Source: an optimization exercise on an open RTL-to-GDS flow (aim: small area, a short achievable clock period and few clock cycles per item). Production flows keep margins and buffers that such runs may drop.
Where RTL was checked, it was by simulation tests only, not by an equivalence proof against the original.
The series may have gaps, and a smaller design here may also do less where the tests do not look.
For runs 2 to 5 and 7 to 10, only the layout was checked, not whether the RTL still works.

<file path="design/flow/config.mk">
export PLATFORM = sky130hd
export DESIGN_NAME = ascon128_top
export DESIGN_NICKNAME = ascon128_top
export VERILOG_FILES = /design/flow/design.v
export SDC_FILE = /design/flow/constraint.sdc
export NUM_CORES = 8
export LEC_CHECK = 0
export CAP_MARGIN = 20
export CORE_MARGIN = 2
export CORE_UTILIZATION = 40
export SLEW_MARGIN = 20
</file>
<file path="design/flow/constraint.sdc">
create_clock -name core_clock -period 8.0 [get_ports {CLK}]
set_input_delay 1.6000 -clock core_clock [delete_from_list [all_inputs] [get_ports {CLK}]]
set_output_delay 1.6000 -clock core_clock [all_outputs]
set_load 0.01 [all_outputs]
</file>
<file path="design/flow/design.v">
module ascon_round (
    input  [63:0] x0, x1, x2, x3, x4,
    input  [63:0] m0, m1, m2, m3, m4,
    output [63:0] y0, y1, y2, y3, y4
);
    wire [63:0] a0 = x0 ^ x4;
    wire [63:0] a4 = x4 ^ x3;
    wire [63:0] a2 = x2 ^ x1;
    wire [63:0] b0 = a0 ^ (~x1 & a2);
    wire [63:0] b1 = x1 ^ (~a2 & x3);
    wire [63:0] b2 = a2 ^ (~x3 & a4);
    wire [63:0] b3 = x3 ^ (~a4 & a0);
    wire [63:0] b4 = a4 ^ (~a0 & x1);
    wire [63:0] s0 = b0 ^ b4;
    wire [63:0] s1 = b1 ^ b0;
    wire [63:0] s2 = ~b2;
    wire [63:0] s3 = b3 ^ b2;
    wire [63:0] s4 = b4;
    assign y0 = s0 ^ {s0[18:0], s0[63:19]} ^ {s0[27:0], s0[63:28]} ^ m0;
    assign y1 = s1 ^ {s1[60:0], s1[63:61]} ^ {s1[38:0], s1[63:39]} ^ m1;
    assign y2 = s2 ^ {s2[0],    s2[63:1]}  ^ {s2[5:0],  s2[63:6]}  ^ m2;
    assign y3 = s3 ^ {s3[9:0],  s3[63:10]} ^ {s3[16:0], s3[63:17]} ^ m3;
    assign y4 = s4 ^ {s4[6:0],  s4[63:7]}  ^ {s4[40:0], s4[63:41]} ^ m4;
endmodule
module ascon128_top(CLK, RST, START, SK, N, A, P, DONE, C, T);
    input CLK;
    input RST;
    input START;
    input [127:0] SK, N;
    input [63:0] A;
    input [63:0] P;
    output reg DONE;
    output [63:0] C;
    output [127:0] T;
    reg [63:0] x0, x1, x2, x3, x4;
    reg [127:0] k;
    reg [63:0] a_r, c_r;
    reg busy;
    reg [1:0] ph;      
    reg [3:0] rd;      
    wire last_rd = (rd == 4'd11);
    wire e_a = last_rd & (ph == 2'd0);
    wire e_p = last_rd & (ph == 2'd1);
    wire e_k = last_rd & (ph == 2'd2);
    wire e_t = last_rd & (ph == 2'd3);
    wire [3:0] rd_n = last_rd ? ((ph == 2'd2) ? 4'd0 : 4'd6) : rd + 4'd1;
    wire [7:0] rc_n = e_t ? 8'h00 : {~rd_n, rd_n};
    wire [63:0] m0 = ({64{e_a}} & a_r) | ({64{e_p}} & c_r);
    wire [63:0] m1 = {64{e_k}} & k[127:64];
    wire [63:0] m2 = ({64{e_k}} & k[63:0]) ^ {56'd0, rc_n};
    wire [63:0] m3 = {64{e_a | e_t}} & k[127:64];
    wire [63:0] m4 = ({64{e_a | e_t}} & k[63:0]) ^ {63'd0, e_p};
    wire [63:0] y0, y1, y2, y3, y4;
    ascon_round u_round (
        .x0(x0), .x1(x1), .x2(x2), .x3(x3), .x4(x4),
        .m0(m0), .m1(m1), .m2(m2), .m3(m3), .m4(m4),
        .y0(y0), .y1(y1), .y2(y2), .y3(y3), .y4(y4));
    always @(posedge CLK) begin
        if (!busy) begin
            x0  <= 64'h80400c0600000000;
            x1  <= SK[127:64];
            x2  <= SK[63:0] ^ 64'hf0;
            x3  <= N[127:64];
            x4  <= N[63:0];
            k   <= SK;
            a_r <= A;
            c_r <= P;
        end else begin
            x0 <= y0;
            x1 <= y1;
            x2 <= y2;
            x3 <= y3;
            x4 <= y4;
            if (e_p) c_r <= y0;
        end
    end
    always @(posedge CLK) begin
        if (RST) begin
            busy <= 1'b0;
            DONE <= 1'b0;
            ph   <= 2'd0;
            rd   <= 4'd0;
        end else begin
            DONE <= busy & e_t;
            if (!busy) begin
                busy <= START;
                ph   <= 2'd0;
                rd   <= 4'd0;
            end else begin
                busy <= ~e_t;
                rd   <= rd_n;
                if (last_rd) ph <= ph + 2'd1;
            end
        end
    end
    assign C = c_r;
    assign T = {x3, x4};
endmodule
</file>
<file path="design/flow/run.sh">
#!/bin/bash
# synth_recipe.tcl (not shown) runs the flow's synth.tcl, then flattens the netlist and writes it again
# the make line also repeats each setting of config.mk as NAME=value (left out here)
make -C /OpenROAD-flow-scripts/flow DESIGN_CONFIG=/design/flow/config.mk WORK_HOME=/design/flow/orfs CLKGATE_MAP_FILE= SYNTH_SCRIPT=/design/flow/synth_recipe.tcl finish
</file>
run_1/placed.png
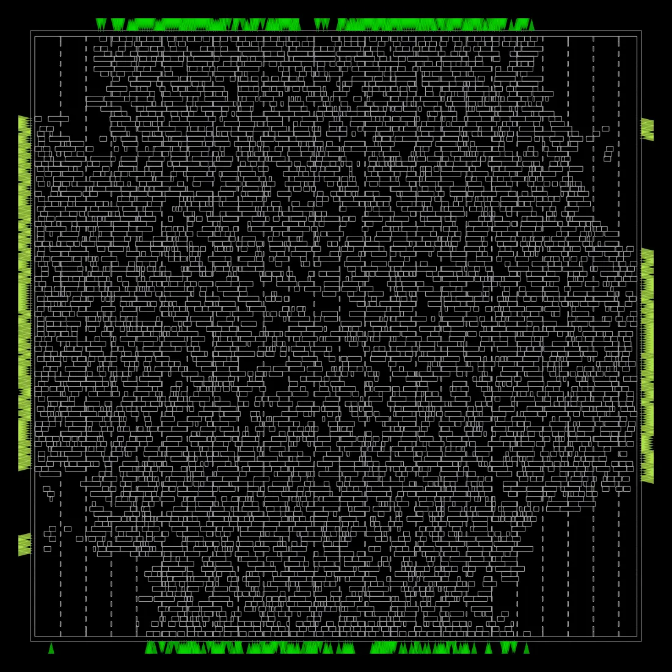
Seq area share: 0.266
seq_cells: 584
FP Rows: 120

run_1/clock_wires.png
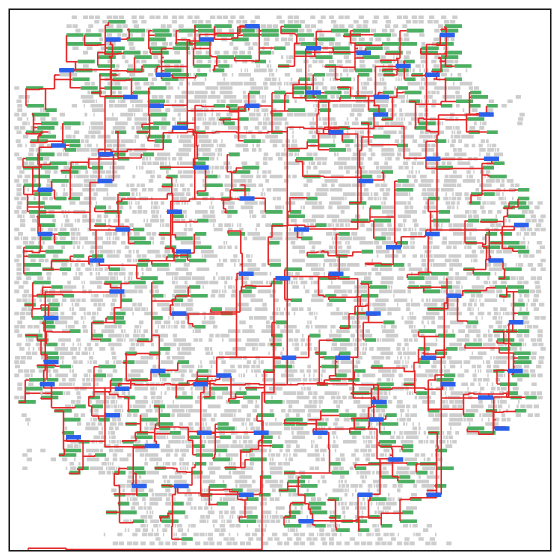
[flip-flops] green | count: 584
[clock wires] red | length: 9,870 um
[clock-net drivers] blue | count: 75
flops lie	all over the die

run_1/ff_map.png
Other sequential cells in the stronger gray, the rest of the logic in the fainter gray.
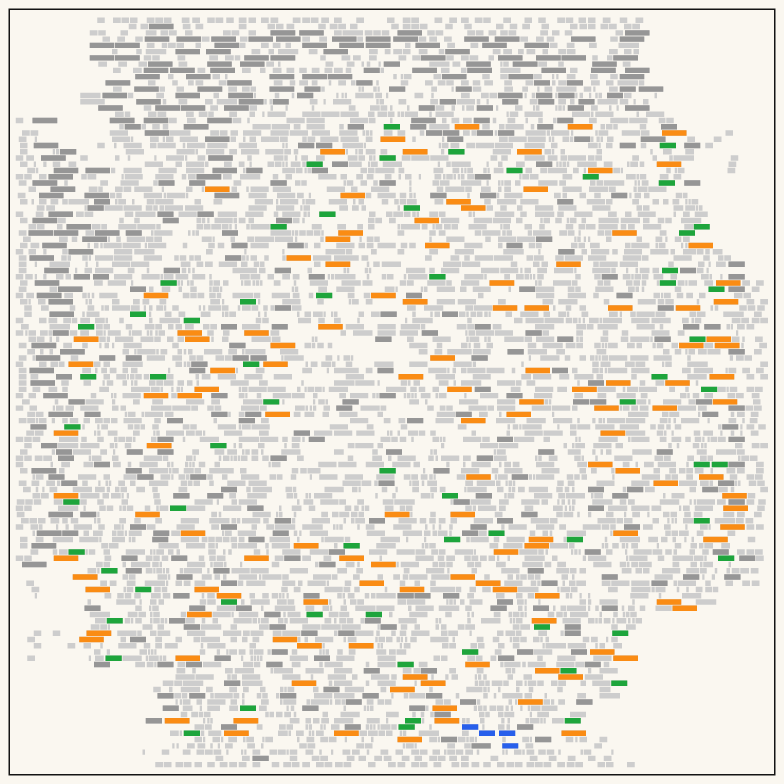
name in the netlist	color	flops
`k`	orange	128
`x2`	green	64
`rd`	blue	4
not colored	388

==> impl_metrics.py, run 1 <==
metrics = {
    "critical_path": {
        "reg2reg_from": "ph[0]",
        "critPathMaxFanout": 66,
        "worstPathArrival_ns": 4.42,
    },
    "synthesis": {
        "synth_top_family_by_area": "XOR/XNOR gates",
        "ys_seq_area_frac": 0.331,
    },
    "cts": {
        "h-tree-depth": 3,
        "cts-root-buf": "clkbuf_16",
        "cts_buffer_depth": 3,
        "cts_sinks": 584,
        "ctsResizeCount": 0,
    },
    "layout": {
        "final_cells": 5649,
        "area_delta_synth_final_pct": 24.4,
    },
    "drt": {
        "wl_met1_um": 77000,
        "via_per_inst": 5.58,
    },
    "grt": {
        "grt_pass1_wl_um": 263000,
        "grt_overflow": 0,
        "grt_max_degree": 148,
        "antenna_found_initial": 26,
    },
    "placement": {
        "portBuffers": 579,
        "gp_congestion": 1.05,
    },
    "run_status": {
        "status": "complete, no violations",
    },
    "job": {
        "drv_cap": 0,
    },
    "sta": {
        "finalWorstSetupSlack_ns": 4.12,
        "fin_crit_ns": 3.88,
    },
    "floorplan": {
        "core_mm2": 0.107,
        "dieArea_mm2": 0.110,
    },
}
Testbench counts for the RTL of run 1, summed over its fixed seeds: cycles 29,608, items 800.
==> run 2: changes to the inputs <==
--- a/design/flow/design.v
+++ b/design/flow/design.v
@@ -38,16 +38,16 @@
     reg busy;
     reg [1:0] ph;      
     reg [3:0] rd;      
-    wire last_rd = (rd == 4'd11);
-    wire e_a = last_rd & (ph == 2'd0);
-    wire e_p = last_rd & (ph == 2'd1);
-    wire e_k = last_rd & (ph == 2'd2);
-    wire e_t = last_rd & (ph == 2'd3);
+    reg e_a, e_p, e_k, e_t;
+    reg [7:0] rc;      
+    wire last_rd = e_a | e_p | e_k | e_t;
     wire [3:0] rd_n = last_rd ? ((ph == 2'd2) ? 4'd0 : 4'd6) : rd + 4'd1;
-    wire [7:0] rc_n = e_t ? 8'h00 : {~rd_n, rd_n};
+    wire [1:0] ph_n = last_rd ? ph + 2'd1 : ph;
+    wire [3:0] rd_nn = (rd_n == 4'd11) ? ((ph_n == 2'd2) ? 4'd0 : 4'd6) : rd_n + 4'd1;
+    wire last_n = (rd_n == 4'd11);
     wire [63:0] m0 = ({64{e_a}} & a_r) | ({64{e_p}} & c_r);
     wire [63:0] m1 = {64{e_k}} & k[127:64];
-    wire [63:0] m2 = ({64{e_k}} & k[63:0]) ^ {56'd0, rc_n};
+    wire [63:0] m2 = ({64{e_k}} & k[63:0]) ^ {56'd0, rc};
     wire [63:0] m3 = {64{e_a | e_t}} & k[127:64];
     wire [63:0] m4 = ({64{e_a | e_t}} & k[63:0]) ^ {63'd0, e_p};
     wire [63:0] y0, y1, y2, y3, y4;
@@ -80,16 +80,31 @@
             DONE <= 1'b0;
             ph   <= 2'd0;
             rd   <= 4'd0;
+            rc   <= 8'he1;
+            e_a  <= 1'b0;
+            e_p  <= 1'b0;
+            e_k  <= 1'b0;
+            e_t  <= 1'b0;
         end else begin
-            DONE <= busy & e_t;
+            DONE <= e_t;
             if (!busy) begin
                 busy <= START;
                 ph   <= 2'd0;
                 rd   <= 4'd0;
+                rc   <= 8'he1;
+                e_a  <= 1'b0;
+                e_p  <= 1'b0;
+                e_k  <= 1'b0;
+                e_t  <= 1'b0;
             end else begin
                 busy <= ~e_t;
                 rd   <= rd_n;
-                if (last_rd) ph <= ph + 2'd1;
+                ph   <= ph_n;
+                rc   <= {~rd_nn, rd_nn};
+                e_a  <= last_n & (ph_n == 2'd0);
+                e_p  <= last_n & (ph_n == 2'd1);
+                e_k  <= last_n & (ph_n == 2'd2);
+                e_t  <= last_n & (ph_n == 2'd3);
             end
         end
     end
--- a/design/flow/config.mk
+++ b/design/flow/config.mk
@@ -5,7 +5,9 @@
 export SDC_FILE = /design/flow/constraint.sdc
 export NUM_CORES = 8
 export LEC_CHECK = 0
+export ABC_CLOCK_PERIOD_IN_PS = 2800
 export CAP_MARGIN = 20
 export CORE_MARGIN = 2
 export CORE_UTILIZATION = 40
+export SETUP_SLACK_MARGIN = 5
 export SLEW_MARGIN = 20
==> run 2 against run 1 <==
Critical path depth fell by 4. Sequential share of layout area rose by 0.85 points. Synthesized cell count fell by 1.7%. Utilization fell by 0.17 points. First-iteration DRC count fell by 1.8%. Final area fell by 0.20%. Synthesized area rose by 0.12%. Critical path type unchanged.
==> impl_metrics.py, run 2 <==
metrics = {
    "run_status": {
        "status": "complete, no violations",
    },
    "synthesis": {
        "synth_area_mm2": 0.0432,
        "synth_top_family_by_area": "XOR/XNOR gates",
        "yosysMostFrequentCell": "nand2_1",
        "synth-xor-area-share": 0.434,
        "synthTopCellsByCount": "nand2_1 (502), xnor2_1 (433), xnor3_1 (361)",
        "synth_fp_nets": 4030,
        "async_reset_ff_frac": 0,
        "ys_seq_area_frac": 0.336,
        "synthAdderAreaFrac": 0.0420,
    },
    "min_path": {
        "holdPathStages": 2,
        "holdCritPathClass": "reg -> reg",
    },
    "sta": {
        "finalWorstSetupSlack_ns": 4.84,
        "fin_crit_ns": 3.16,
        "hold_slack_ns": 0.477,
    },
    "layout": {
        "seq_share": 0.274,
        "n_all_inverters": 150,
        "area_delta_synth_final_pct": 24.0,
        "antennaDiodeCount": 10,
        "design.seq.count": 596,
    },
    "cts": {
        "cts_sinks": 596,
        "ctsResizeCount": 480,
        "cts_hold_buf": 0,
        "cts-root-buf": "clkbuf_16",
        "post_cts_buffers": 2,
        "cts_buffer_depth": 3,
        "cts_tree": "yes",
        "h-tree-depth": 3,
    },
    "drt": {
        "finalWirelength_um": 199000,
        "wl_met1_um": 75800,
        "via_per_inst": 5.52,
    },
    "floorplan": {
        "num_rows": 120,
        "dieArea_mm2": 0.111,
    },
    "grt": {
        "grt_overflow": 0,
        "grt_max_degree": 132,
        "grt_pass1_wl_um": 261000,
        "antenna_found_initial": 23,
    },
    "critical_path": {
        "reg2reg_depth": 6,
        "worstPathArrival_ns": 3.63,
        "crit_top_cell": "xnor3_1",
        "reg2reg_from": "x4[29]",
        "critPathMaxFanout": 3,
        "cp-end-kind": "register",
        "rrSetupSlack_ns": 4.84,
    },
    "placement": {
        "gp_congestion": 1.05,
        "portBuffers": 579,
    },
    "job": {
        "drv_cap": 0,
    },
}
run_2/ir_map.png
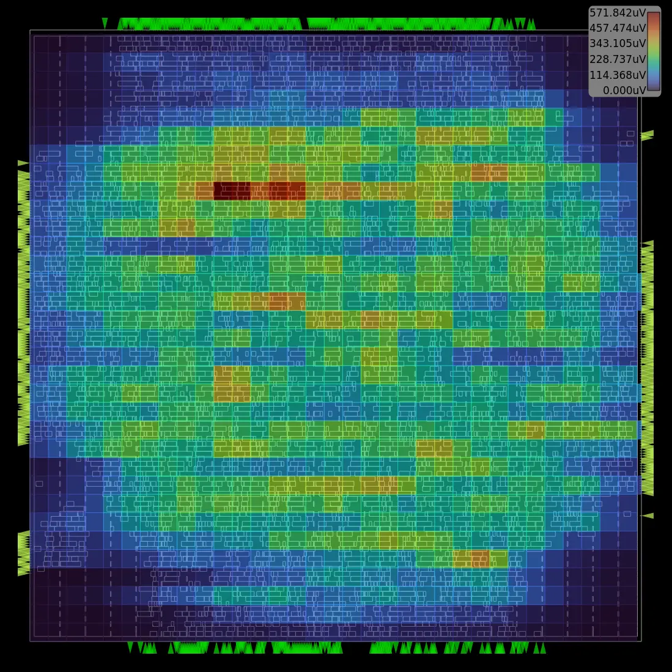

run_2/placed.png
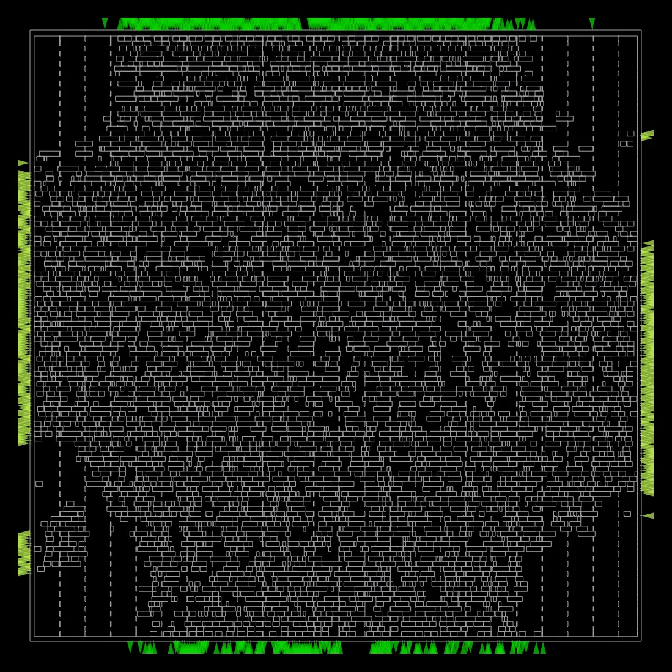
final non-filler cell total: 5,582
Tap Count: 1,403
# fillers: 9,625

run_2/gates.png
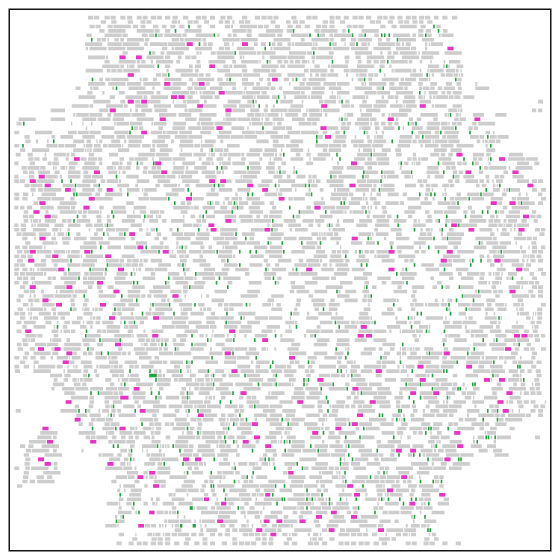
family	color	cells	most used	where
mux cells	magenta	184	mux2_2	all over the die
nand cells	green	506	nand2_1	all over the die

==> run 3: changes to the inputs <==
==> design/flow/flow/run.sh (new file) <==
#!/bin/bash
# Layout flow: the standard synthesis unchanged, then the standard ORFS
# steps with a tighter timing-repair target, plain buffers on the ports and a
# clock tree built from smaller buffers. Each tool's output goes to its own log.
set -euo pipefail
here=$(cd "$(dirname "$0")" && pwd)
source "$here/params.sh"
bash standard.sh synth > synth.log 2>&1
bash standard.sh \
  SETUP_SLACK_MARGIN="$SETUP_MARGIN" \
  TNS_END_PERCENT="$TNS_END" \
  BUFFER_PORTS_ARGS="-buffer_cell $PORT_BUF" \
  CTS_ARGS="$CTS_ARGS" \
  finish > layout.log 2>&1
==> design/flow/flow/params.sh (new file) <==
SETUP_MARGIN=5.6
TNS_END=100
PORT_BUF=sky130_fd_sc_hd__buf_2
CTS_ARGS="-sink_clustering_enable -repair_clock_nets -dont_use_dummy_load"
==> design/flow/standard.sh (new file) <==
#!/bin/bash
# synth_recipe.tcl (not shown) runs the flow's synth.tcl, then flattens the netlist and writes it again
# the make line also repeats each setting of config.mk as NAME=value (left out here)
make -C /OpenROAD-flow-scripts/flow DESIGN_CONFIG=/design/flow/config.mk WORK_HOME=/design/flow/orfs CLKGATE_MAP_FILE= SYNTH_SCRIPT=/design/flow/synth_recipe.tcl "${@:-finish}"
==> design/flow/config.mk (replaced) <==
export PLATFORM = sky130hd
export DESIGN_NAME = ascon128_top
export DESIGN_NICKNAME = ascon128_top
export VERILOG_FILES = /design/flow/design.v
export SDC_FILE = /design/flow/constraint.sdc
export NUM_CORES = 8
export LEC_CHECK = 0
export ABC_CLOCK_PERIOD_IN_PS = 2500
export CAP_MARGIN = 20
export CORE_MARGIN = 2
export CORE_UTILIZATION = 40
export SLEW_MARGIN = 20
removed: design/flow/run.sh
==> run 3 against run 2 <==
Still clean on timing, DRC and antenna. Final cell count increased by 5.4%. Utilization rose by 4.9 points. Wire length is 6.4% higher. Critical path depth decreased by 5. Sequential share of layout area decreased by 2.0 points. Flip-flop and latch count did not move. Setup slack better by 0.24 ns. First-iteration DRC count is 9.2% higher. Count of clock-buffer cells in the layout fell by 43. Register-to-register slack better by 0.64 ns. Clock skew is 0.036 ns higher.
==> impl_metrics.py, run 3 <==
metrics = {
    "min_path": {
        "holdPathStages": 2,
        "hold_end": "e_t",
        "holdCritPathClass": "reg -> reg",
    },
    "drt": {
        "finalWirelength_um": 212000,
        "dr.pass1.iters": 5,
        "wl_met1_um": 78600,
        "via_per_inst": 5.67,
    },
    "critical_path": {
        "cp-end-kind": "primary output",
        "critPathMaxFanout": 2,
        "reg2reg_from": "c_r[61]",
        "worstPathArrival_ns": 1.32,
        "crit_family": "flip-flops",
        "reg2reg_depth": 6,
    },
    "cts": {
        "cts_tree": "yes",
        "cts_hold_buf": 0,
        "ctsResizeCount": 850,
        "clock_latency_ns": 0.68,
        "h-tree-depth": 3,
        "post_cts_buffers": 208,
        "cts_sinks": 596,
        "cts-root-buf": "clkbuf_16",
        "cts_buffer_depth": 3,
    },
    "synthesis": {
        "synth_area_mm2": 0.0432,
        "synth_fp_nets": 4030,
        "synth_top_family_by_area": "XOR/XNOR gates",
        "async_reset_ff_frac": 0,
        "ys_seq_area_frac": 0.336,
        "synth-xor-area-share": 0.434,
        "yosysMostFrequentCell": "nand2_1",
    },
    "floorplan": {
        "n_tap_cell": 1403,
        "num_rows": 120,
        "dieArea_mm2": 0.111,
    },
    "sta": {
        "hold_slack_ns": 0.444,
        "fin_crit_ns": 2.92,
        "finalWorstSetupSlack_ns": 5.08,
        "tightest_slew_ns": 0.889,
        "relSlewSlack": 0.401,
    },
    "layout": {
        "n_all_buffers": 1009,
        "multi_input_comb_cells": 2638,
        "final_cell_area_mm2": 0.0588,
        "n_all_inverters": 150,
        "n_fill_cell": 8952,
        "antennaDiodeCount": 8,
    },
    "grt": {
        "grt_overflow": 0,
        "grt_pass1_wl_um": 274000,
        "grt_max_degree": 98,
        "globalRouteTotalUtil": 0.372,
    },
    "placement": {
        "portBuffers": 579,
        "gp_congestion": 1.04,
    },
    "run_status": {
        "status": "complete, no violations",
    },
    "job": {
        "drv_cap": 0,
    },
}
run_3/ff_map.png
Other sequential cells in the stronger gray, the rest of the logic in the fainter gray.
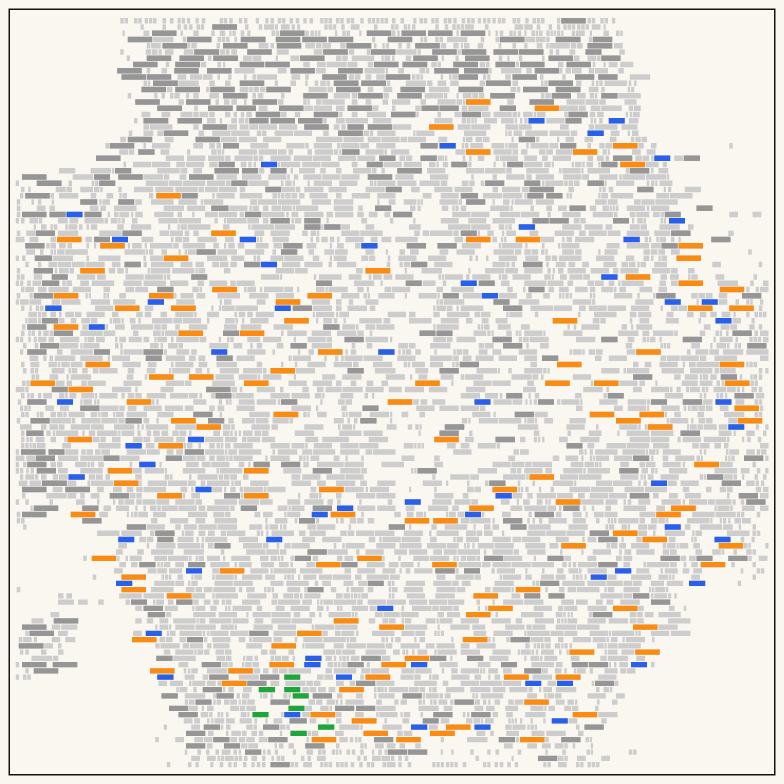
name in the netlist	color	flops
`k`	orange	128
`x2`	blue	64
`rc`	green	8
not colored	396

run_3/ir_map.png
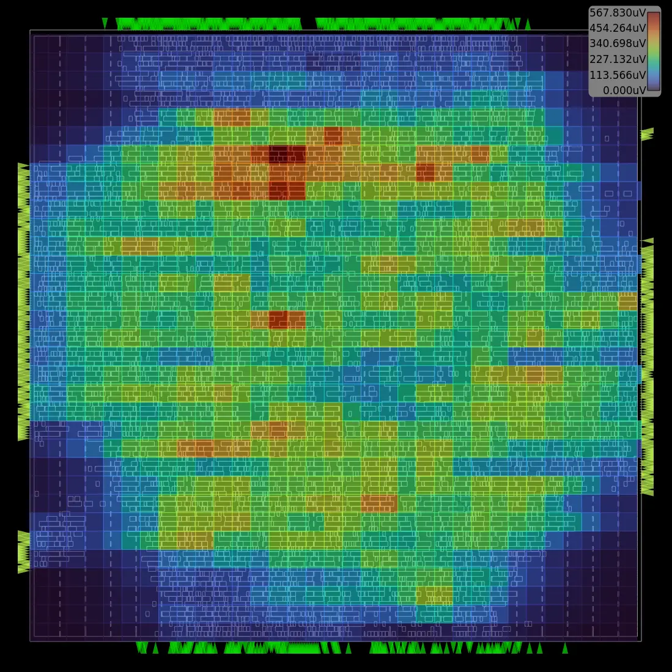

run_3/placed.png
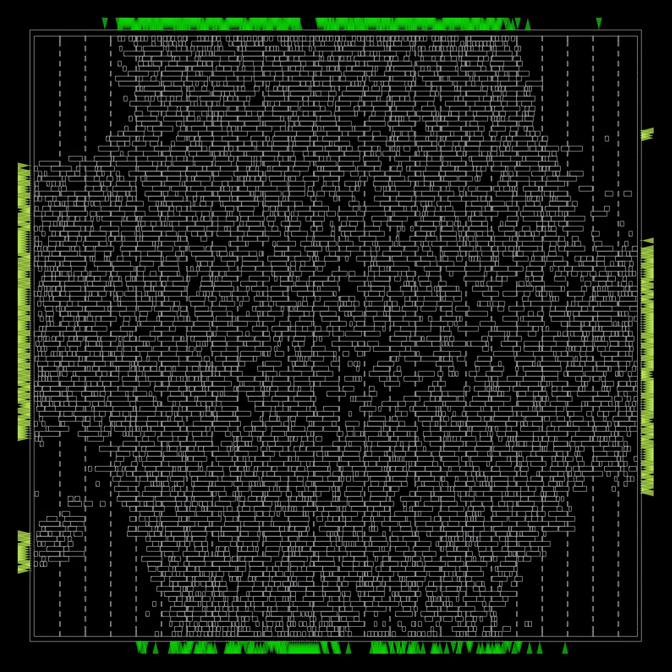
final non-filler cell total: 5,882
fin util: 0.549
Seq area share: 0.255
Core Footprint: 0.107 mm2
seq_cells: 596

==> run 4: changes to the inputs <==
--- a/design/flow/design.v
+++ b/design/flow/design.v
@@ -39,6 +39,7 @@
     reg [1:0] ph;      
     reg [3:0] rd;      
     reg e_a, e_p, e_k, e_t;
+    reg e_c;           
     reg [7:0] rc;      
     wire last_rd = e_a | e_p | e_k | e_t;
     wire [3:0] rd_n = last_rd ? ((ph == 2'd2) ? 4'd0 : 4'd6) : rd + 4'd1;
@@ -71,13 +72,14 @@
             x2 <= y2;
             x3 <= y3;
             x4 <= y4;
-            if (e_p) c_r <= y0;
+            if (e_c) c_r <= x0;
         end
     end
     always @(posedge CLK) begin
         if (RST) begin
             busy <= 1'b0;
             DONE <= 1'b0;
+            e_c  <= 1'b0;
             ph   <= 2'd0;
             rd   <= 4'd0;
             rc   <= 8'he1;
@@ -87,6 +89,7 @@
             e_t  <= 1'b0;
         end else begin
             DONE <= e_t;
+            e_c  <= e_p & busy;
             if (!busy) begin
                 busy <= START;
                 ph   <= 2'd0;
==> design/flow/flow/params.sh (replaced) <==
SETUP_MARGIN=5.0
TNS_END=100
PORT_BUF=sky130_fd_sc_hd__buf_2
CTS_ARGS="-sink_clustering_enable -repair_clock_nets -dont_use_dummy_load -buf_list {sky130_fd_sc_hd__clkbuf_16} -sink_clustering_size 20 -sink_clustering_max_diameter 80"
--- a/design/flow/config.mk
+++ b/design/flow/config.mk
@@ -5,7 +5,7 @@
 export SDC_FILE = /design/flow/constraint.sdc
 export NUM_CORES = 8
 export LEC_CHECK = 0
-export ABC_CLOCK_PERIOD_IN_PS = 2500
+export ABC_AREA = 1
 export CAP_MARGIN = 20
 export CORE_MARGIN = 2
 export CORE_UTILIZATION = 40
==> run 4 against run 3 <==
Still clean on timing, DRC and antenna. Maximum frequency shrank 8.7%. Die area grew 8.0%. Hold slack gained 0.12 ns. Non-clock buffer count shrank 373. Via count grew 66%. Global-route usage grew 11 points. Sequential share of layout area grew 2.1 points. Setup slack lost 0.28 ns. Synthesized area grew 8.1%. Critical endpoint is now x0[59].
==> impl_metrics.py, run 4 <==
metrics = {
    "run_status": {
        "status": "complete, no violations",
    },
    "critical_path": {
        "crit_top_cell": "nand2_1",
        "critPathMaxFanout": 7,
        "cp-end-kind": "register",
        "rrSetupSlack_ns": 4.80,
        "worstPathArrival_ns": 3.79,
        "reg2reg_from": "x0[59]",
        "reg2reg_depth": 12,
    },
    "sta": {
        "fin_crit_ns": 3.20,
        "tightest_slew_ns": 1.32,
        "relSlewSlack": 0.115,
        "hold_slack_ns": 0.566,
        "finalWorstSetupSlack_ns": 4.80,
    },
    "drt": {
        "via_per_inst": 5.69,
        "finalWirelength_um": 300000,
    },
    "placement": {
        "gp_congestion": 1.14,
        "portBuffers": 579,
    },
    "layout": {
        "n_all_inverters": 960,
        "antennaDiodeCount": 13,
        "n_all_buffers": 636,
        "design.seq.count": 597,
        "final_util": 0.456,
        "area_delta_synth_final_pct": 13.4,
        "final_cells": 9732,
        "multi_input_comb_cells": 5952,
    },
    "cts": {
        "cts_tree": "yes",
        "cts_buffer_depth": 3,
        "post_cts_buffers": 0,
        "ctsResizeCount": 46,
        "h-tree-depth": 2,
        "cts-root-buf": "clkbuf_16",
        "cts_hold_buf": 0,
    },
    "grt": {
        "antenna_found_initial": 32,
        "globalRouteTotalUtil": 0.480,
        "grt_overflow": 0,
        "grt_pass1_wl_um": 389000,
    },
    "synthesis": {
        "synthAdderAreaFrac": 0.0351,
        "synth_top_family_by_area": "simple AND/OR/NAND/NOR gates",
        "synth_area_mm2": 0.0466,
        "synth_fp_nets": 8150,
        "synth-xor-area-share": 0.0777,
        "synthTopCellsByCount": "nand2_1 (3,963), inv_1 (957), nand3_1 (684)",
        "async_reset_ff_frac": 0,
        "ys_seq_area_frac": 0.311,
    },
    "floorplan": {
        "n_tap_cell": 1524,
        "core_mm2": 0.116,
        "dieArea_mm2": 0.119,
    },
    "job": {
        "drv_cap": 0,
    },
    "min_path": {
        "holdCritPathClass": "reg -> reg",
        "hold_end": "DONE",
    },
}
run_4/gates.png
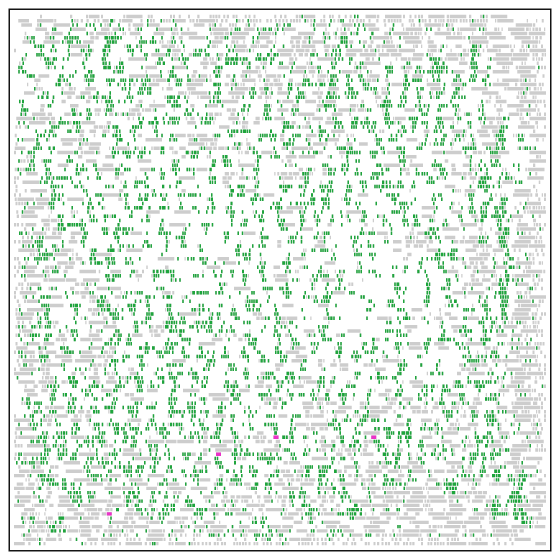
family	color	cells	most used
nand cells	green	4,877	nand2_1
mux cells	magenta	4	mux2i_1

run_4/ff_map.png
Other sequential cells in the stronger gray, the rest of the logic in the fainter gray.
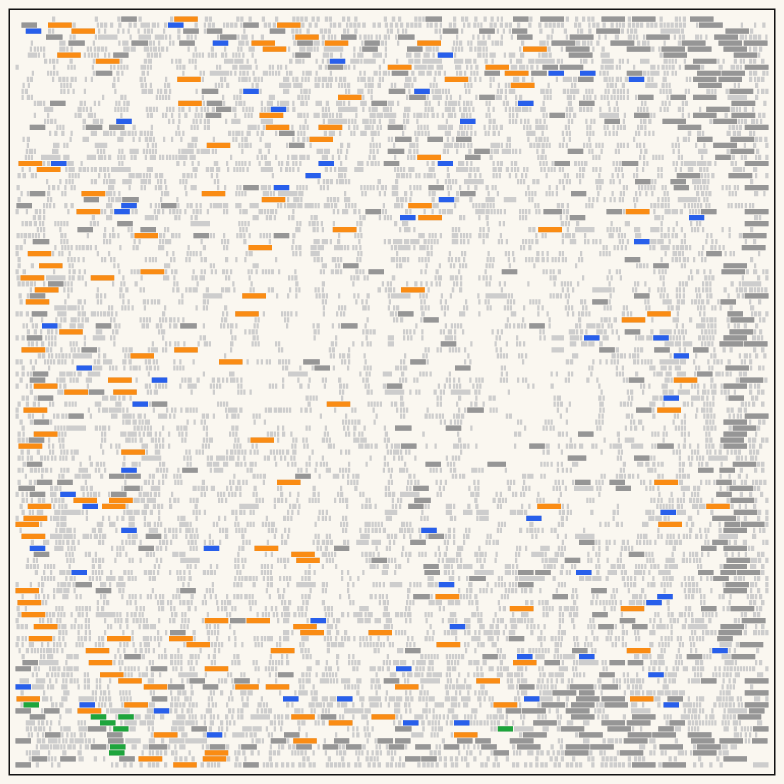
name in the netlist	color	flops	where
`k`	orange	128	all over the die
`rc`	green	8	south-west
`x2`	blue	64	all over the die
Seq area share: 0.276
Storage cell area: 0.0146 mm2

run_4/port_trees.png
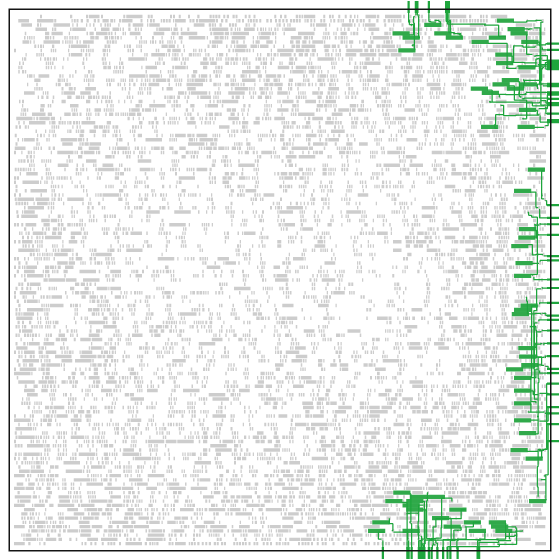
port	color	bits	direction	end cells	buffers	wire
`C`	green	64	output	64	64	2,230 um

==> run 5: changes to the inputs <==
--- a/design/flow/config.mk
+++ b/design/flow/config.mk
@@ -5,7 +5,6 @@
 export SDC_FILE = /design/flow/constraint.sdc
 export NUM_CORES = 8
 export LEC_CHECK = 0
-export ABC_AREA = 1
 export CAP_MARGIN = 20
 export CORE_MARGIN = 2
 export CORE_UTILIZATION = 40
==> run 5 against run 4 <==
Clock skew shrank 0.042 ns. Final area down 9.2%. Register-to-register slack better by 0.15 ns.
==> impl_metrics.py, run 5 <==
metrics = {
    "run_status": {
        "status": "complete, no violations",
    },
    "critical_path": {
        "reg2reg_from": "x3[36]",
        "cp-end-kind": "register",
    },
    "cts": {
        "post_cts_buffers": 0,
        "ctsResizeCount": 10,
        "cts_hold_buf": 0,
    },
    "placement": {
        "gp_congestion": 1.08,
    },
    "synthesis": {
        "synthTopCellsByCount": "xnor2_1 (447), dfxtp_1 (341), nand2_1 (319)",
        "synth-xor-area-share": 0.404,
        "yosysMostFrequentCell": "xnor2_1",
    },
    "grt": {
        "globalRouteTotalUtil": 0.343,
        "grt_max_degree": 144,
    },
    "min_path": {
        "holdPathStages": 2,
        "hold_end": "e_t",
    },
    "job": {
        "drv_cap": 0,
    },
    "layout": {
        "design.seq.count": 597,
        "n_all_inverters": 151,
        "final_cell_area_mm2": 0.0480,
        "area_delta_synth_final_pct": 14.1,
    },
    "drt": {
        "wl_met1_um": 71100,
        "dr.pass1.iters": 6,
        "finalWirelength_um": 189000,
    },
    "sta": {
        "fin_crit_ns": 3.05,
    },
}
run_5/gates.png
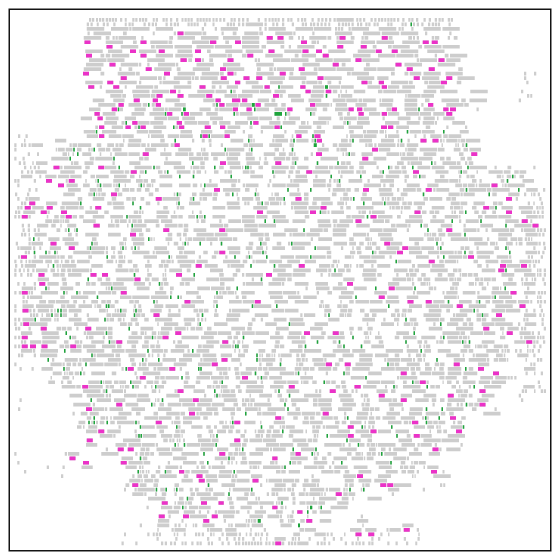
family	color	cells	most used
nand cells	green	327	nand2_1
mux cells	magenta	290	mux2_2

run_5/placed.png
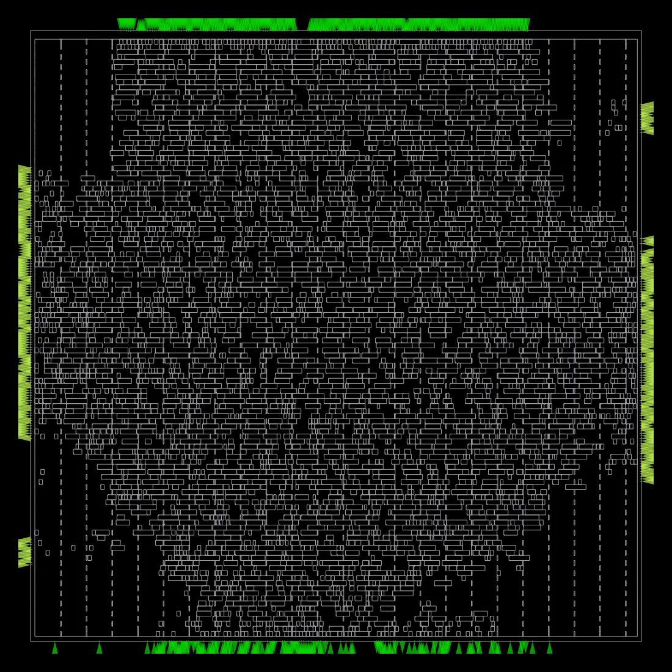
# fillers: 9,715
final non-filler cell total: 5,343
FP Rows: 118
Seq area share: 0.303

run_5/clock_wires.png
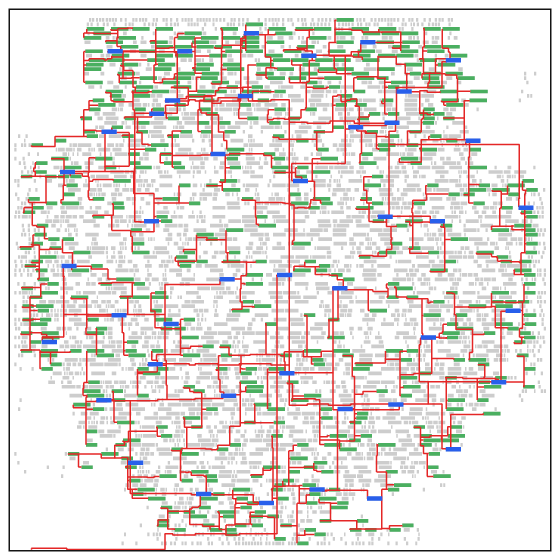
[clock-net drivers] blue | count: 43
[flip-flops] green | count: 597
[clock wires] red | length: 8,890 um
routed clock nets	44
Max Clock Skew: 0.0396 ns
Clock Latency Late Sink: 0.66 ns

==> run 6: changes to the inputs <==
--- a/design/flow/design.v
+++ b/design/flow/design.v
@@ -3,19 +3,11 @@
     input  [63:0] m0, m1, m2, m3, m4,
     output [63:0] y0, y1, y2, y3, y4
 );
-    wire [63:0] a0 = x0 ^ x4;
-    wire [63:0] a4 = x4 ^ x3;
-    wire [63:0] a2 = x2 ^ x1;
-    wire [63:0] b0 = a0 ^ (~x1 & a2);
-    wire [63:0] b1 = x1 ^ (~a2 & x3);
-    wire [63:0] b2 = a2 ^ (~x3 & a4);
-    wire [63:0] b3 = x3 ^ (~a4 & a0);
-    wire [63:0] b4 = a4 ^ (~a0 & x1);
-    wire [63:0] s0 = b0 ^ b4;
-    wire [63:0] s1 = b1 ^ b0;
-    wire [63:0] s2 = ~b2;
-    wire [63:0] s3 = b3 ^ b2;
-    wire [63:0] s4 = b4;
+    wire [63:0] s0 = (x1 & ~(x4 ^ x2 ^ x0)) ^ (x3 ^ x2 ^ x0);
+    wire [63:0] s1 = ((x1 & x2) | (x3 & (x1 | x2))) ^ (x0 ^ x1 ^ x2 ^ x3 ^ x4);
+    wire [63:0] s2 = ~((x4 & ~x3) ^ x1 ^ x2);
+    wire [63:0] s3 = (x0 | (x3 ^ x4)) ^ x1 ^ x2;
+    wire [63:0] s4 = (x1 & ~(x0 ^ x4)) ^ x3 ^ x4;
     assign y0 = s0 ^ {s0[18:0], s0[63:19]} ^ {s0[27:0], s0[63:28]} ^ m0;
     assign y1 = s1 ^ {s1[60:0], s1[63:61]} ^ {s1[38:0], s1[63:39]} ^ m1;
     assign y2 = s2 ^ {s2[0],    s2[63:1]}  ^ {s2[5:0],  s2[63:6]}  ^ m2;
==> run 6 against run 5 <==
Critical path type is now reg -> out. Count of clock-buffer cells in the layout grew 2. Maximum frequency grew 2.2%. Largest cell class unchanged. Sequential share of layout area grew 3.6 points. Wire length shrank 12%. First-iteration DRC count shrank 12%. Hold slack lost 0.024 ns. Global-route usage shrank 0.31 points.
==> impl_metrics.py, run 6 <==
metrics = {
    "layout": {
        "area_delta_synth_final_pct": 16.1,
        "n_all_buffers": 663,
        "antennaDiodeCount": 7,
        "multi_input_comb_cells": 2882,
        "n_all_inverters": 132,
        "final-seq-area_mm2": 0.0145,
        "final_util": 0.469,
        "final_cells": 5512,
        "final_cell_area_mm2": 0.0430,
    },
    "sta": {
        "fin_skew_ns": 0.0542,
        "fin_crit_ns": 2.99,
        "finalWorstSetupSlack_ns": 5.01,
        "tightest_slew_ns": 1.30,
    },
    "cts": {
        "ctsResizeCount": 8,
        "cts_tree": "yes",
        "cts-root-buf": "clkbuf_16",
        "cts_sinks": 597,
    },
    "grt": {
        "grt_overflow": 0,
        "grt_max_degree": 159,
        "grt_pass1_wl_um": 222000,
    },
    "floorplan": {
        "dieArea_mm2": 0.0950,
        "n_tap_cell": 1186,
        "core_mm2": 0.0917,
    },
    "synthesis": {
        "async_reset_ff_frac": 0,
        "ys_seq_area_frac": 0.392,
        "synth-xor-area-share": 0.353,
        "synthAdderAreaFrac": 0.0226,
        "synth_top_family_by_area": "XOR/XNOR gates",
        "synth_fp_nets": 4165,
        "synth_area_mm2": 0.0370,
        "synthTopCellsByCount": "xnor2_1 (1,195), nand2_1 (357), dfxtp_1 (341)",
    },
    "critical_path": {
        "reg2reg_depth": 6,
        "worstPathArrival_ns": 1.39,
        "crit_family": "flip-flops",
        "rrSetupSlack_ns": 5.08,
    },
    "drt": {
        "finalWirelength_um": 166000,
        "wl_met1_um": 65700,
    },
    "min_path": {
        "hold_end": "e_a",
    },
    "run_status": {
        "status": "complete, no violations",
    },
}
Testbench counts for the RTL of run 6, summed over its fixed seeds: cycles 29,608, items 800.
run_6/placed.png
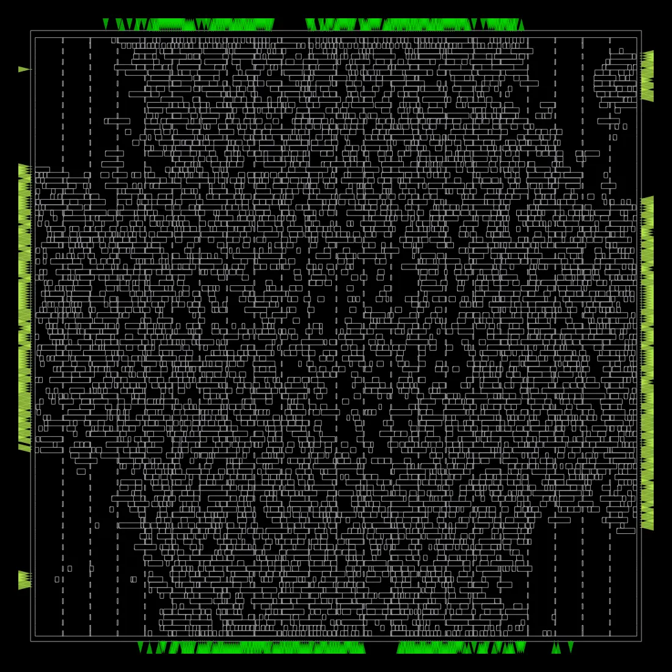
# fillers: 8,853
seq_cells: 597
Seq area share: 0.338

run_6/port_trees.png
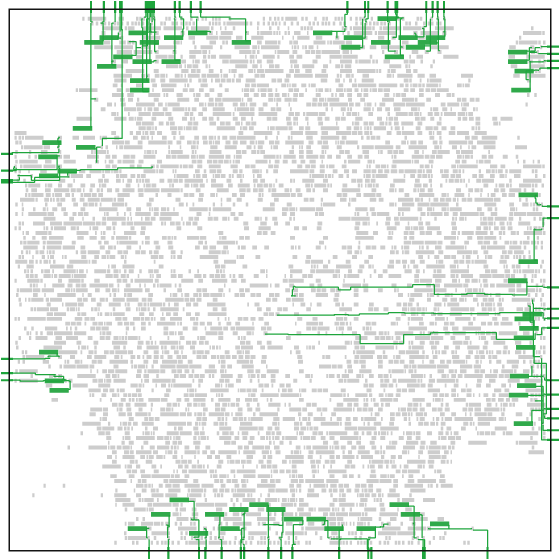
port	color	bits	direction	end cells	buffers	wire
`C`	green	64	output	64	64	2,460 um

run_6/ir_map.png
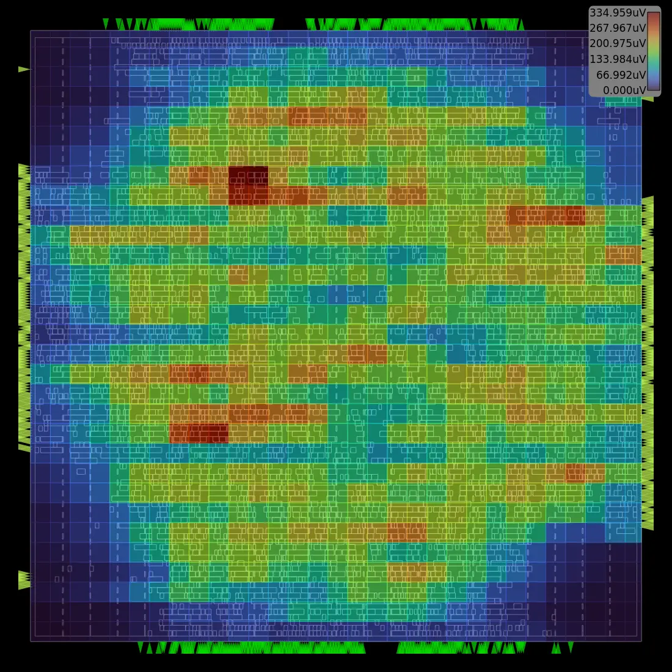

==> run 7: changes to the inputs <==
--- a/design/flow/design.v
+++ b/design/flow/design.v
@@ -31,6 +31,7 @@
     reg [1:0] ph;      
     reg [3:0] rd;      
     reg e_a, e_p, e_k, e_t;
+    reg e_at;          
     reg e_c;           
     reg [7:0] rc;      
     wire last_rd = e_a | e_p | e_k | e_t;
@@ -41,8 +42,8 @@
     wire [63:0] m0 = ({64{e_a}} & a_r) | ({64{e_p}} & c_r);
     wire [63:0] m1 = {64{e_k}} & k[127:64];
     wire [63:0] m2 = ({64{e_k}} & k[63:0]) ^ {56'd0, rc};
-    wire [63:0] m3 = {64{e_a | e_t}} & k[127:64];
-    wire [63:0] m4 = ({64{e_a | e_t}} & k[63:0]) ^ {63'd0, e_p};
+    wire [63:0] m3 = {64{e_at}} & k[127:64];
+    wire [63:0] m4 = ({64{e_at}} & k[63:0]) ^ {63'd0, e_p};
     wire [63:0] y0, y1, y2, y3, y4;
     ascon_round u_round (
         .x0(x0), .x1(x1), .x2(x2), .x3(x3), .x4(x4),
@@ -79,6 +80,7 @@
             e_p  <= 1'b0;
             e_k  <= 1'b0;
             e_t  <= 1'b0;
+            e_at <= 1'b0;
         end else begin
             DONE <= e_t;
             e_c  <= e_p & busy;
@@ -91,6 +93,7 @@
                 e_p  <= 1'b0;
                 e_k  <= 1'b0;
                 e_t  <= 1'b0;
+                e_at <= 1'b0;
             end else begin
                 busy <= ~e_t;
                 rd   <= rd_n;
@@ -100,6 +103,7 @@
                 e_p  <= last_n & (ph_n == 2'd1);
                 e_k  <= last_n & (ph_n == 2'd2);
                 e_t  <= last_n & (ph_n == 2'd3);
+                e_at <= last_n & ((ph_n == 2'd0) | (ph_n == 2'd3));
             end
         end
     end
==> design/flow/flow/params.sh (replaced) <==
SETUP_MARGIN=5.2
TNS_END=100
PORT_BUF=sky130_fd_sc_hd__buf_2
CTS_ARGS="-sink_clustering_enable -repair_clock_nets -dont_use_dummy_load -buf_list {sky130_fd_sc_hd__clkbuf_16} -sink_clustering_size 20 -sink_clustering_max_diameter 80"
==> run 7 against run 6 <==
Clock skew grew 0.016 ns. Utilization grew 1.0 points. Die area is 0.14% higher. Final area rose by 2.3%. Still clean. Highest routed layer unchanged. Flip-flop and latch count up 1. Sequential share of layout area increased by 0.15 points. Critical path type is now reg -> reg.
==> impl_metrics.py, run 7 <==
metrics = {
    "drt": {
        "wl_met1_um": 64300,
        "via_per_inst": 5.34,
    },
    "min_path": {
        "holdPathStages": 1,
        "holdCritPathClass": "reg -> reg",
    },
    "run_status": {
        "status": "complete, no violations",
    },
    "critical_path": {
        "crit_top_cell": "xnor2_1",
        "reg2reg_depth": 7,
        "crit_family": "XOR/XNOR gates",
        "reg2reg_from": "x4[62]",
    },
    "layout": {
        "area_delta_synth_final_pct": 18.6,
        "n_all_buffers": 707,
        "multi_input_comb_cells": 2882,
        "antennaDiodeCount": 16,
    },
    "cts": {
        "cts_hold_buf": 0,
        "h-tree-depth": 2,
        "ctsResizeCount": 239,
    },
    "sta": {
        "tightest_slew_ns": 1.31,
        "fin_skew_ns": 0.0706,
    },
    "placement": {
        "gp_congestion": 1.06,
    },
    "synthesis": {
        "synth_fp_nets": 4177,
        "ys_seq_area_frac": 0.392,
        "synthAdderAreaFrac": 0.0240,
    },
    "grt": {
        "grt_max_degree": 155,
        "globalRouteTotalUtil": 0.339,
    },
    "floorplan": {
        "core_mm2": 0.0918,
    },
}
run_7/ir_map.png
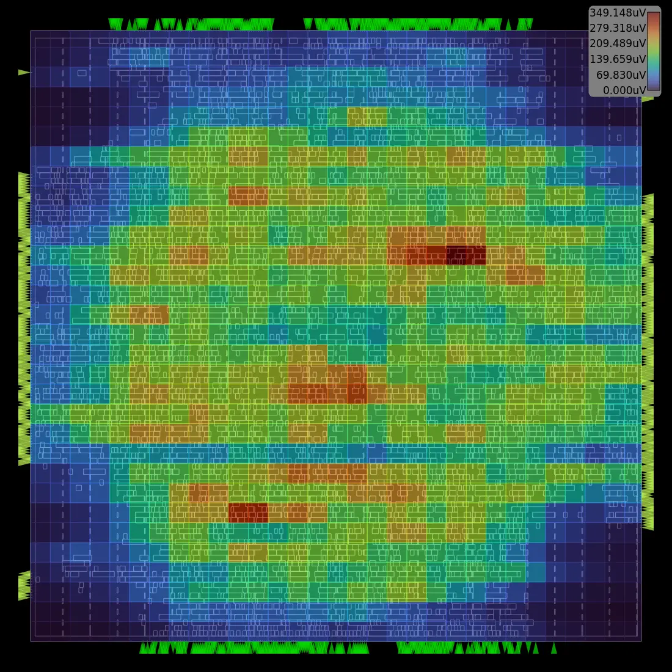

run_7/placed.png
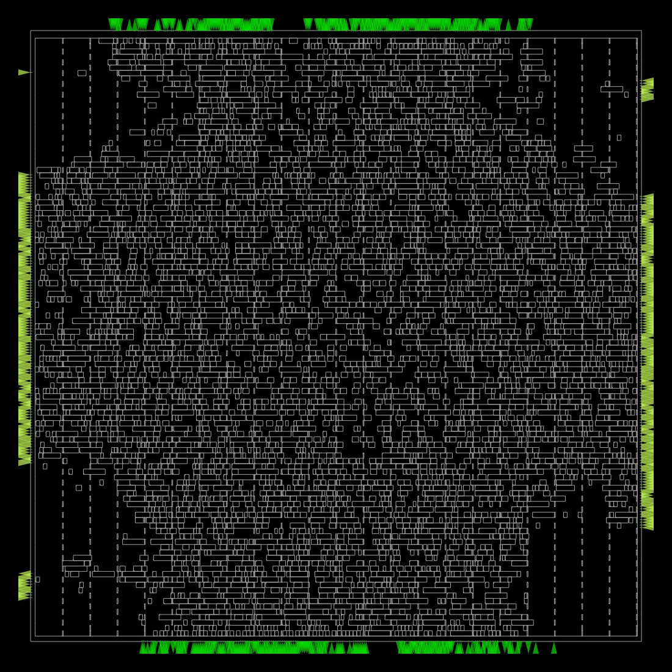
Tap Count: 1,243
FP Rows: 111
Seq area share: 0.340
seq_cells: 598

run_7/ff_map.png
Other sequential cells in the stronger gray, the rest of the logic in the fainter gray.
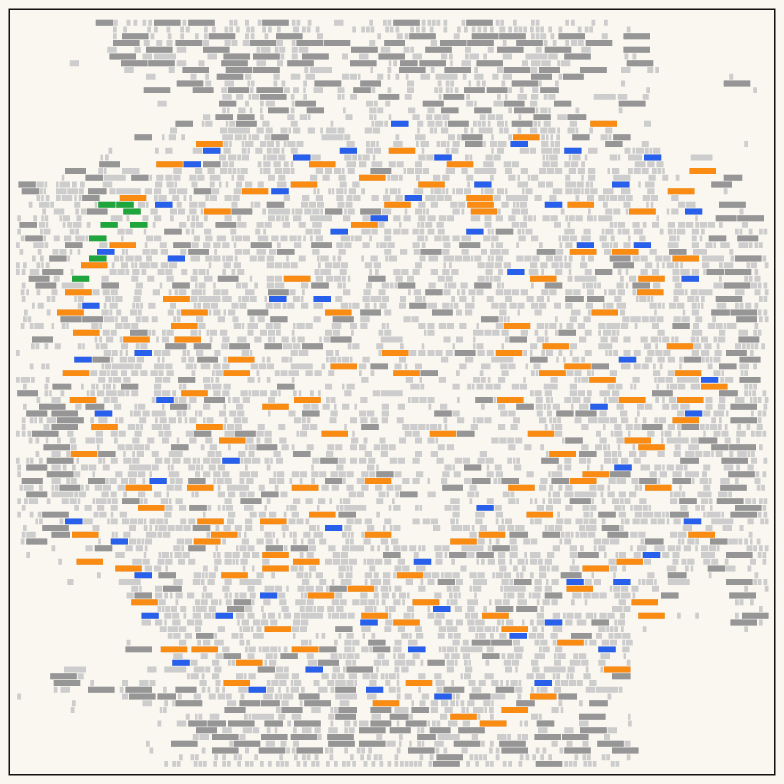
name in the netlist	color	flops
`k`	orange	128
`x2`	blue	64
`rc`	green	8
not colored	398
fin util: 0.479
Storage cell area: 0.0149 mm2

==> run 8: changes to the inputs <==
==> design/flow/flow/params.sh (replaced) <==
SETUP_MARGIN=5.5
TNS_END=100
PORT_BUF=sky130_fd_sc_hd__buf_2
CTS_ARGS="-sink_clustering_enable -repair_clock_nets -dont_use_dummy_load -buf_list {sky130_fd_sc_hd__clkbuf_16} -sink_clustering_size 20 -sink_clustering_max_diameter 80"
==> run 8 against run 7 <==
Maximum frequency increased by 1.4%. First-iteration DRC count decreased by 12%. Critical endpoint is now C[9]. Largest cell class unchanged.
==> impl_metrics.py, run 8 <==
metrics = {
    "run_status": {
        "status": "complete, no violations",
    },
    "floorplan": {
        "dieArea_mm2": 0.0951,
        "core_mm2": 0.0918,
        "num_rows": 111,
    },
    "layout": {
        "n_all_inverters": 138,
        "n_all_buffers": 816,
        "antennaDiodeCount": 17,
        "multi_input_comb_cells": 2882,
        "final_cell_area_mm2": 0.0460,
        "final_util": 0.501,
        "seq_share": 0.327,
    },
    "min_path": {
        "holdCritPathClass": "reg -> reg",
        "hold_end": "rc[4]",
        "holdPathStages": 1,
    },
    "cts": {
        "post_cts_buffers": 143,
        "cts_hold_buf": 0,
        "cts_sinks": 598,
        "ctsResizeCount": 481,
        "cts-root-buf": "clkbuf_16",
        "h-tree-depth": 2,
    },
    "drt": {
        "via_per_inst": 5.28,
        "finalWirelength_um": 166000,
    },
    "synthesis": {
        "synthTopCellsByCount": "xnor2_1 (1,203), nand2_1 (361), dfxtp_1 (342)",
        "synth-xor-area-share": 0.352,
        "synth_fp_nets": 4177,
        "ys_seq_area_frac": 0.392,
        "synth_area_mm2": 0.0371,
        "async_reset_ff_frac": 0,
    },
    "critical_path": {
        "rrSetupSlack_ns": 5.41,
        "cp-end-kind": "primary output",
        "crit_family": "flip-flops",
        "critPathMaxFanout": 2,
    },
    "sta": {
        "finalWorstSetupSlack_ns": 5.17,
        "hold_slack_ns": 0.515,
        "relSlewSlack": 0.153,
        "fin_crit_ns": 2.83,
        "tightest_slew_ns": 1.26,
    },
    "grt": {
        "antenna_found_initial": 40,
    },
    "placement": {
        "portBuffers": 579,
    },
}
run_8/gates.png
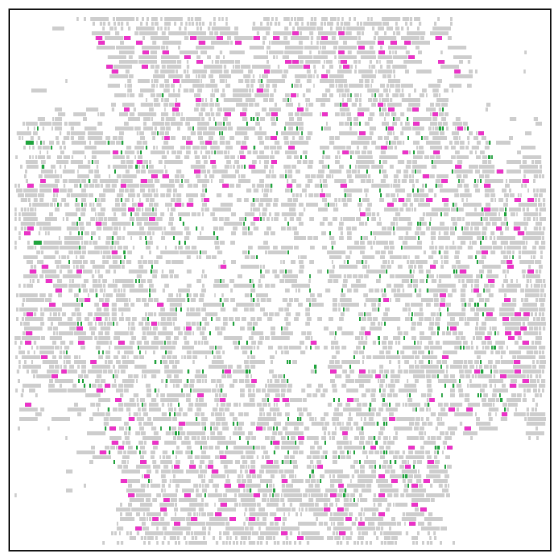
family	color	cells	most used
nand cells	green	386	nand2_1
mux cells	magenta	253	mux2_2
final non-filler cell total: 5,737
multi-input combinational area share: 0.482

run_8/clock_wires.png
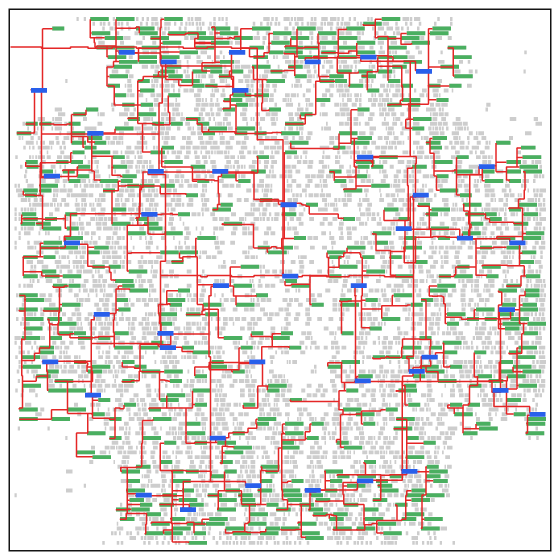
[clock-net drivers] blue | count: 43
[flip-flops] green | count: 598
[clock wires] red | length: 8,460 um
routed clock nets	44
Clock Latency Late Sink: 0.64 ns
Max Clock Skew: 0.0741 ns

run_8/ff_map.png
Other sequential cells in the stronger gray, the rest of the logic in the fainter gray.
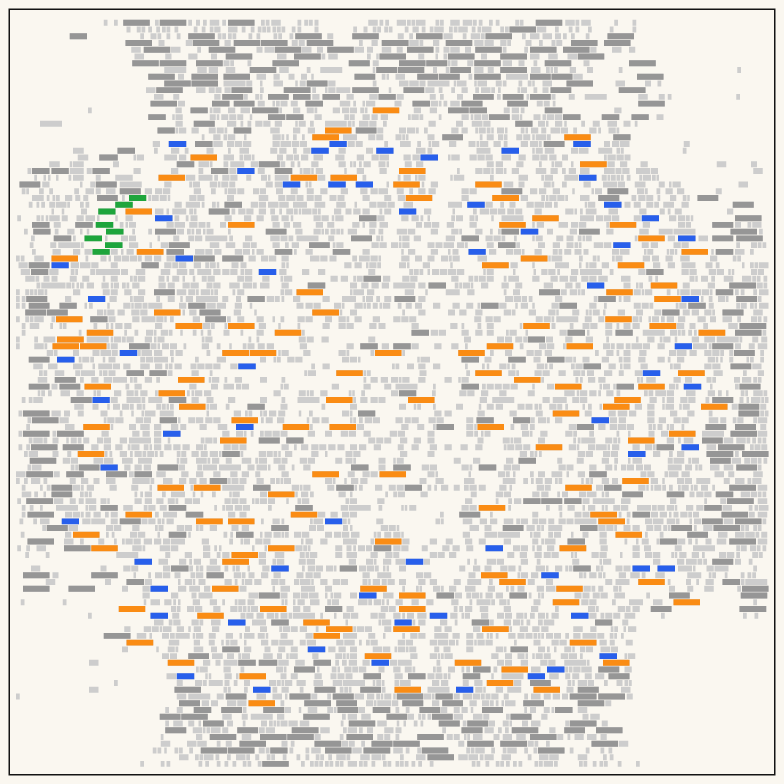
name in the netlist	color	flops
`x2`	blue	64
`k`	orange	128
`rc`	green	8
not colored	398

==> run 9: changes to the inputs <==
==> design/flow/flow/params.sh (replaced) <==
SETUP_MARGIN=5.2
TNS_END=100
PORT_BUF=sky130_fd_sc_hd__buf_2
CTS_ARGS="-sink_clustering_enable -repair_clock_nets -dont_use_dummy_load -buf_list {sky130_fd_sc_hd__clkbuf_16} -sink_clustering_size 20 -sink_clustering_max_diameter 80"
--- a/design/flow/config.mk
+++ b/design/flow/config.mk
@@ -7,5 +7,5 @@
 export LEC_CHECK = 0
 export CAP_MARGIN = 20
 export CORE_MARGIN = 2
-export CORE_UTILIZATION = 40
+export CORE_UTILIZATION = 60
 export SLEW_MARGIN = 20
==> run 9 against run 8 <==
Critical path depth is the same. Maximum frequency shrank 0.17%. Largest cell class unchanged. Non-clock buffer count shrank 176. Utilization grew 19 points. Synthesized area is the same. First-iteration DRC count grew 24%. Wire length shrank 10%. Final cell count shrank 11%.
==> impl_metrics.py, run 9 <==
metrics = {
    "job": {
        "drv_cap": 0,
    },
    "layout": {
        "antennaDiodeCount": 5,
        "n_all_inverters": 138,
        "final-seq-area_mm2": 0.0148,
        "final_util": 0.692,
        "multi_input_area_share": 0.512,
        "area_delta_synth_final_pct": 14.6,
        "n_fill_cell": 5079,
        "n_all_buffers": 640,
    },
    "synthesis": {
        "ys_seq_area_frac": 0.392,
        "async_reset_ff_frac": 0,
    },
    "sta": {
        "finalWorstSetupSlack_ns": 5.17,
        "fin_crit_ns": 2.83,
        "relSlewSlack": 0.103,
    },
    "min_path": {
        "holdCritPathClass": "reg -> reg",
    },
    "placement": {
        "portBuffers": 579,
        "gp_congestion": 1.08,
    },
    "grt": {
        "grt_pass1_wl_um": 203000,
        "globalRouteTotalUtil": 0.455,
    },
    "run_status": {
        "status": "complete, no violations",
    },
    "cts": {
        "h-tree-depth": 2,
        "post_cts_buffers": 2,
        "cts_tree": "yes",
        "cts_buffer_depth": 3,
    },
    "drt": {
        "via_per_inst": 5.91,
    },
    "critical_path": {
        "reg2reg_depth": 7,
        "worstPathArrival_ns": 1.23,
        "reg2reg_from": "x3[20]",
    },
}
run_9/ir_map.png
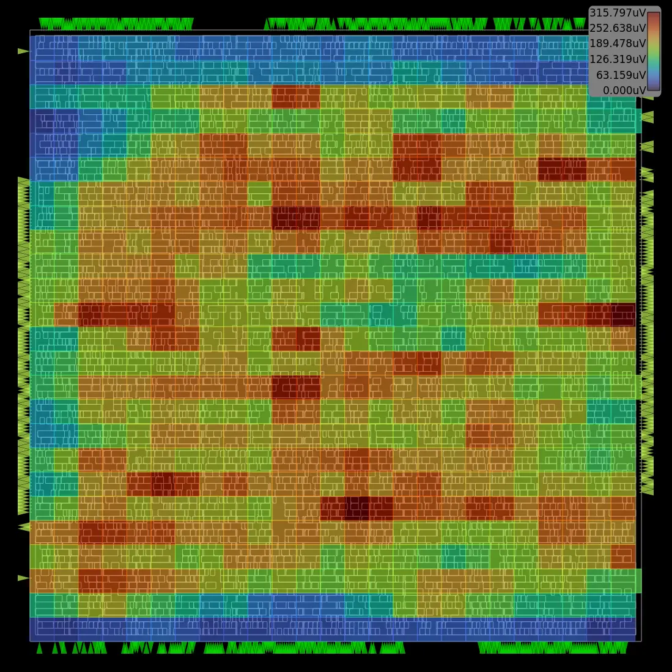

run_9/gates.png
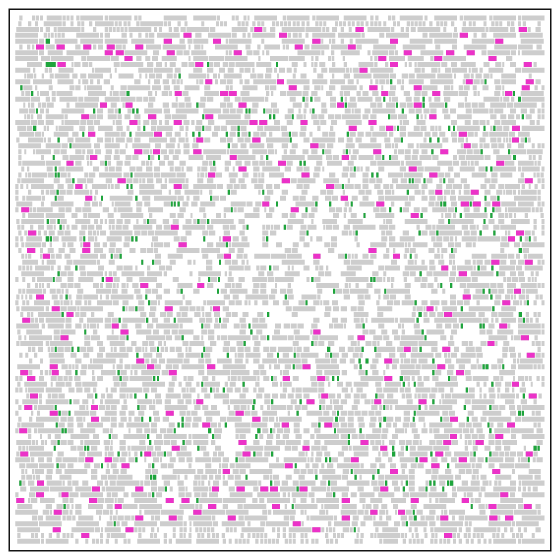
family	color	cells	most used	where
mux cells	magenta	253	mux2_2	all over the die
nand cells	green	386	nand2_1	all over the die

run_9/clock_wires.png
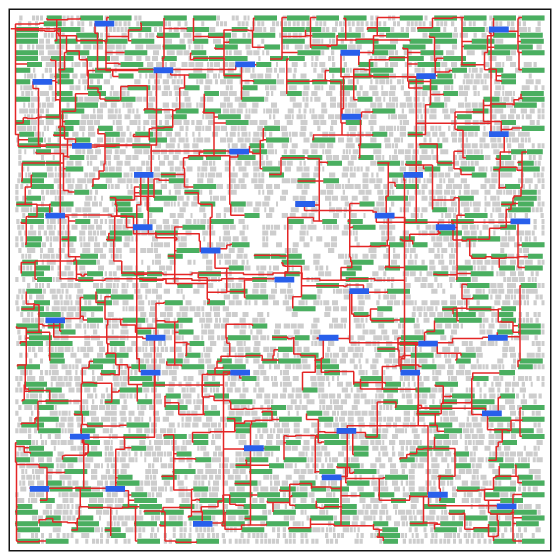
[clock wires] red | length: 7,790 um
[flip-flops] green | count: 598
[clock-net drivers] blue | count: 40
routed clock nets	41
Clock Latency Late Sink: 0.61 ns
Max Clock Skew: 0.0375 ns

## Run 10: files that changed since run 9, shown whole
removed: design/flow/flow/run.sh
removed: design/flow/flow/params.sh
removed: design/flow/standard.sh
==> design/flow/design.v <==
module ascon_round (
    input  [63:0] x0, x1, x2, x3, x4,
    input  [63:0] m0, m1, m2, m3, m4,
    output [63:0] y0, y1, y2, y3, y4
);
    wire [63:0] a0 = x0 ^ x4;
    wire [63:0] a4 = x4 ^ x3;
    wire [63:0] a2 = x2 ^ x1;
    wire [63:0] b0 = a0 ^ (~x1 & a2);
    wire [63:0] b1 = x1 ^ (~a2 & x3);
    wire [63:0] b2 = a2 ^ (~x3 & a4);
    wire [63:0] b3 = x3 ^ (~a4 & a0);
    wire [63:0] b4 = a4 ^ (~a0 & x1);
    wire [63:0] s0 = b0 ^ b4;
    wire [63:0] s1 = b1 ^ b0;
    wire [63:0] s2 = ~b2;
    wire [63:0] s3 = b3 ^ b2;
    wire [63:0] s4 = b4;
    assign y0 = s0 ^ {s0[18:0], s0[63:19]} ^ {s0[27:0], s0[63:28]} ^ m0;
    assign y1 = s1 ^ {s1[60:0], s1[63:61]} ^ {s1[38:0], s1[63:39]} ^ m1;
    assign y2 = s2 ^ {s2[0],    s2[63:1]}  ^ {s2[5:0],  s2[63:6]}  ^ m2;
    assign y3 = s3 ^ {s3[9:0],  s3[63:10]} ^ {s3[16:0], s3[63:17]} ^ m3;
    assign y4 = s4 ^ {s4[6:0],  s4[63:7]}  ^ {s4[40:0], s4[63:41]} ^ m4;
endmodule
module ascon128_top(CLK, RST, START, SK, N, A, P, DONE, C, T);
    input CLK;
    input RST;
    input START;
    input [127:0] SK, N;
    input [63:0] A;
    input [63:0] P;
    output reg DONE;
    output [63:0] C;
    output [127:0] T;
    reg [63:0] x0, x1, x2, x3, x4;
    reg [127:0] k;
    reg [63:0] a_r, c_r;
    reg busy;
    reg [1:0] ph;      
    reg [3:0] rd;      
    reg e_a, e_p, e_k, e_t;
    reg [7:0] rc2;     
    reg [7:0] rc3;     
    wire last_rd = e_a | e_p | e_k | e_t;
    wire [3:0] rd_n = last_rd ? ((ph == 2'd2) ? 4'd0 : 4'd6) : rd + 4'd2;
    wire [1:0] ph_n = last_rd ? ph + 2'd1 : ph;
    wire last_n = (rd_n == 4'd10);
    wire [3:0] rd_nn = last_n ? ((ph_n == 2'd2) ? 4'd0 : 4'd6) : rd_n + 4'd2;
    wire [3:0] rd_n1 = rd_n + 4'd1;
    wire [63:0] m0 = ({64{e_a}} & a_r) | ({64{e_p}} & c_r);
    wire [63:0] m1 = {64{e_k}} & k[127:64];
    wire [63:0] m2 = ({64{e_k}} & k[63:0]) ^ {56'd0, rc3};
    wire [63:0] m3 = {64{e_a | e_t}} & k[127:64];
    wire [63:0] m4 = ({64{e_a | e_t}} & k[63:0]) ^ {63'd0, e_p};
    wire [63:0] h0, h1, h2, h3, h4;
    wire [63:0] y0, y1, y2, y3, y4;
    ascon_round u_round1 (
        .x0(x0), .x1(x1), .x2(x2), .x3(x3), .x4(x4),
        .m0(64'd0), .m1(64'd0), .m2({56'd0, rc2}), .m3(64'd0), .m4(64'd0),
        .y0(h0), .y1(h1), .y2(h2), .y3(h3), .y4(h4));
    ascon_round u_round2 (
        .x0(h0), .x1(h1), .x2(h2), .x3(h3), .x4(h4),
        .m0(m0), .m1(m1), .m2(m2), .m3(m3), .m4(m4),
        .y0(y0), .y1(y1), .y2(y2), .y3(y3), .y4(y4));
    always @(posedge CLK) begin
        if (!busy) begin
            x0  <= 64'h80400c0600000000;
            x1  <= SK[127:64];
            x2  <= SK[63:0] ^ 64'hf0;
            x3  <= N[127:64];
            x4  <= N[63:0];
            k   <= SK;
            a_r <= A;
            c_r <= P;
        end else begin
            x0 <= y0;
            x1 <= y1;
            x2 <= y2;
            x3 <= y3;
            x4 <= y4;
            if (e_p) c_r <= y0;
        end
    end
    always @(posedge CLK) begin
        if (RST) begin
            busy <= 1'b0;
            DONE <= 1'b0;
            ph   <= 2'd0;
            rd   <= 4'd0;
            rc2  <= 8'he1;
            rc3  <= 8'hd2;
            e_a  <= 1'b0;
            e_p  <= 1'b0;
            e_k  <= 1'b0;
            e_t  <= 1'b0;
        end else begin
            DONE <= e_t;
            if (!busy) begin
                busy <= START;
                ph   <= 2'd0;
                rd   <= 4'd0;
                rc2  <= 8'he1;
                rc3  <= 8'hd2;
                e_a  <= 1'b0;
                e_p  <= 1'b0;
                e_k  <= 1'b0;
                e_t  <= 1'b0;
            end else begin
                busy <= ~e_t;
                rd   <= rd_n;
                ph   <= ph_n;
                rc2  <= {~rd_n1, rd_n1};
                rc3  <= {~rd_nn, rd_nn};
                e_a  <= last_n & (ph_n == 2'd0);
                e_p  <= last_n & (ph_n == 2'd1);
                e_k  <= last_n & (ph_n == 2'd2);
                e_t  <= last_n & (ph_n == 2'd3);
            end
        end
    end
    assign C = c_r;
    assign T = {x3, x4};
endmodule
==> design/flow/run.sh <==
#!/bin/bash
# synth_recipe.tcl (not shown) runs the flow's synth.tcl, then flattens the netlist and writes it again
# the make line also repeats each setting of config.mk as NAME=value (left out here)
make -C /OpenROAD-flow-scripts/flow DESIGN_CONFIG=/design/flow/config.mk WORK_HOME=/design/flow/orfs CLKGATE_MAP_FILE= SYNTH_SCRIPT=/design/flow/synth_recipe.tcl finish
==> design/flow/config.mk <==
export PLATFORM = sky130hd
export DESIGN_NAME = ascon128_top
export DESIGN_NICKNAME = ascon128_top
export VERILOG_FILES = /design/flow/design.v
export SDC_FILE = /design/flow/constraint.sdc
export NUM_CORES = 8
export LEC_CHECK = 0
export ABC_CLOCK_PERIOD_IN_PS = 3000
export CAP_MARGIN = 20
export CORE_MARGIN = 2
export CORE_UTILIZATION = 40
export SETUP_SLACK_MARGIN = 5
export SLEW_MARGIN = 20
==> run 10 against run 9 <==
Now fails the layout checks on capacitance limit, slew limit. Setup slack got worse by 1.8 ns. Wire length rose to 2.9 times the previous value. Highest routed layer unchanged. Clock skew rose by 0.0018 ns. Non-clock buffer count rose by 1838. Largest cell class unchanged. Sequential share of layout area fell by 21 points.
==> impl_metrics.py, run 10 <==
metrics = {
    "cts": {
        "post_cts_buffers": 1311,
        "cts_sinks": 601,
        "cts_tree": "yes",
        "clock_latency_ns": 0.76,
        "cts_buffer_depth": 3,
        "h-tree-depth": 3,
        "cts-root-buf": "clkbuf_16",
        "ctsResizeCount": 3708,
    },
    "min_path": {
        "holdPathStages": 1,
    },
    "job": {
        "drv_cap": 1,
    },
    "sta": {
        "drv_slew": 2,
        "fin_crit_ns": 4.60,
        "tightest_slew_ns": 2.47,
        "relSlewSlack": -0.650,
        "finalWorstSetupSlack_ns": 3.40,
    },
    "synthesis": {
        "synth-xor-area-share": 0.503,
        "synth_top_family_by_area": "XOR/XNOR gates",
        "synthAdderAreaFrac": 0.0720,
        "synthTopCellsByCount": "xnor2_1 (1,012), xnor3_1 (497), nand2_1 (484)",
        "yosysMostFrequentCell": "xnor2_1",
        "synth_fp_nets": 5741,
        "async_reset_ff_frac": 0,
    },
    "layout": {
        "n_fill_cell": 6811,
        "n_all_buffers": 2478,
        "multi_input_area_share": 0.568,
        "final_cell_area_mm2": 0.114,
        "n_all_inverters": 324,
        "final_cells": 9532,
        "antennaDiodeCount": 46,
        "multi_input_comb_cells": 4051,
        "design.seq.count": 601,
        "area_delta_synth_final_pct": 99.3,
    },
    "critical_path": {
        "rrSetupSlack_ns": 3.40,
        "crit_top_cell": "xnor3_2",
        "cp-end-kind": "register",
        "worstPathArrival_ns": 5.10,
    },
    "grt": {
        "grt_max_degree": 168,
        "globalRouteTotalUtil": 0.541,
    },
    "run_status": {
        "status": "complete, but fails checks",
        "checkFailReasons": "capacitance limit, slew limit",
    },
    "drt": {
        "via_per_inst": 6.26,
        "finalWirelength_um": 440000,
        "dr.pass1.iters": 8,
    },
    "floorplan": {
        "dieArea_mm2": 0.146,
        "core_mm2": 0.142,
        "n_tap_cell": 1890,
    },
    "placement": {
        "gp_congestion": 1.17,
    },
}
run_10/gates.png
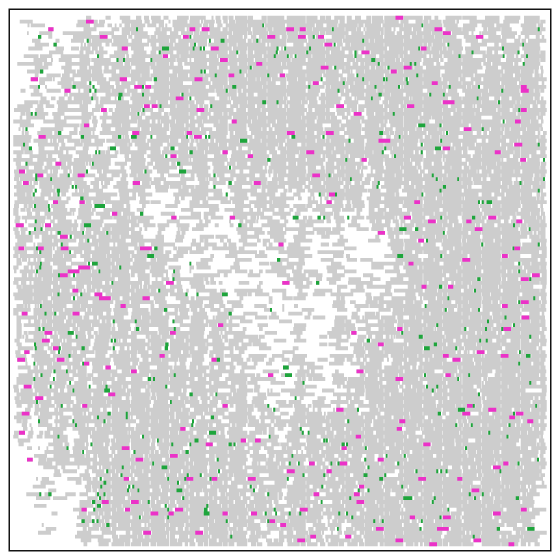
family	color	cells	most used	where
mux cells	magenta	222	mux2_4	all over the die
nand cells	green	509	nand2_1	all over the die

run_10/port_trees.png
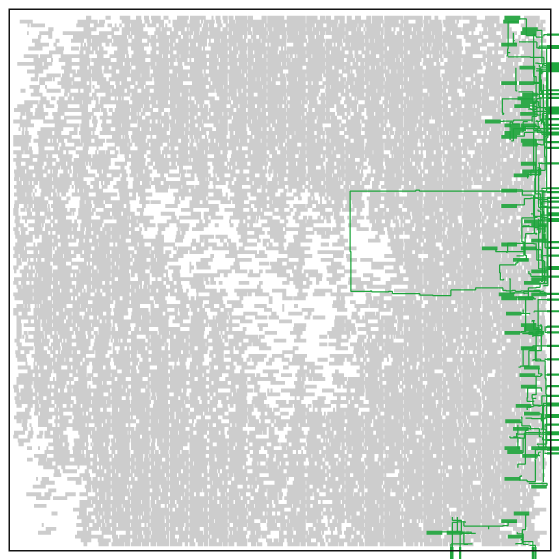
port	color	bits	direction	end cells	buffers	wire
`C`	green	64	output	64	64	3,490 um

run_10/ff_map.png
Other sequential cells in the stronger gray, the rest of the logic in the fainter gray.
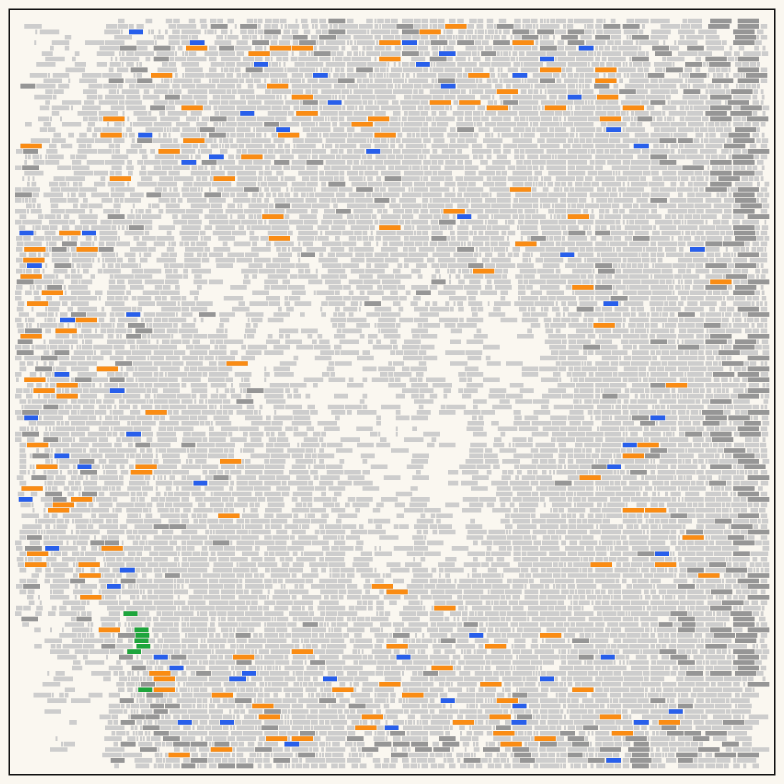
name in the netlist	color	flops	where
`x2`	blue	64	all over the die
`k`	orange	128	all over the die
`rc2`	green	7	south-west
not colored	402
fin util: 0.804
Storage cell area: 0.0154 mm2
Seq area share: 0.135


==> layout pictures side by side <==
Routed clock nets over the placement.
panel A
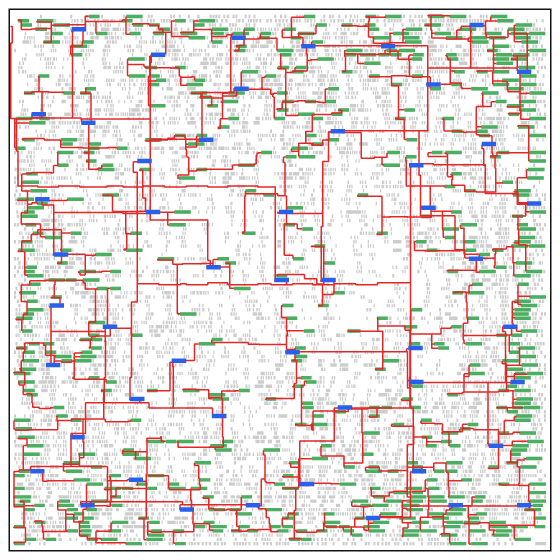
panel B
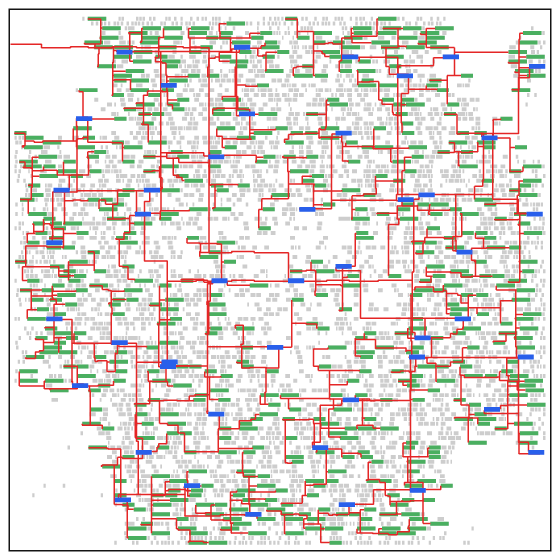
panel C
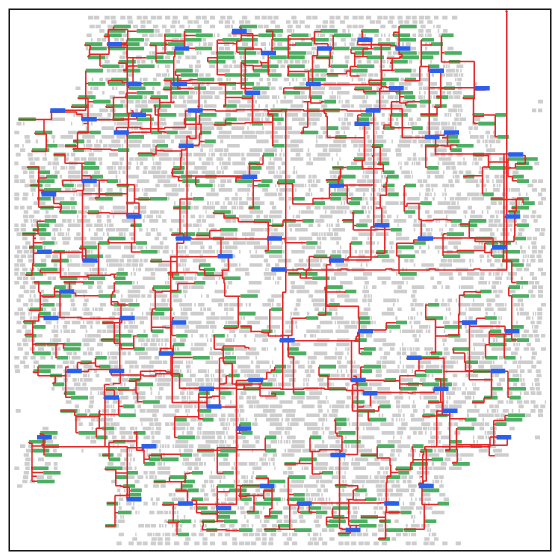
panel D
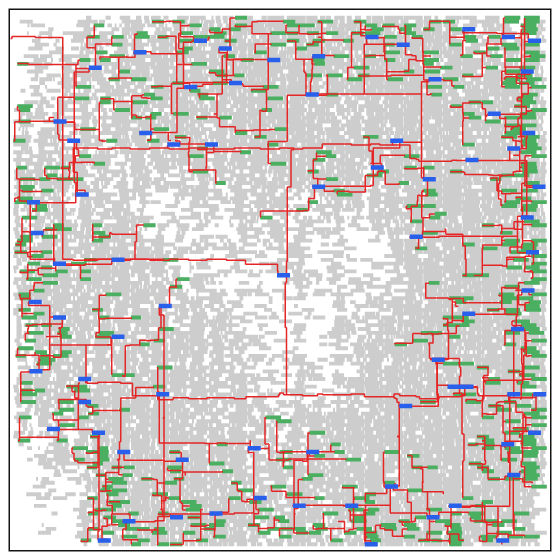
panel E
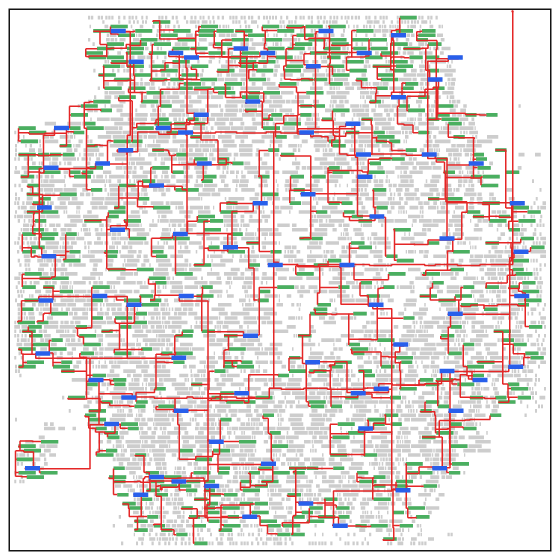
panel F
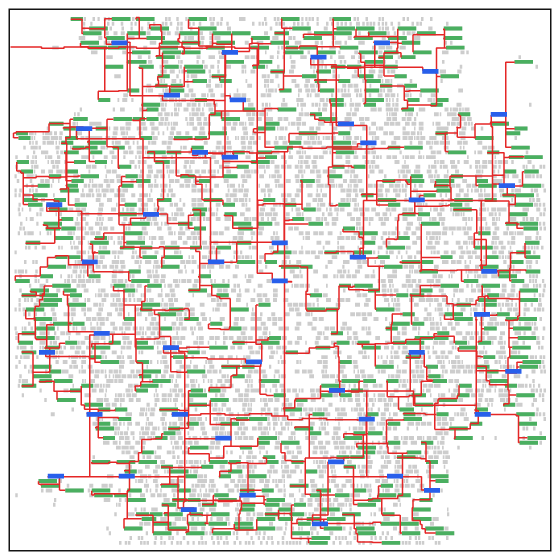
run 10 -> panel D
run 7 -> panel F
run 2 -> panel C
run 3 -> panel E
run 4 -> panel A
run 6 -> panel B

Key to panel E:
[clock wires] red | length: 10,100 um
[clock-net drivers] blue | count: 78
[flip-flops] green | count: 596
flops lie	all over the die


==> layout pictures side by side <==
Placement view.
Plate I
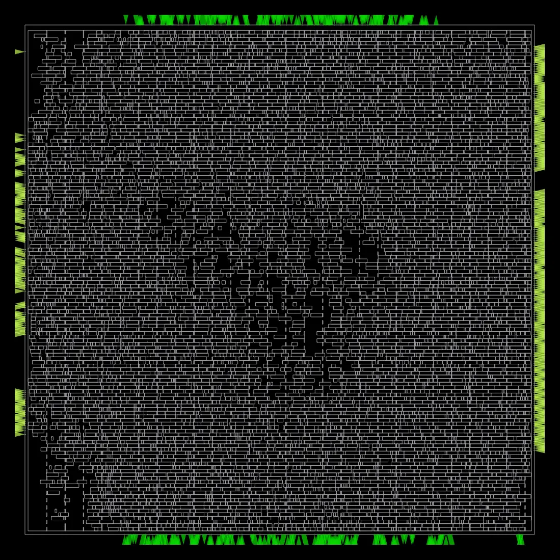
Plate II
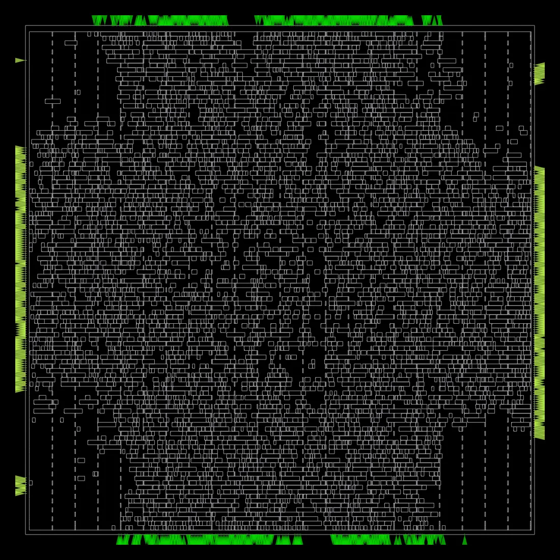
Plate III
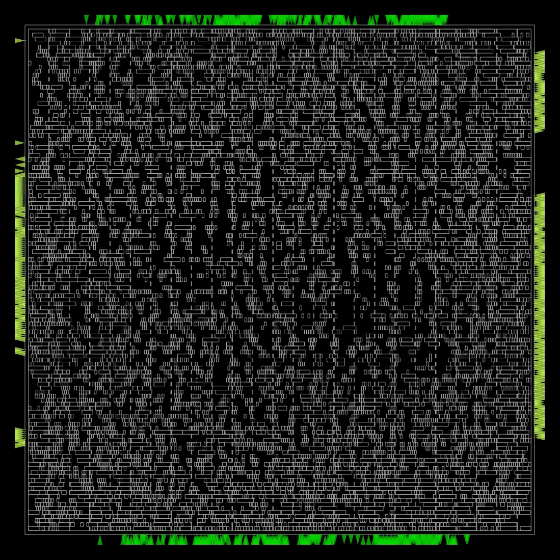
Plate IV
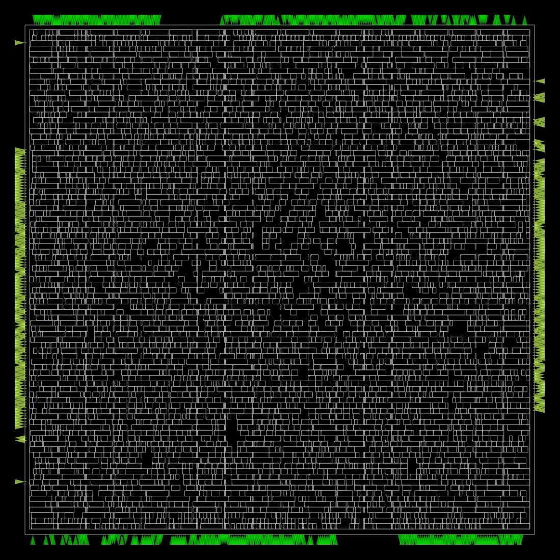
run 8 -> Plate II
run 10 -> Plate I
run 9 -> Plate IV
run 4 -> Plate III
- highest utilization: Plate I

separate check: timing with driven ports:
How much do the figures lean on ideal ports? The routed layouts below were timed once more, with nothing changed but the port constraints. Step 1, drivers: a clkbuf_16 drives CLK and a buf_2 each remaining input, both assumed. Step 2 also shifts input and output timing later by t, the mid clock arrival at the registers, as if the neighbouring blocks saw the same clock. Slacks: no drivers / after step 1 / after step 2; pairs: no drivers / after step 1.
run | t (ns) | slack for setup (ns) | hold slack, ns | latest minus earliest clock arrival (ns) | slew at the worst register clock pin (ns)
run 1 | 0.723 | 4.121 / 4.121 / 4.121 | 0.506 / 0.506 / 0.506 | 0.032 / 0.032 | 0.07 / 0.07
run 2 | 0.736 | 4.837 / 4.837 / 4.812 | 0.477 / 0.477 / 0.477 | 0.033 / 0.034 | 0.06 / 0.06
run 3 | 0.726 | 5.076 / 5.000 / 5.327 | 0.444 / 0.444 / 0.444 | 0.070 / 0.070 | 0.06 / 0.06
run 4 | 0.764 | 4.796 / 4.796 / 4.796 | 0.566 / 0.566 / 0.566 | 0.091 / 0.091 | 0.10 / 0.10
run 5 | 0.718 | 4.946 / 4.931 / 4.946 | 0.537 / 0.537 / 0.537 | 0.040 / 0.040 | 0.09 / 0.09
run 6 | 0.685 | 5.013 / 4.937 / 5.077 | 0.513 / 0.513 / 0.513 | 0.055 / 0.055 | 0.09 / 0.09
run 7 | 0.688 | 5.131 / 5.091 / 5.131 | 0.524 / 0.524 / 0.524 | 0.078 / 0.078 | 0.09 / 0.09
run 8 | 0.674 | 5.170 / 5.098 / 5.347 | 0.515 / 0.515 / 0.515 | 0.083 / 0.083 | 0.09 / 0.09
run 9 | 0.664 | 5.166 / 5.097 / 5.151 | 0.491 / 0.491 / 0.491 | 0.038 / 0.038 | 0.09 / 0.09
run 10 | 0.828 | 3.397 / 3.397 / 3.397 | 0.560 / 0.560 / 0.560 | 0.039 / 0.040 | 0.08 / 0.08
The setup slack of run 2, which loses most, moves by 0.000 ns with the drivers and by -0.025 ns with both steps.
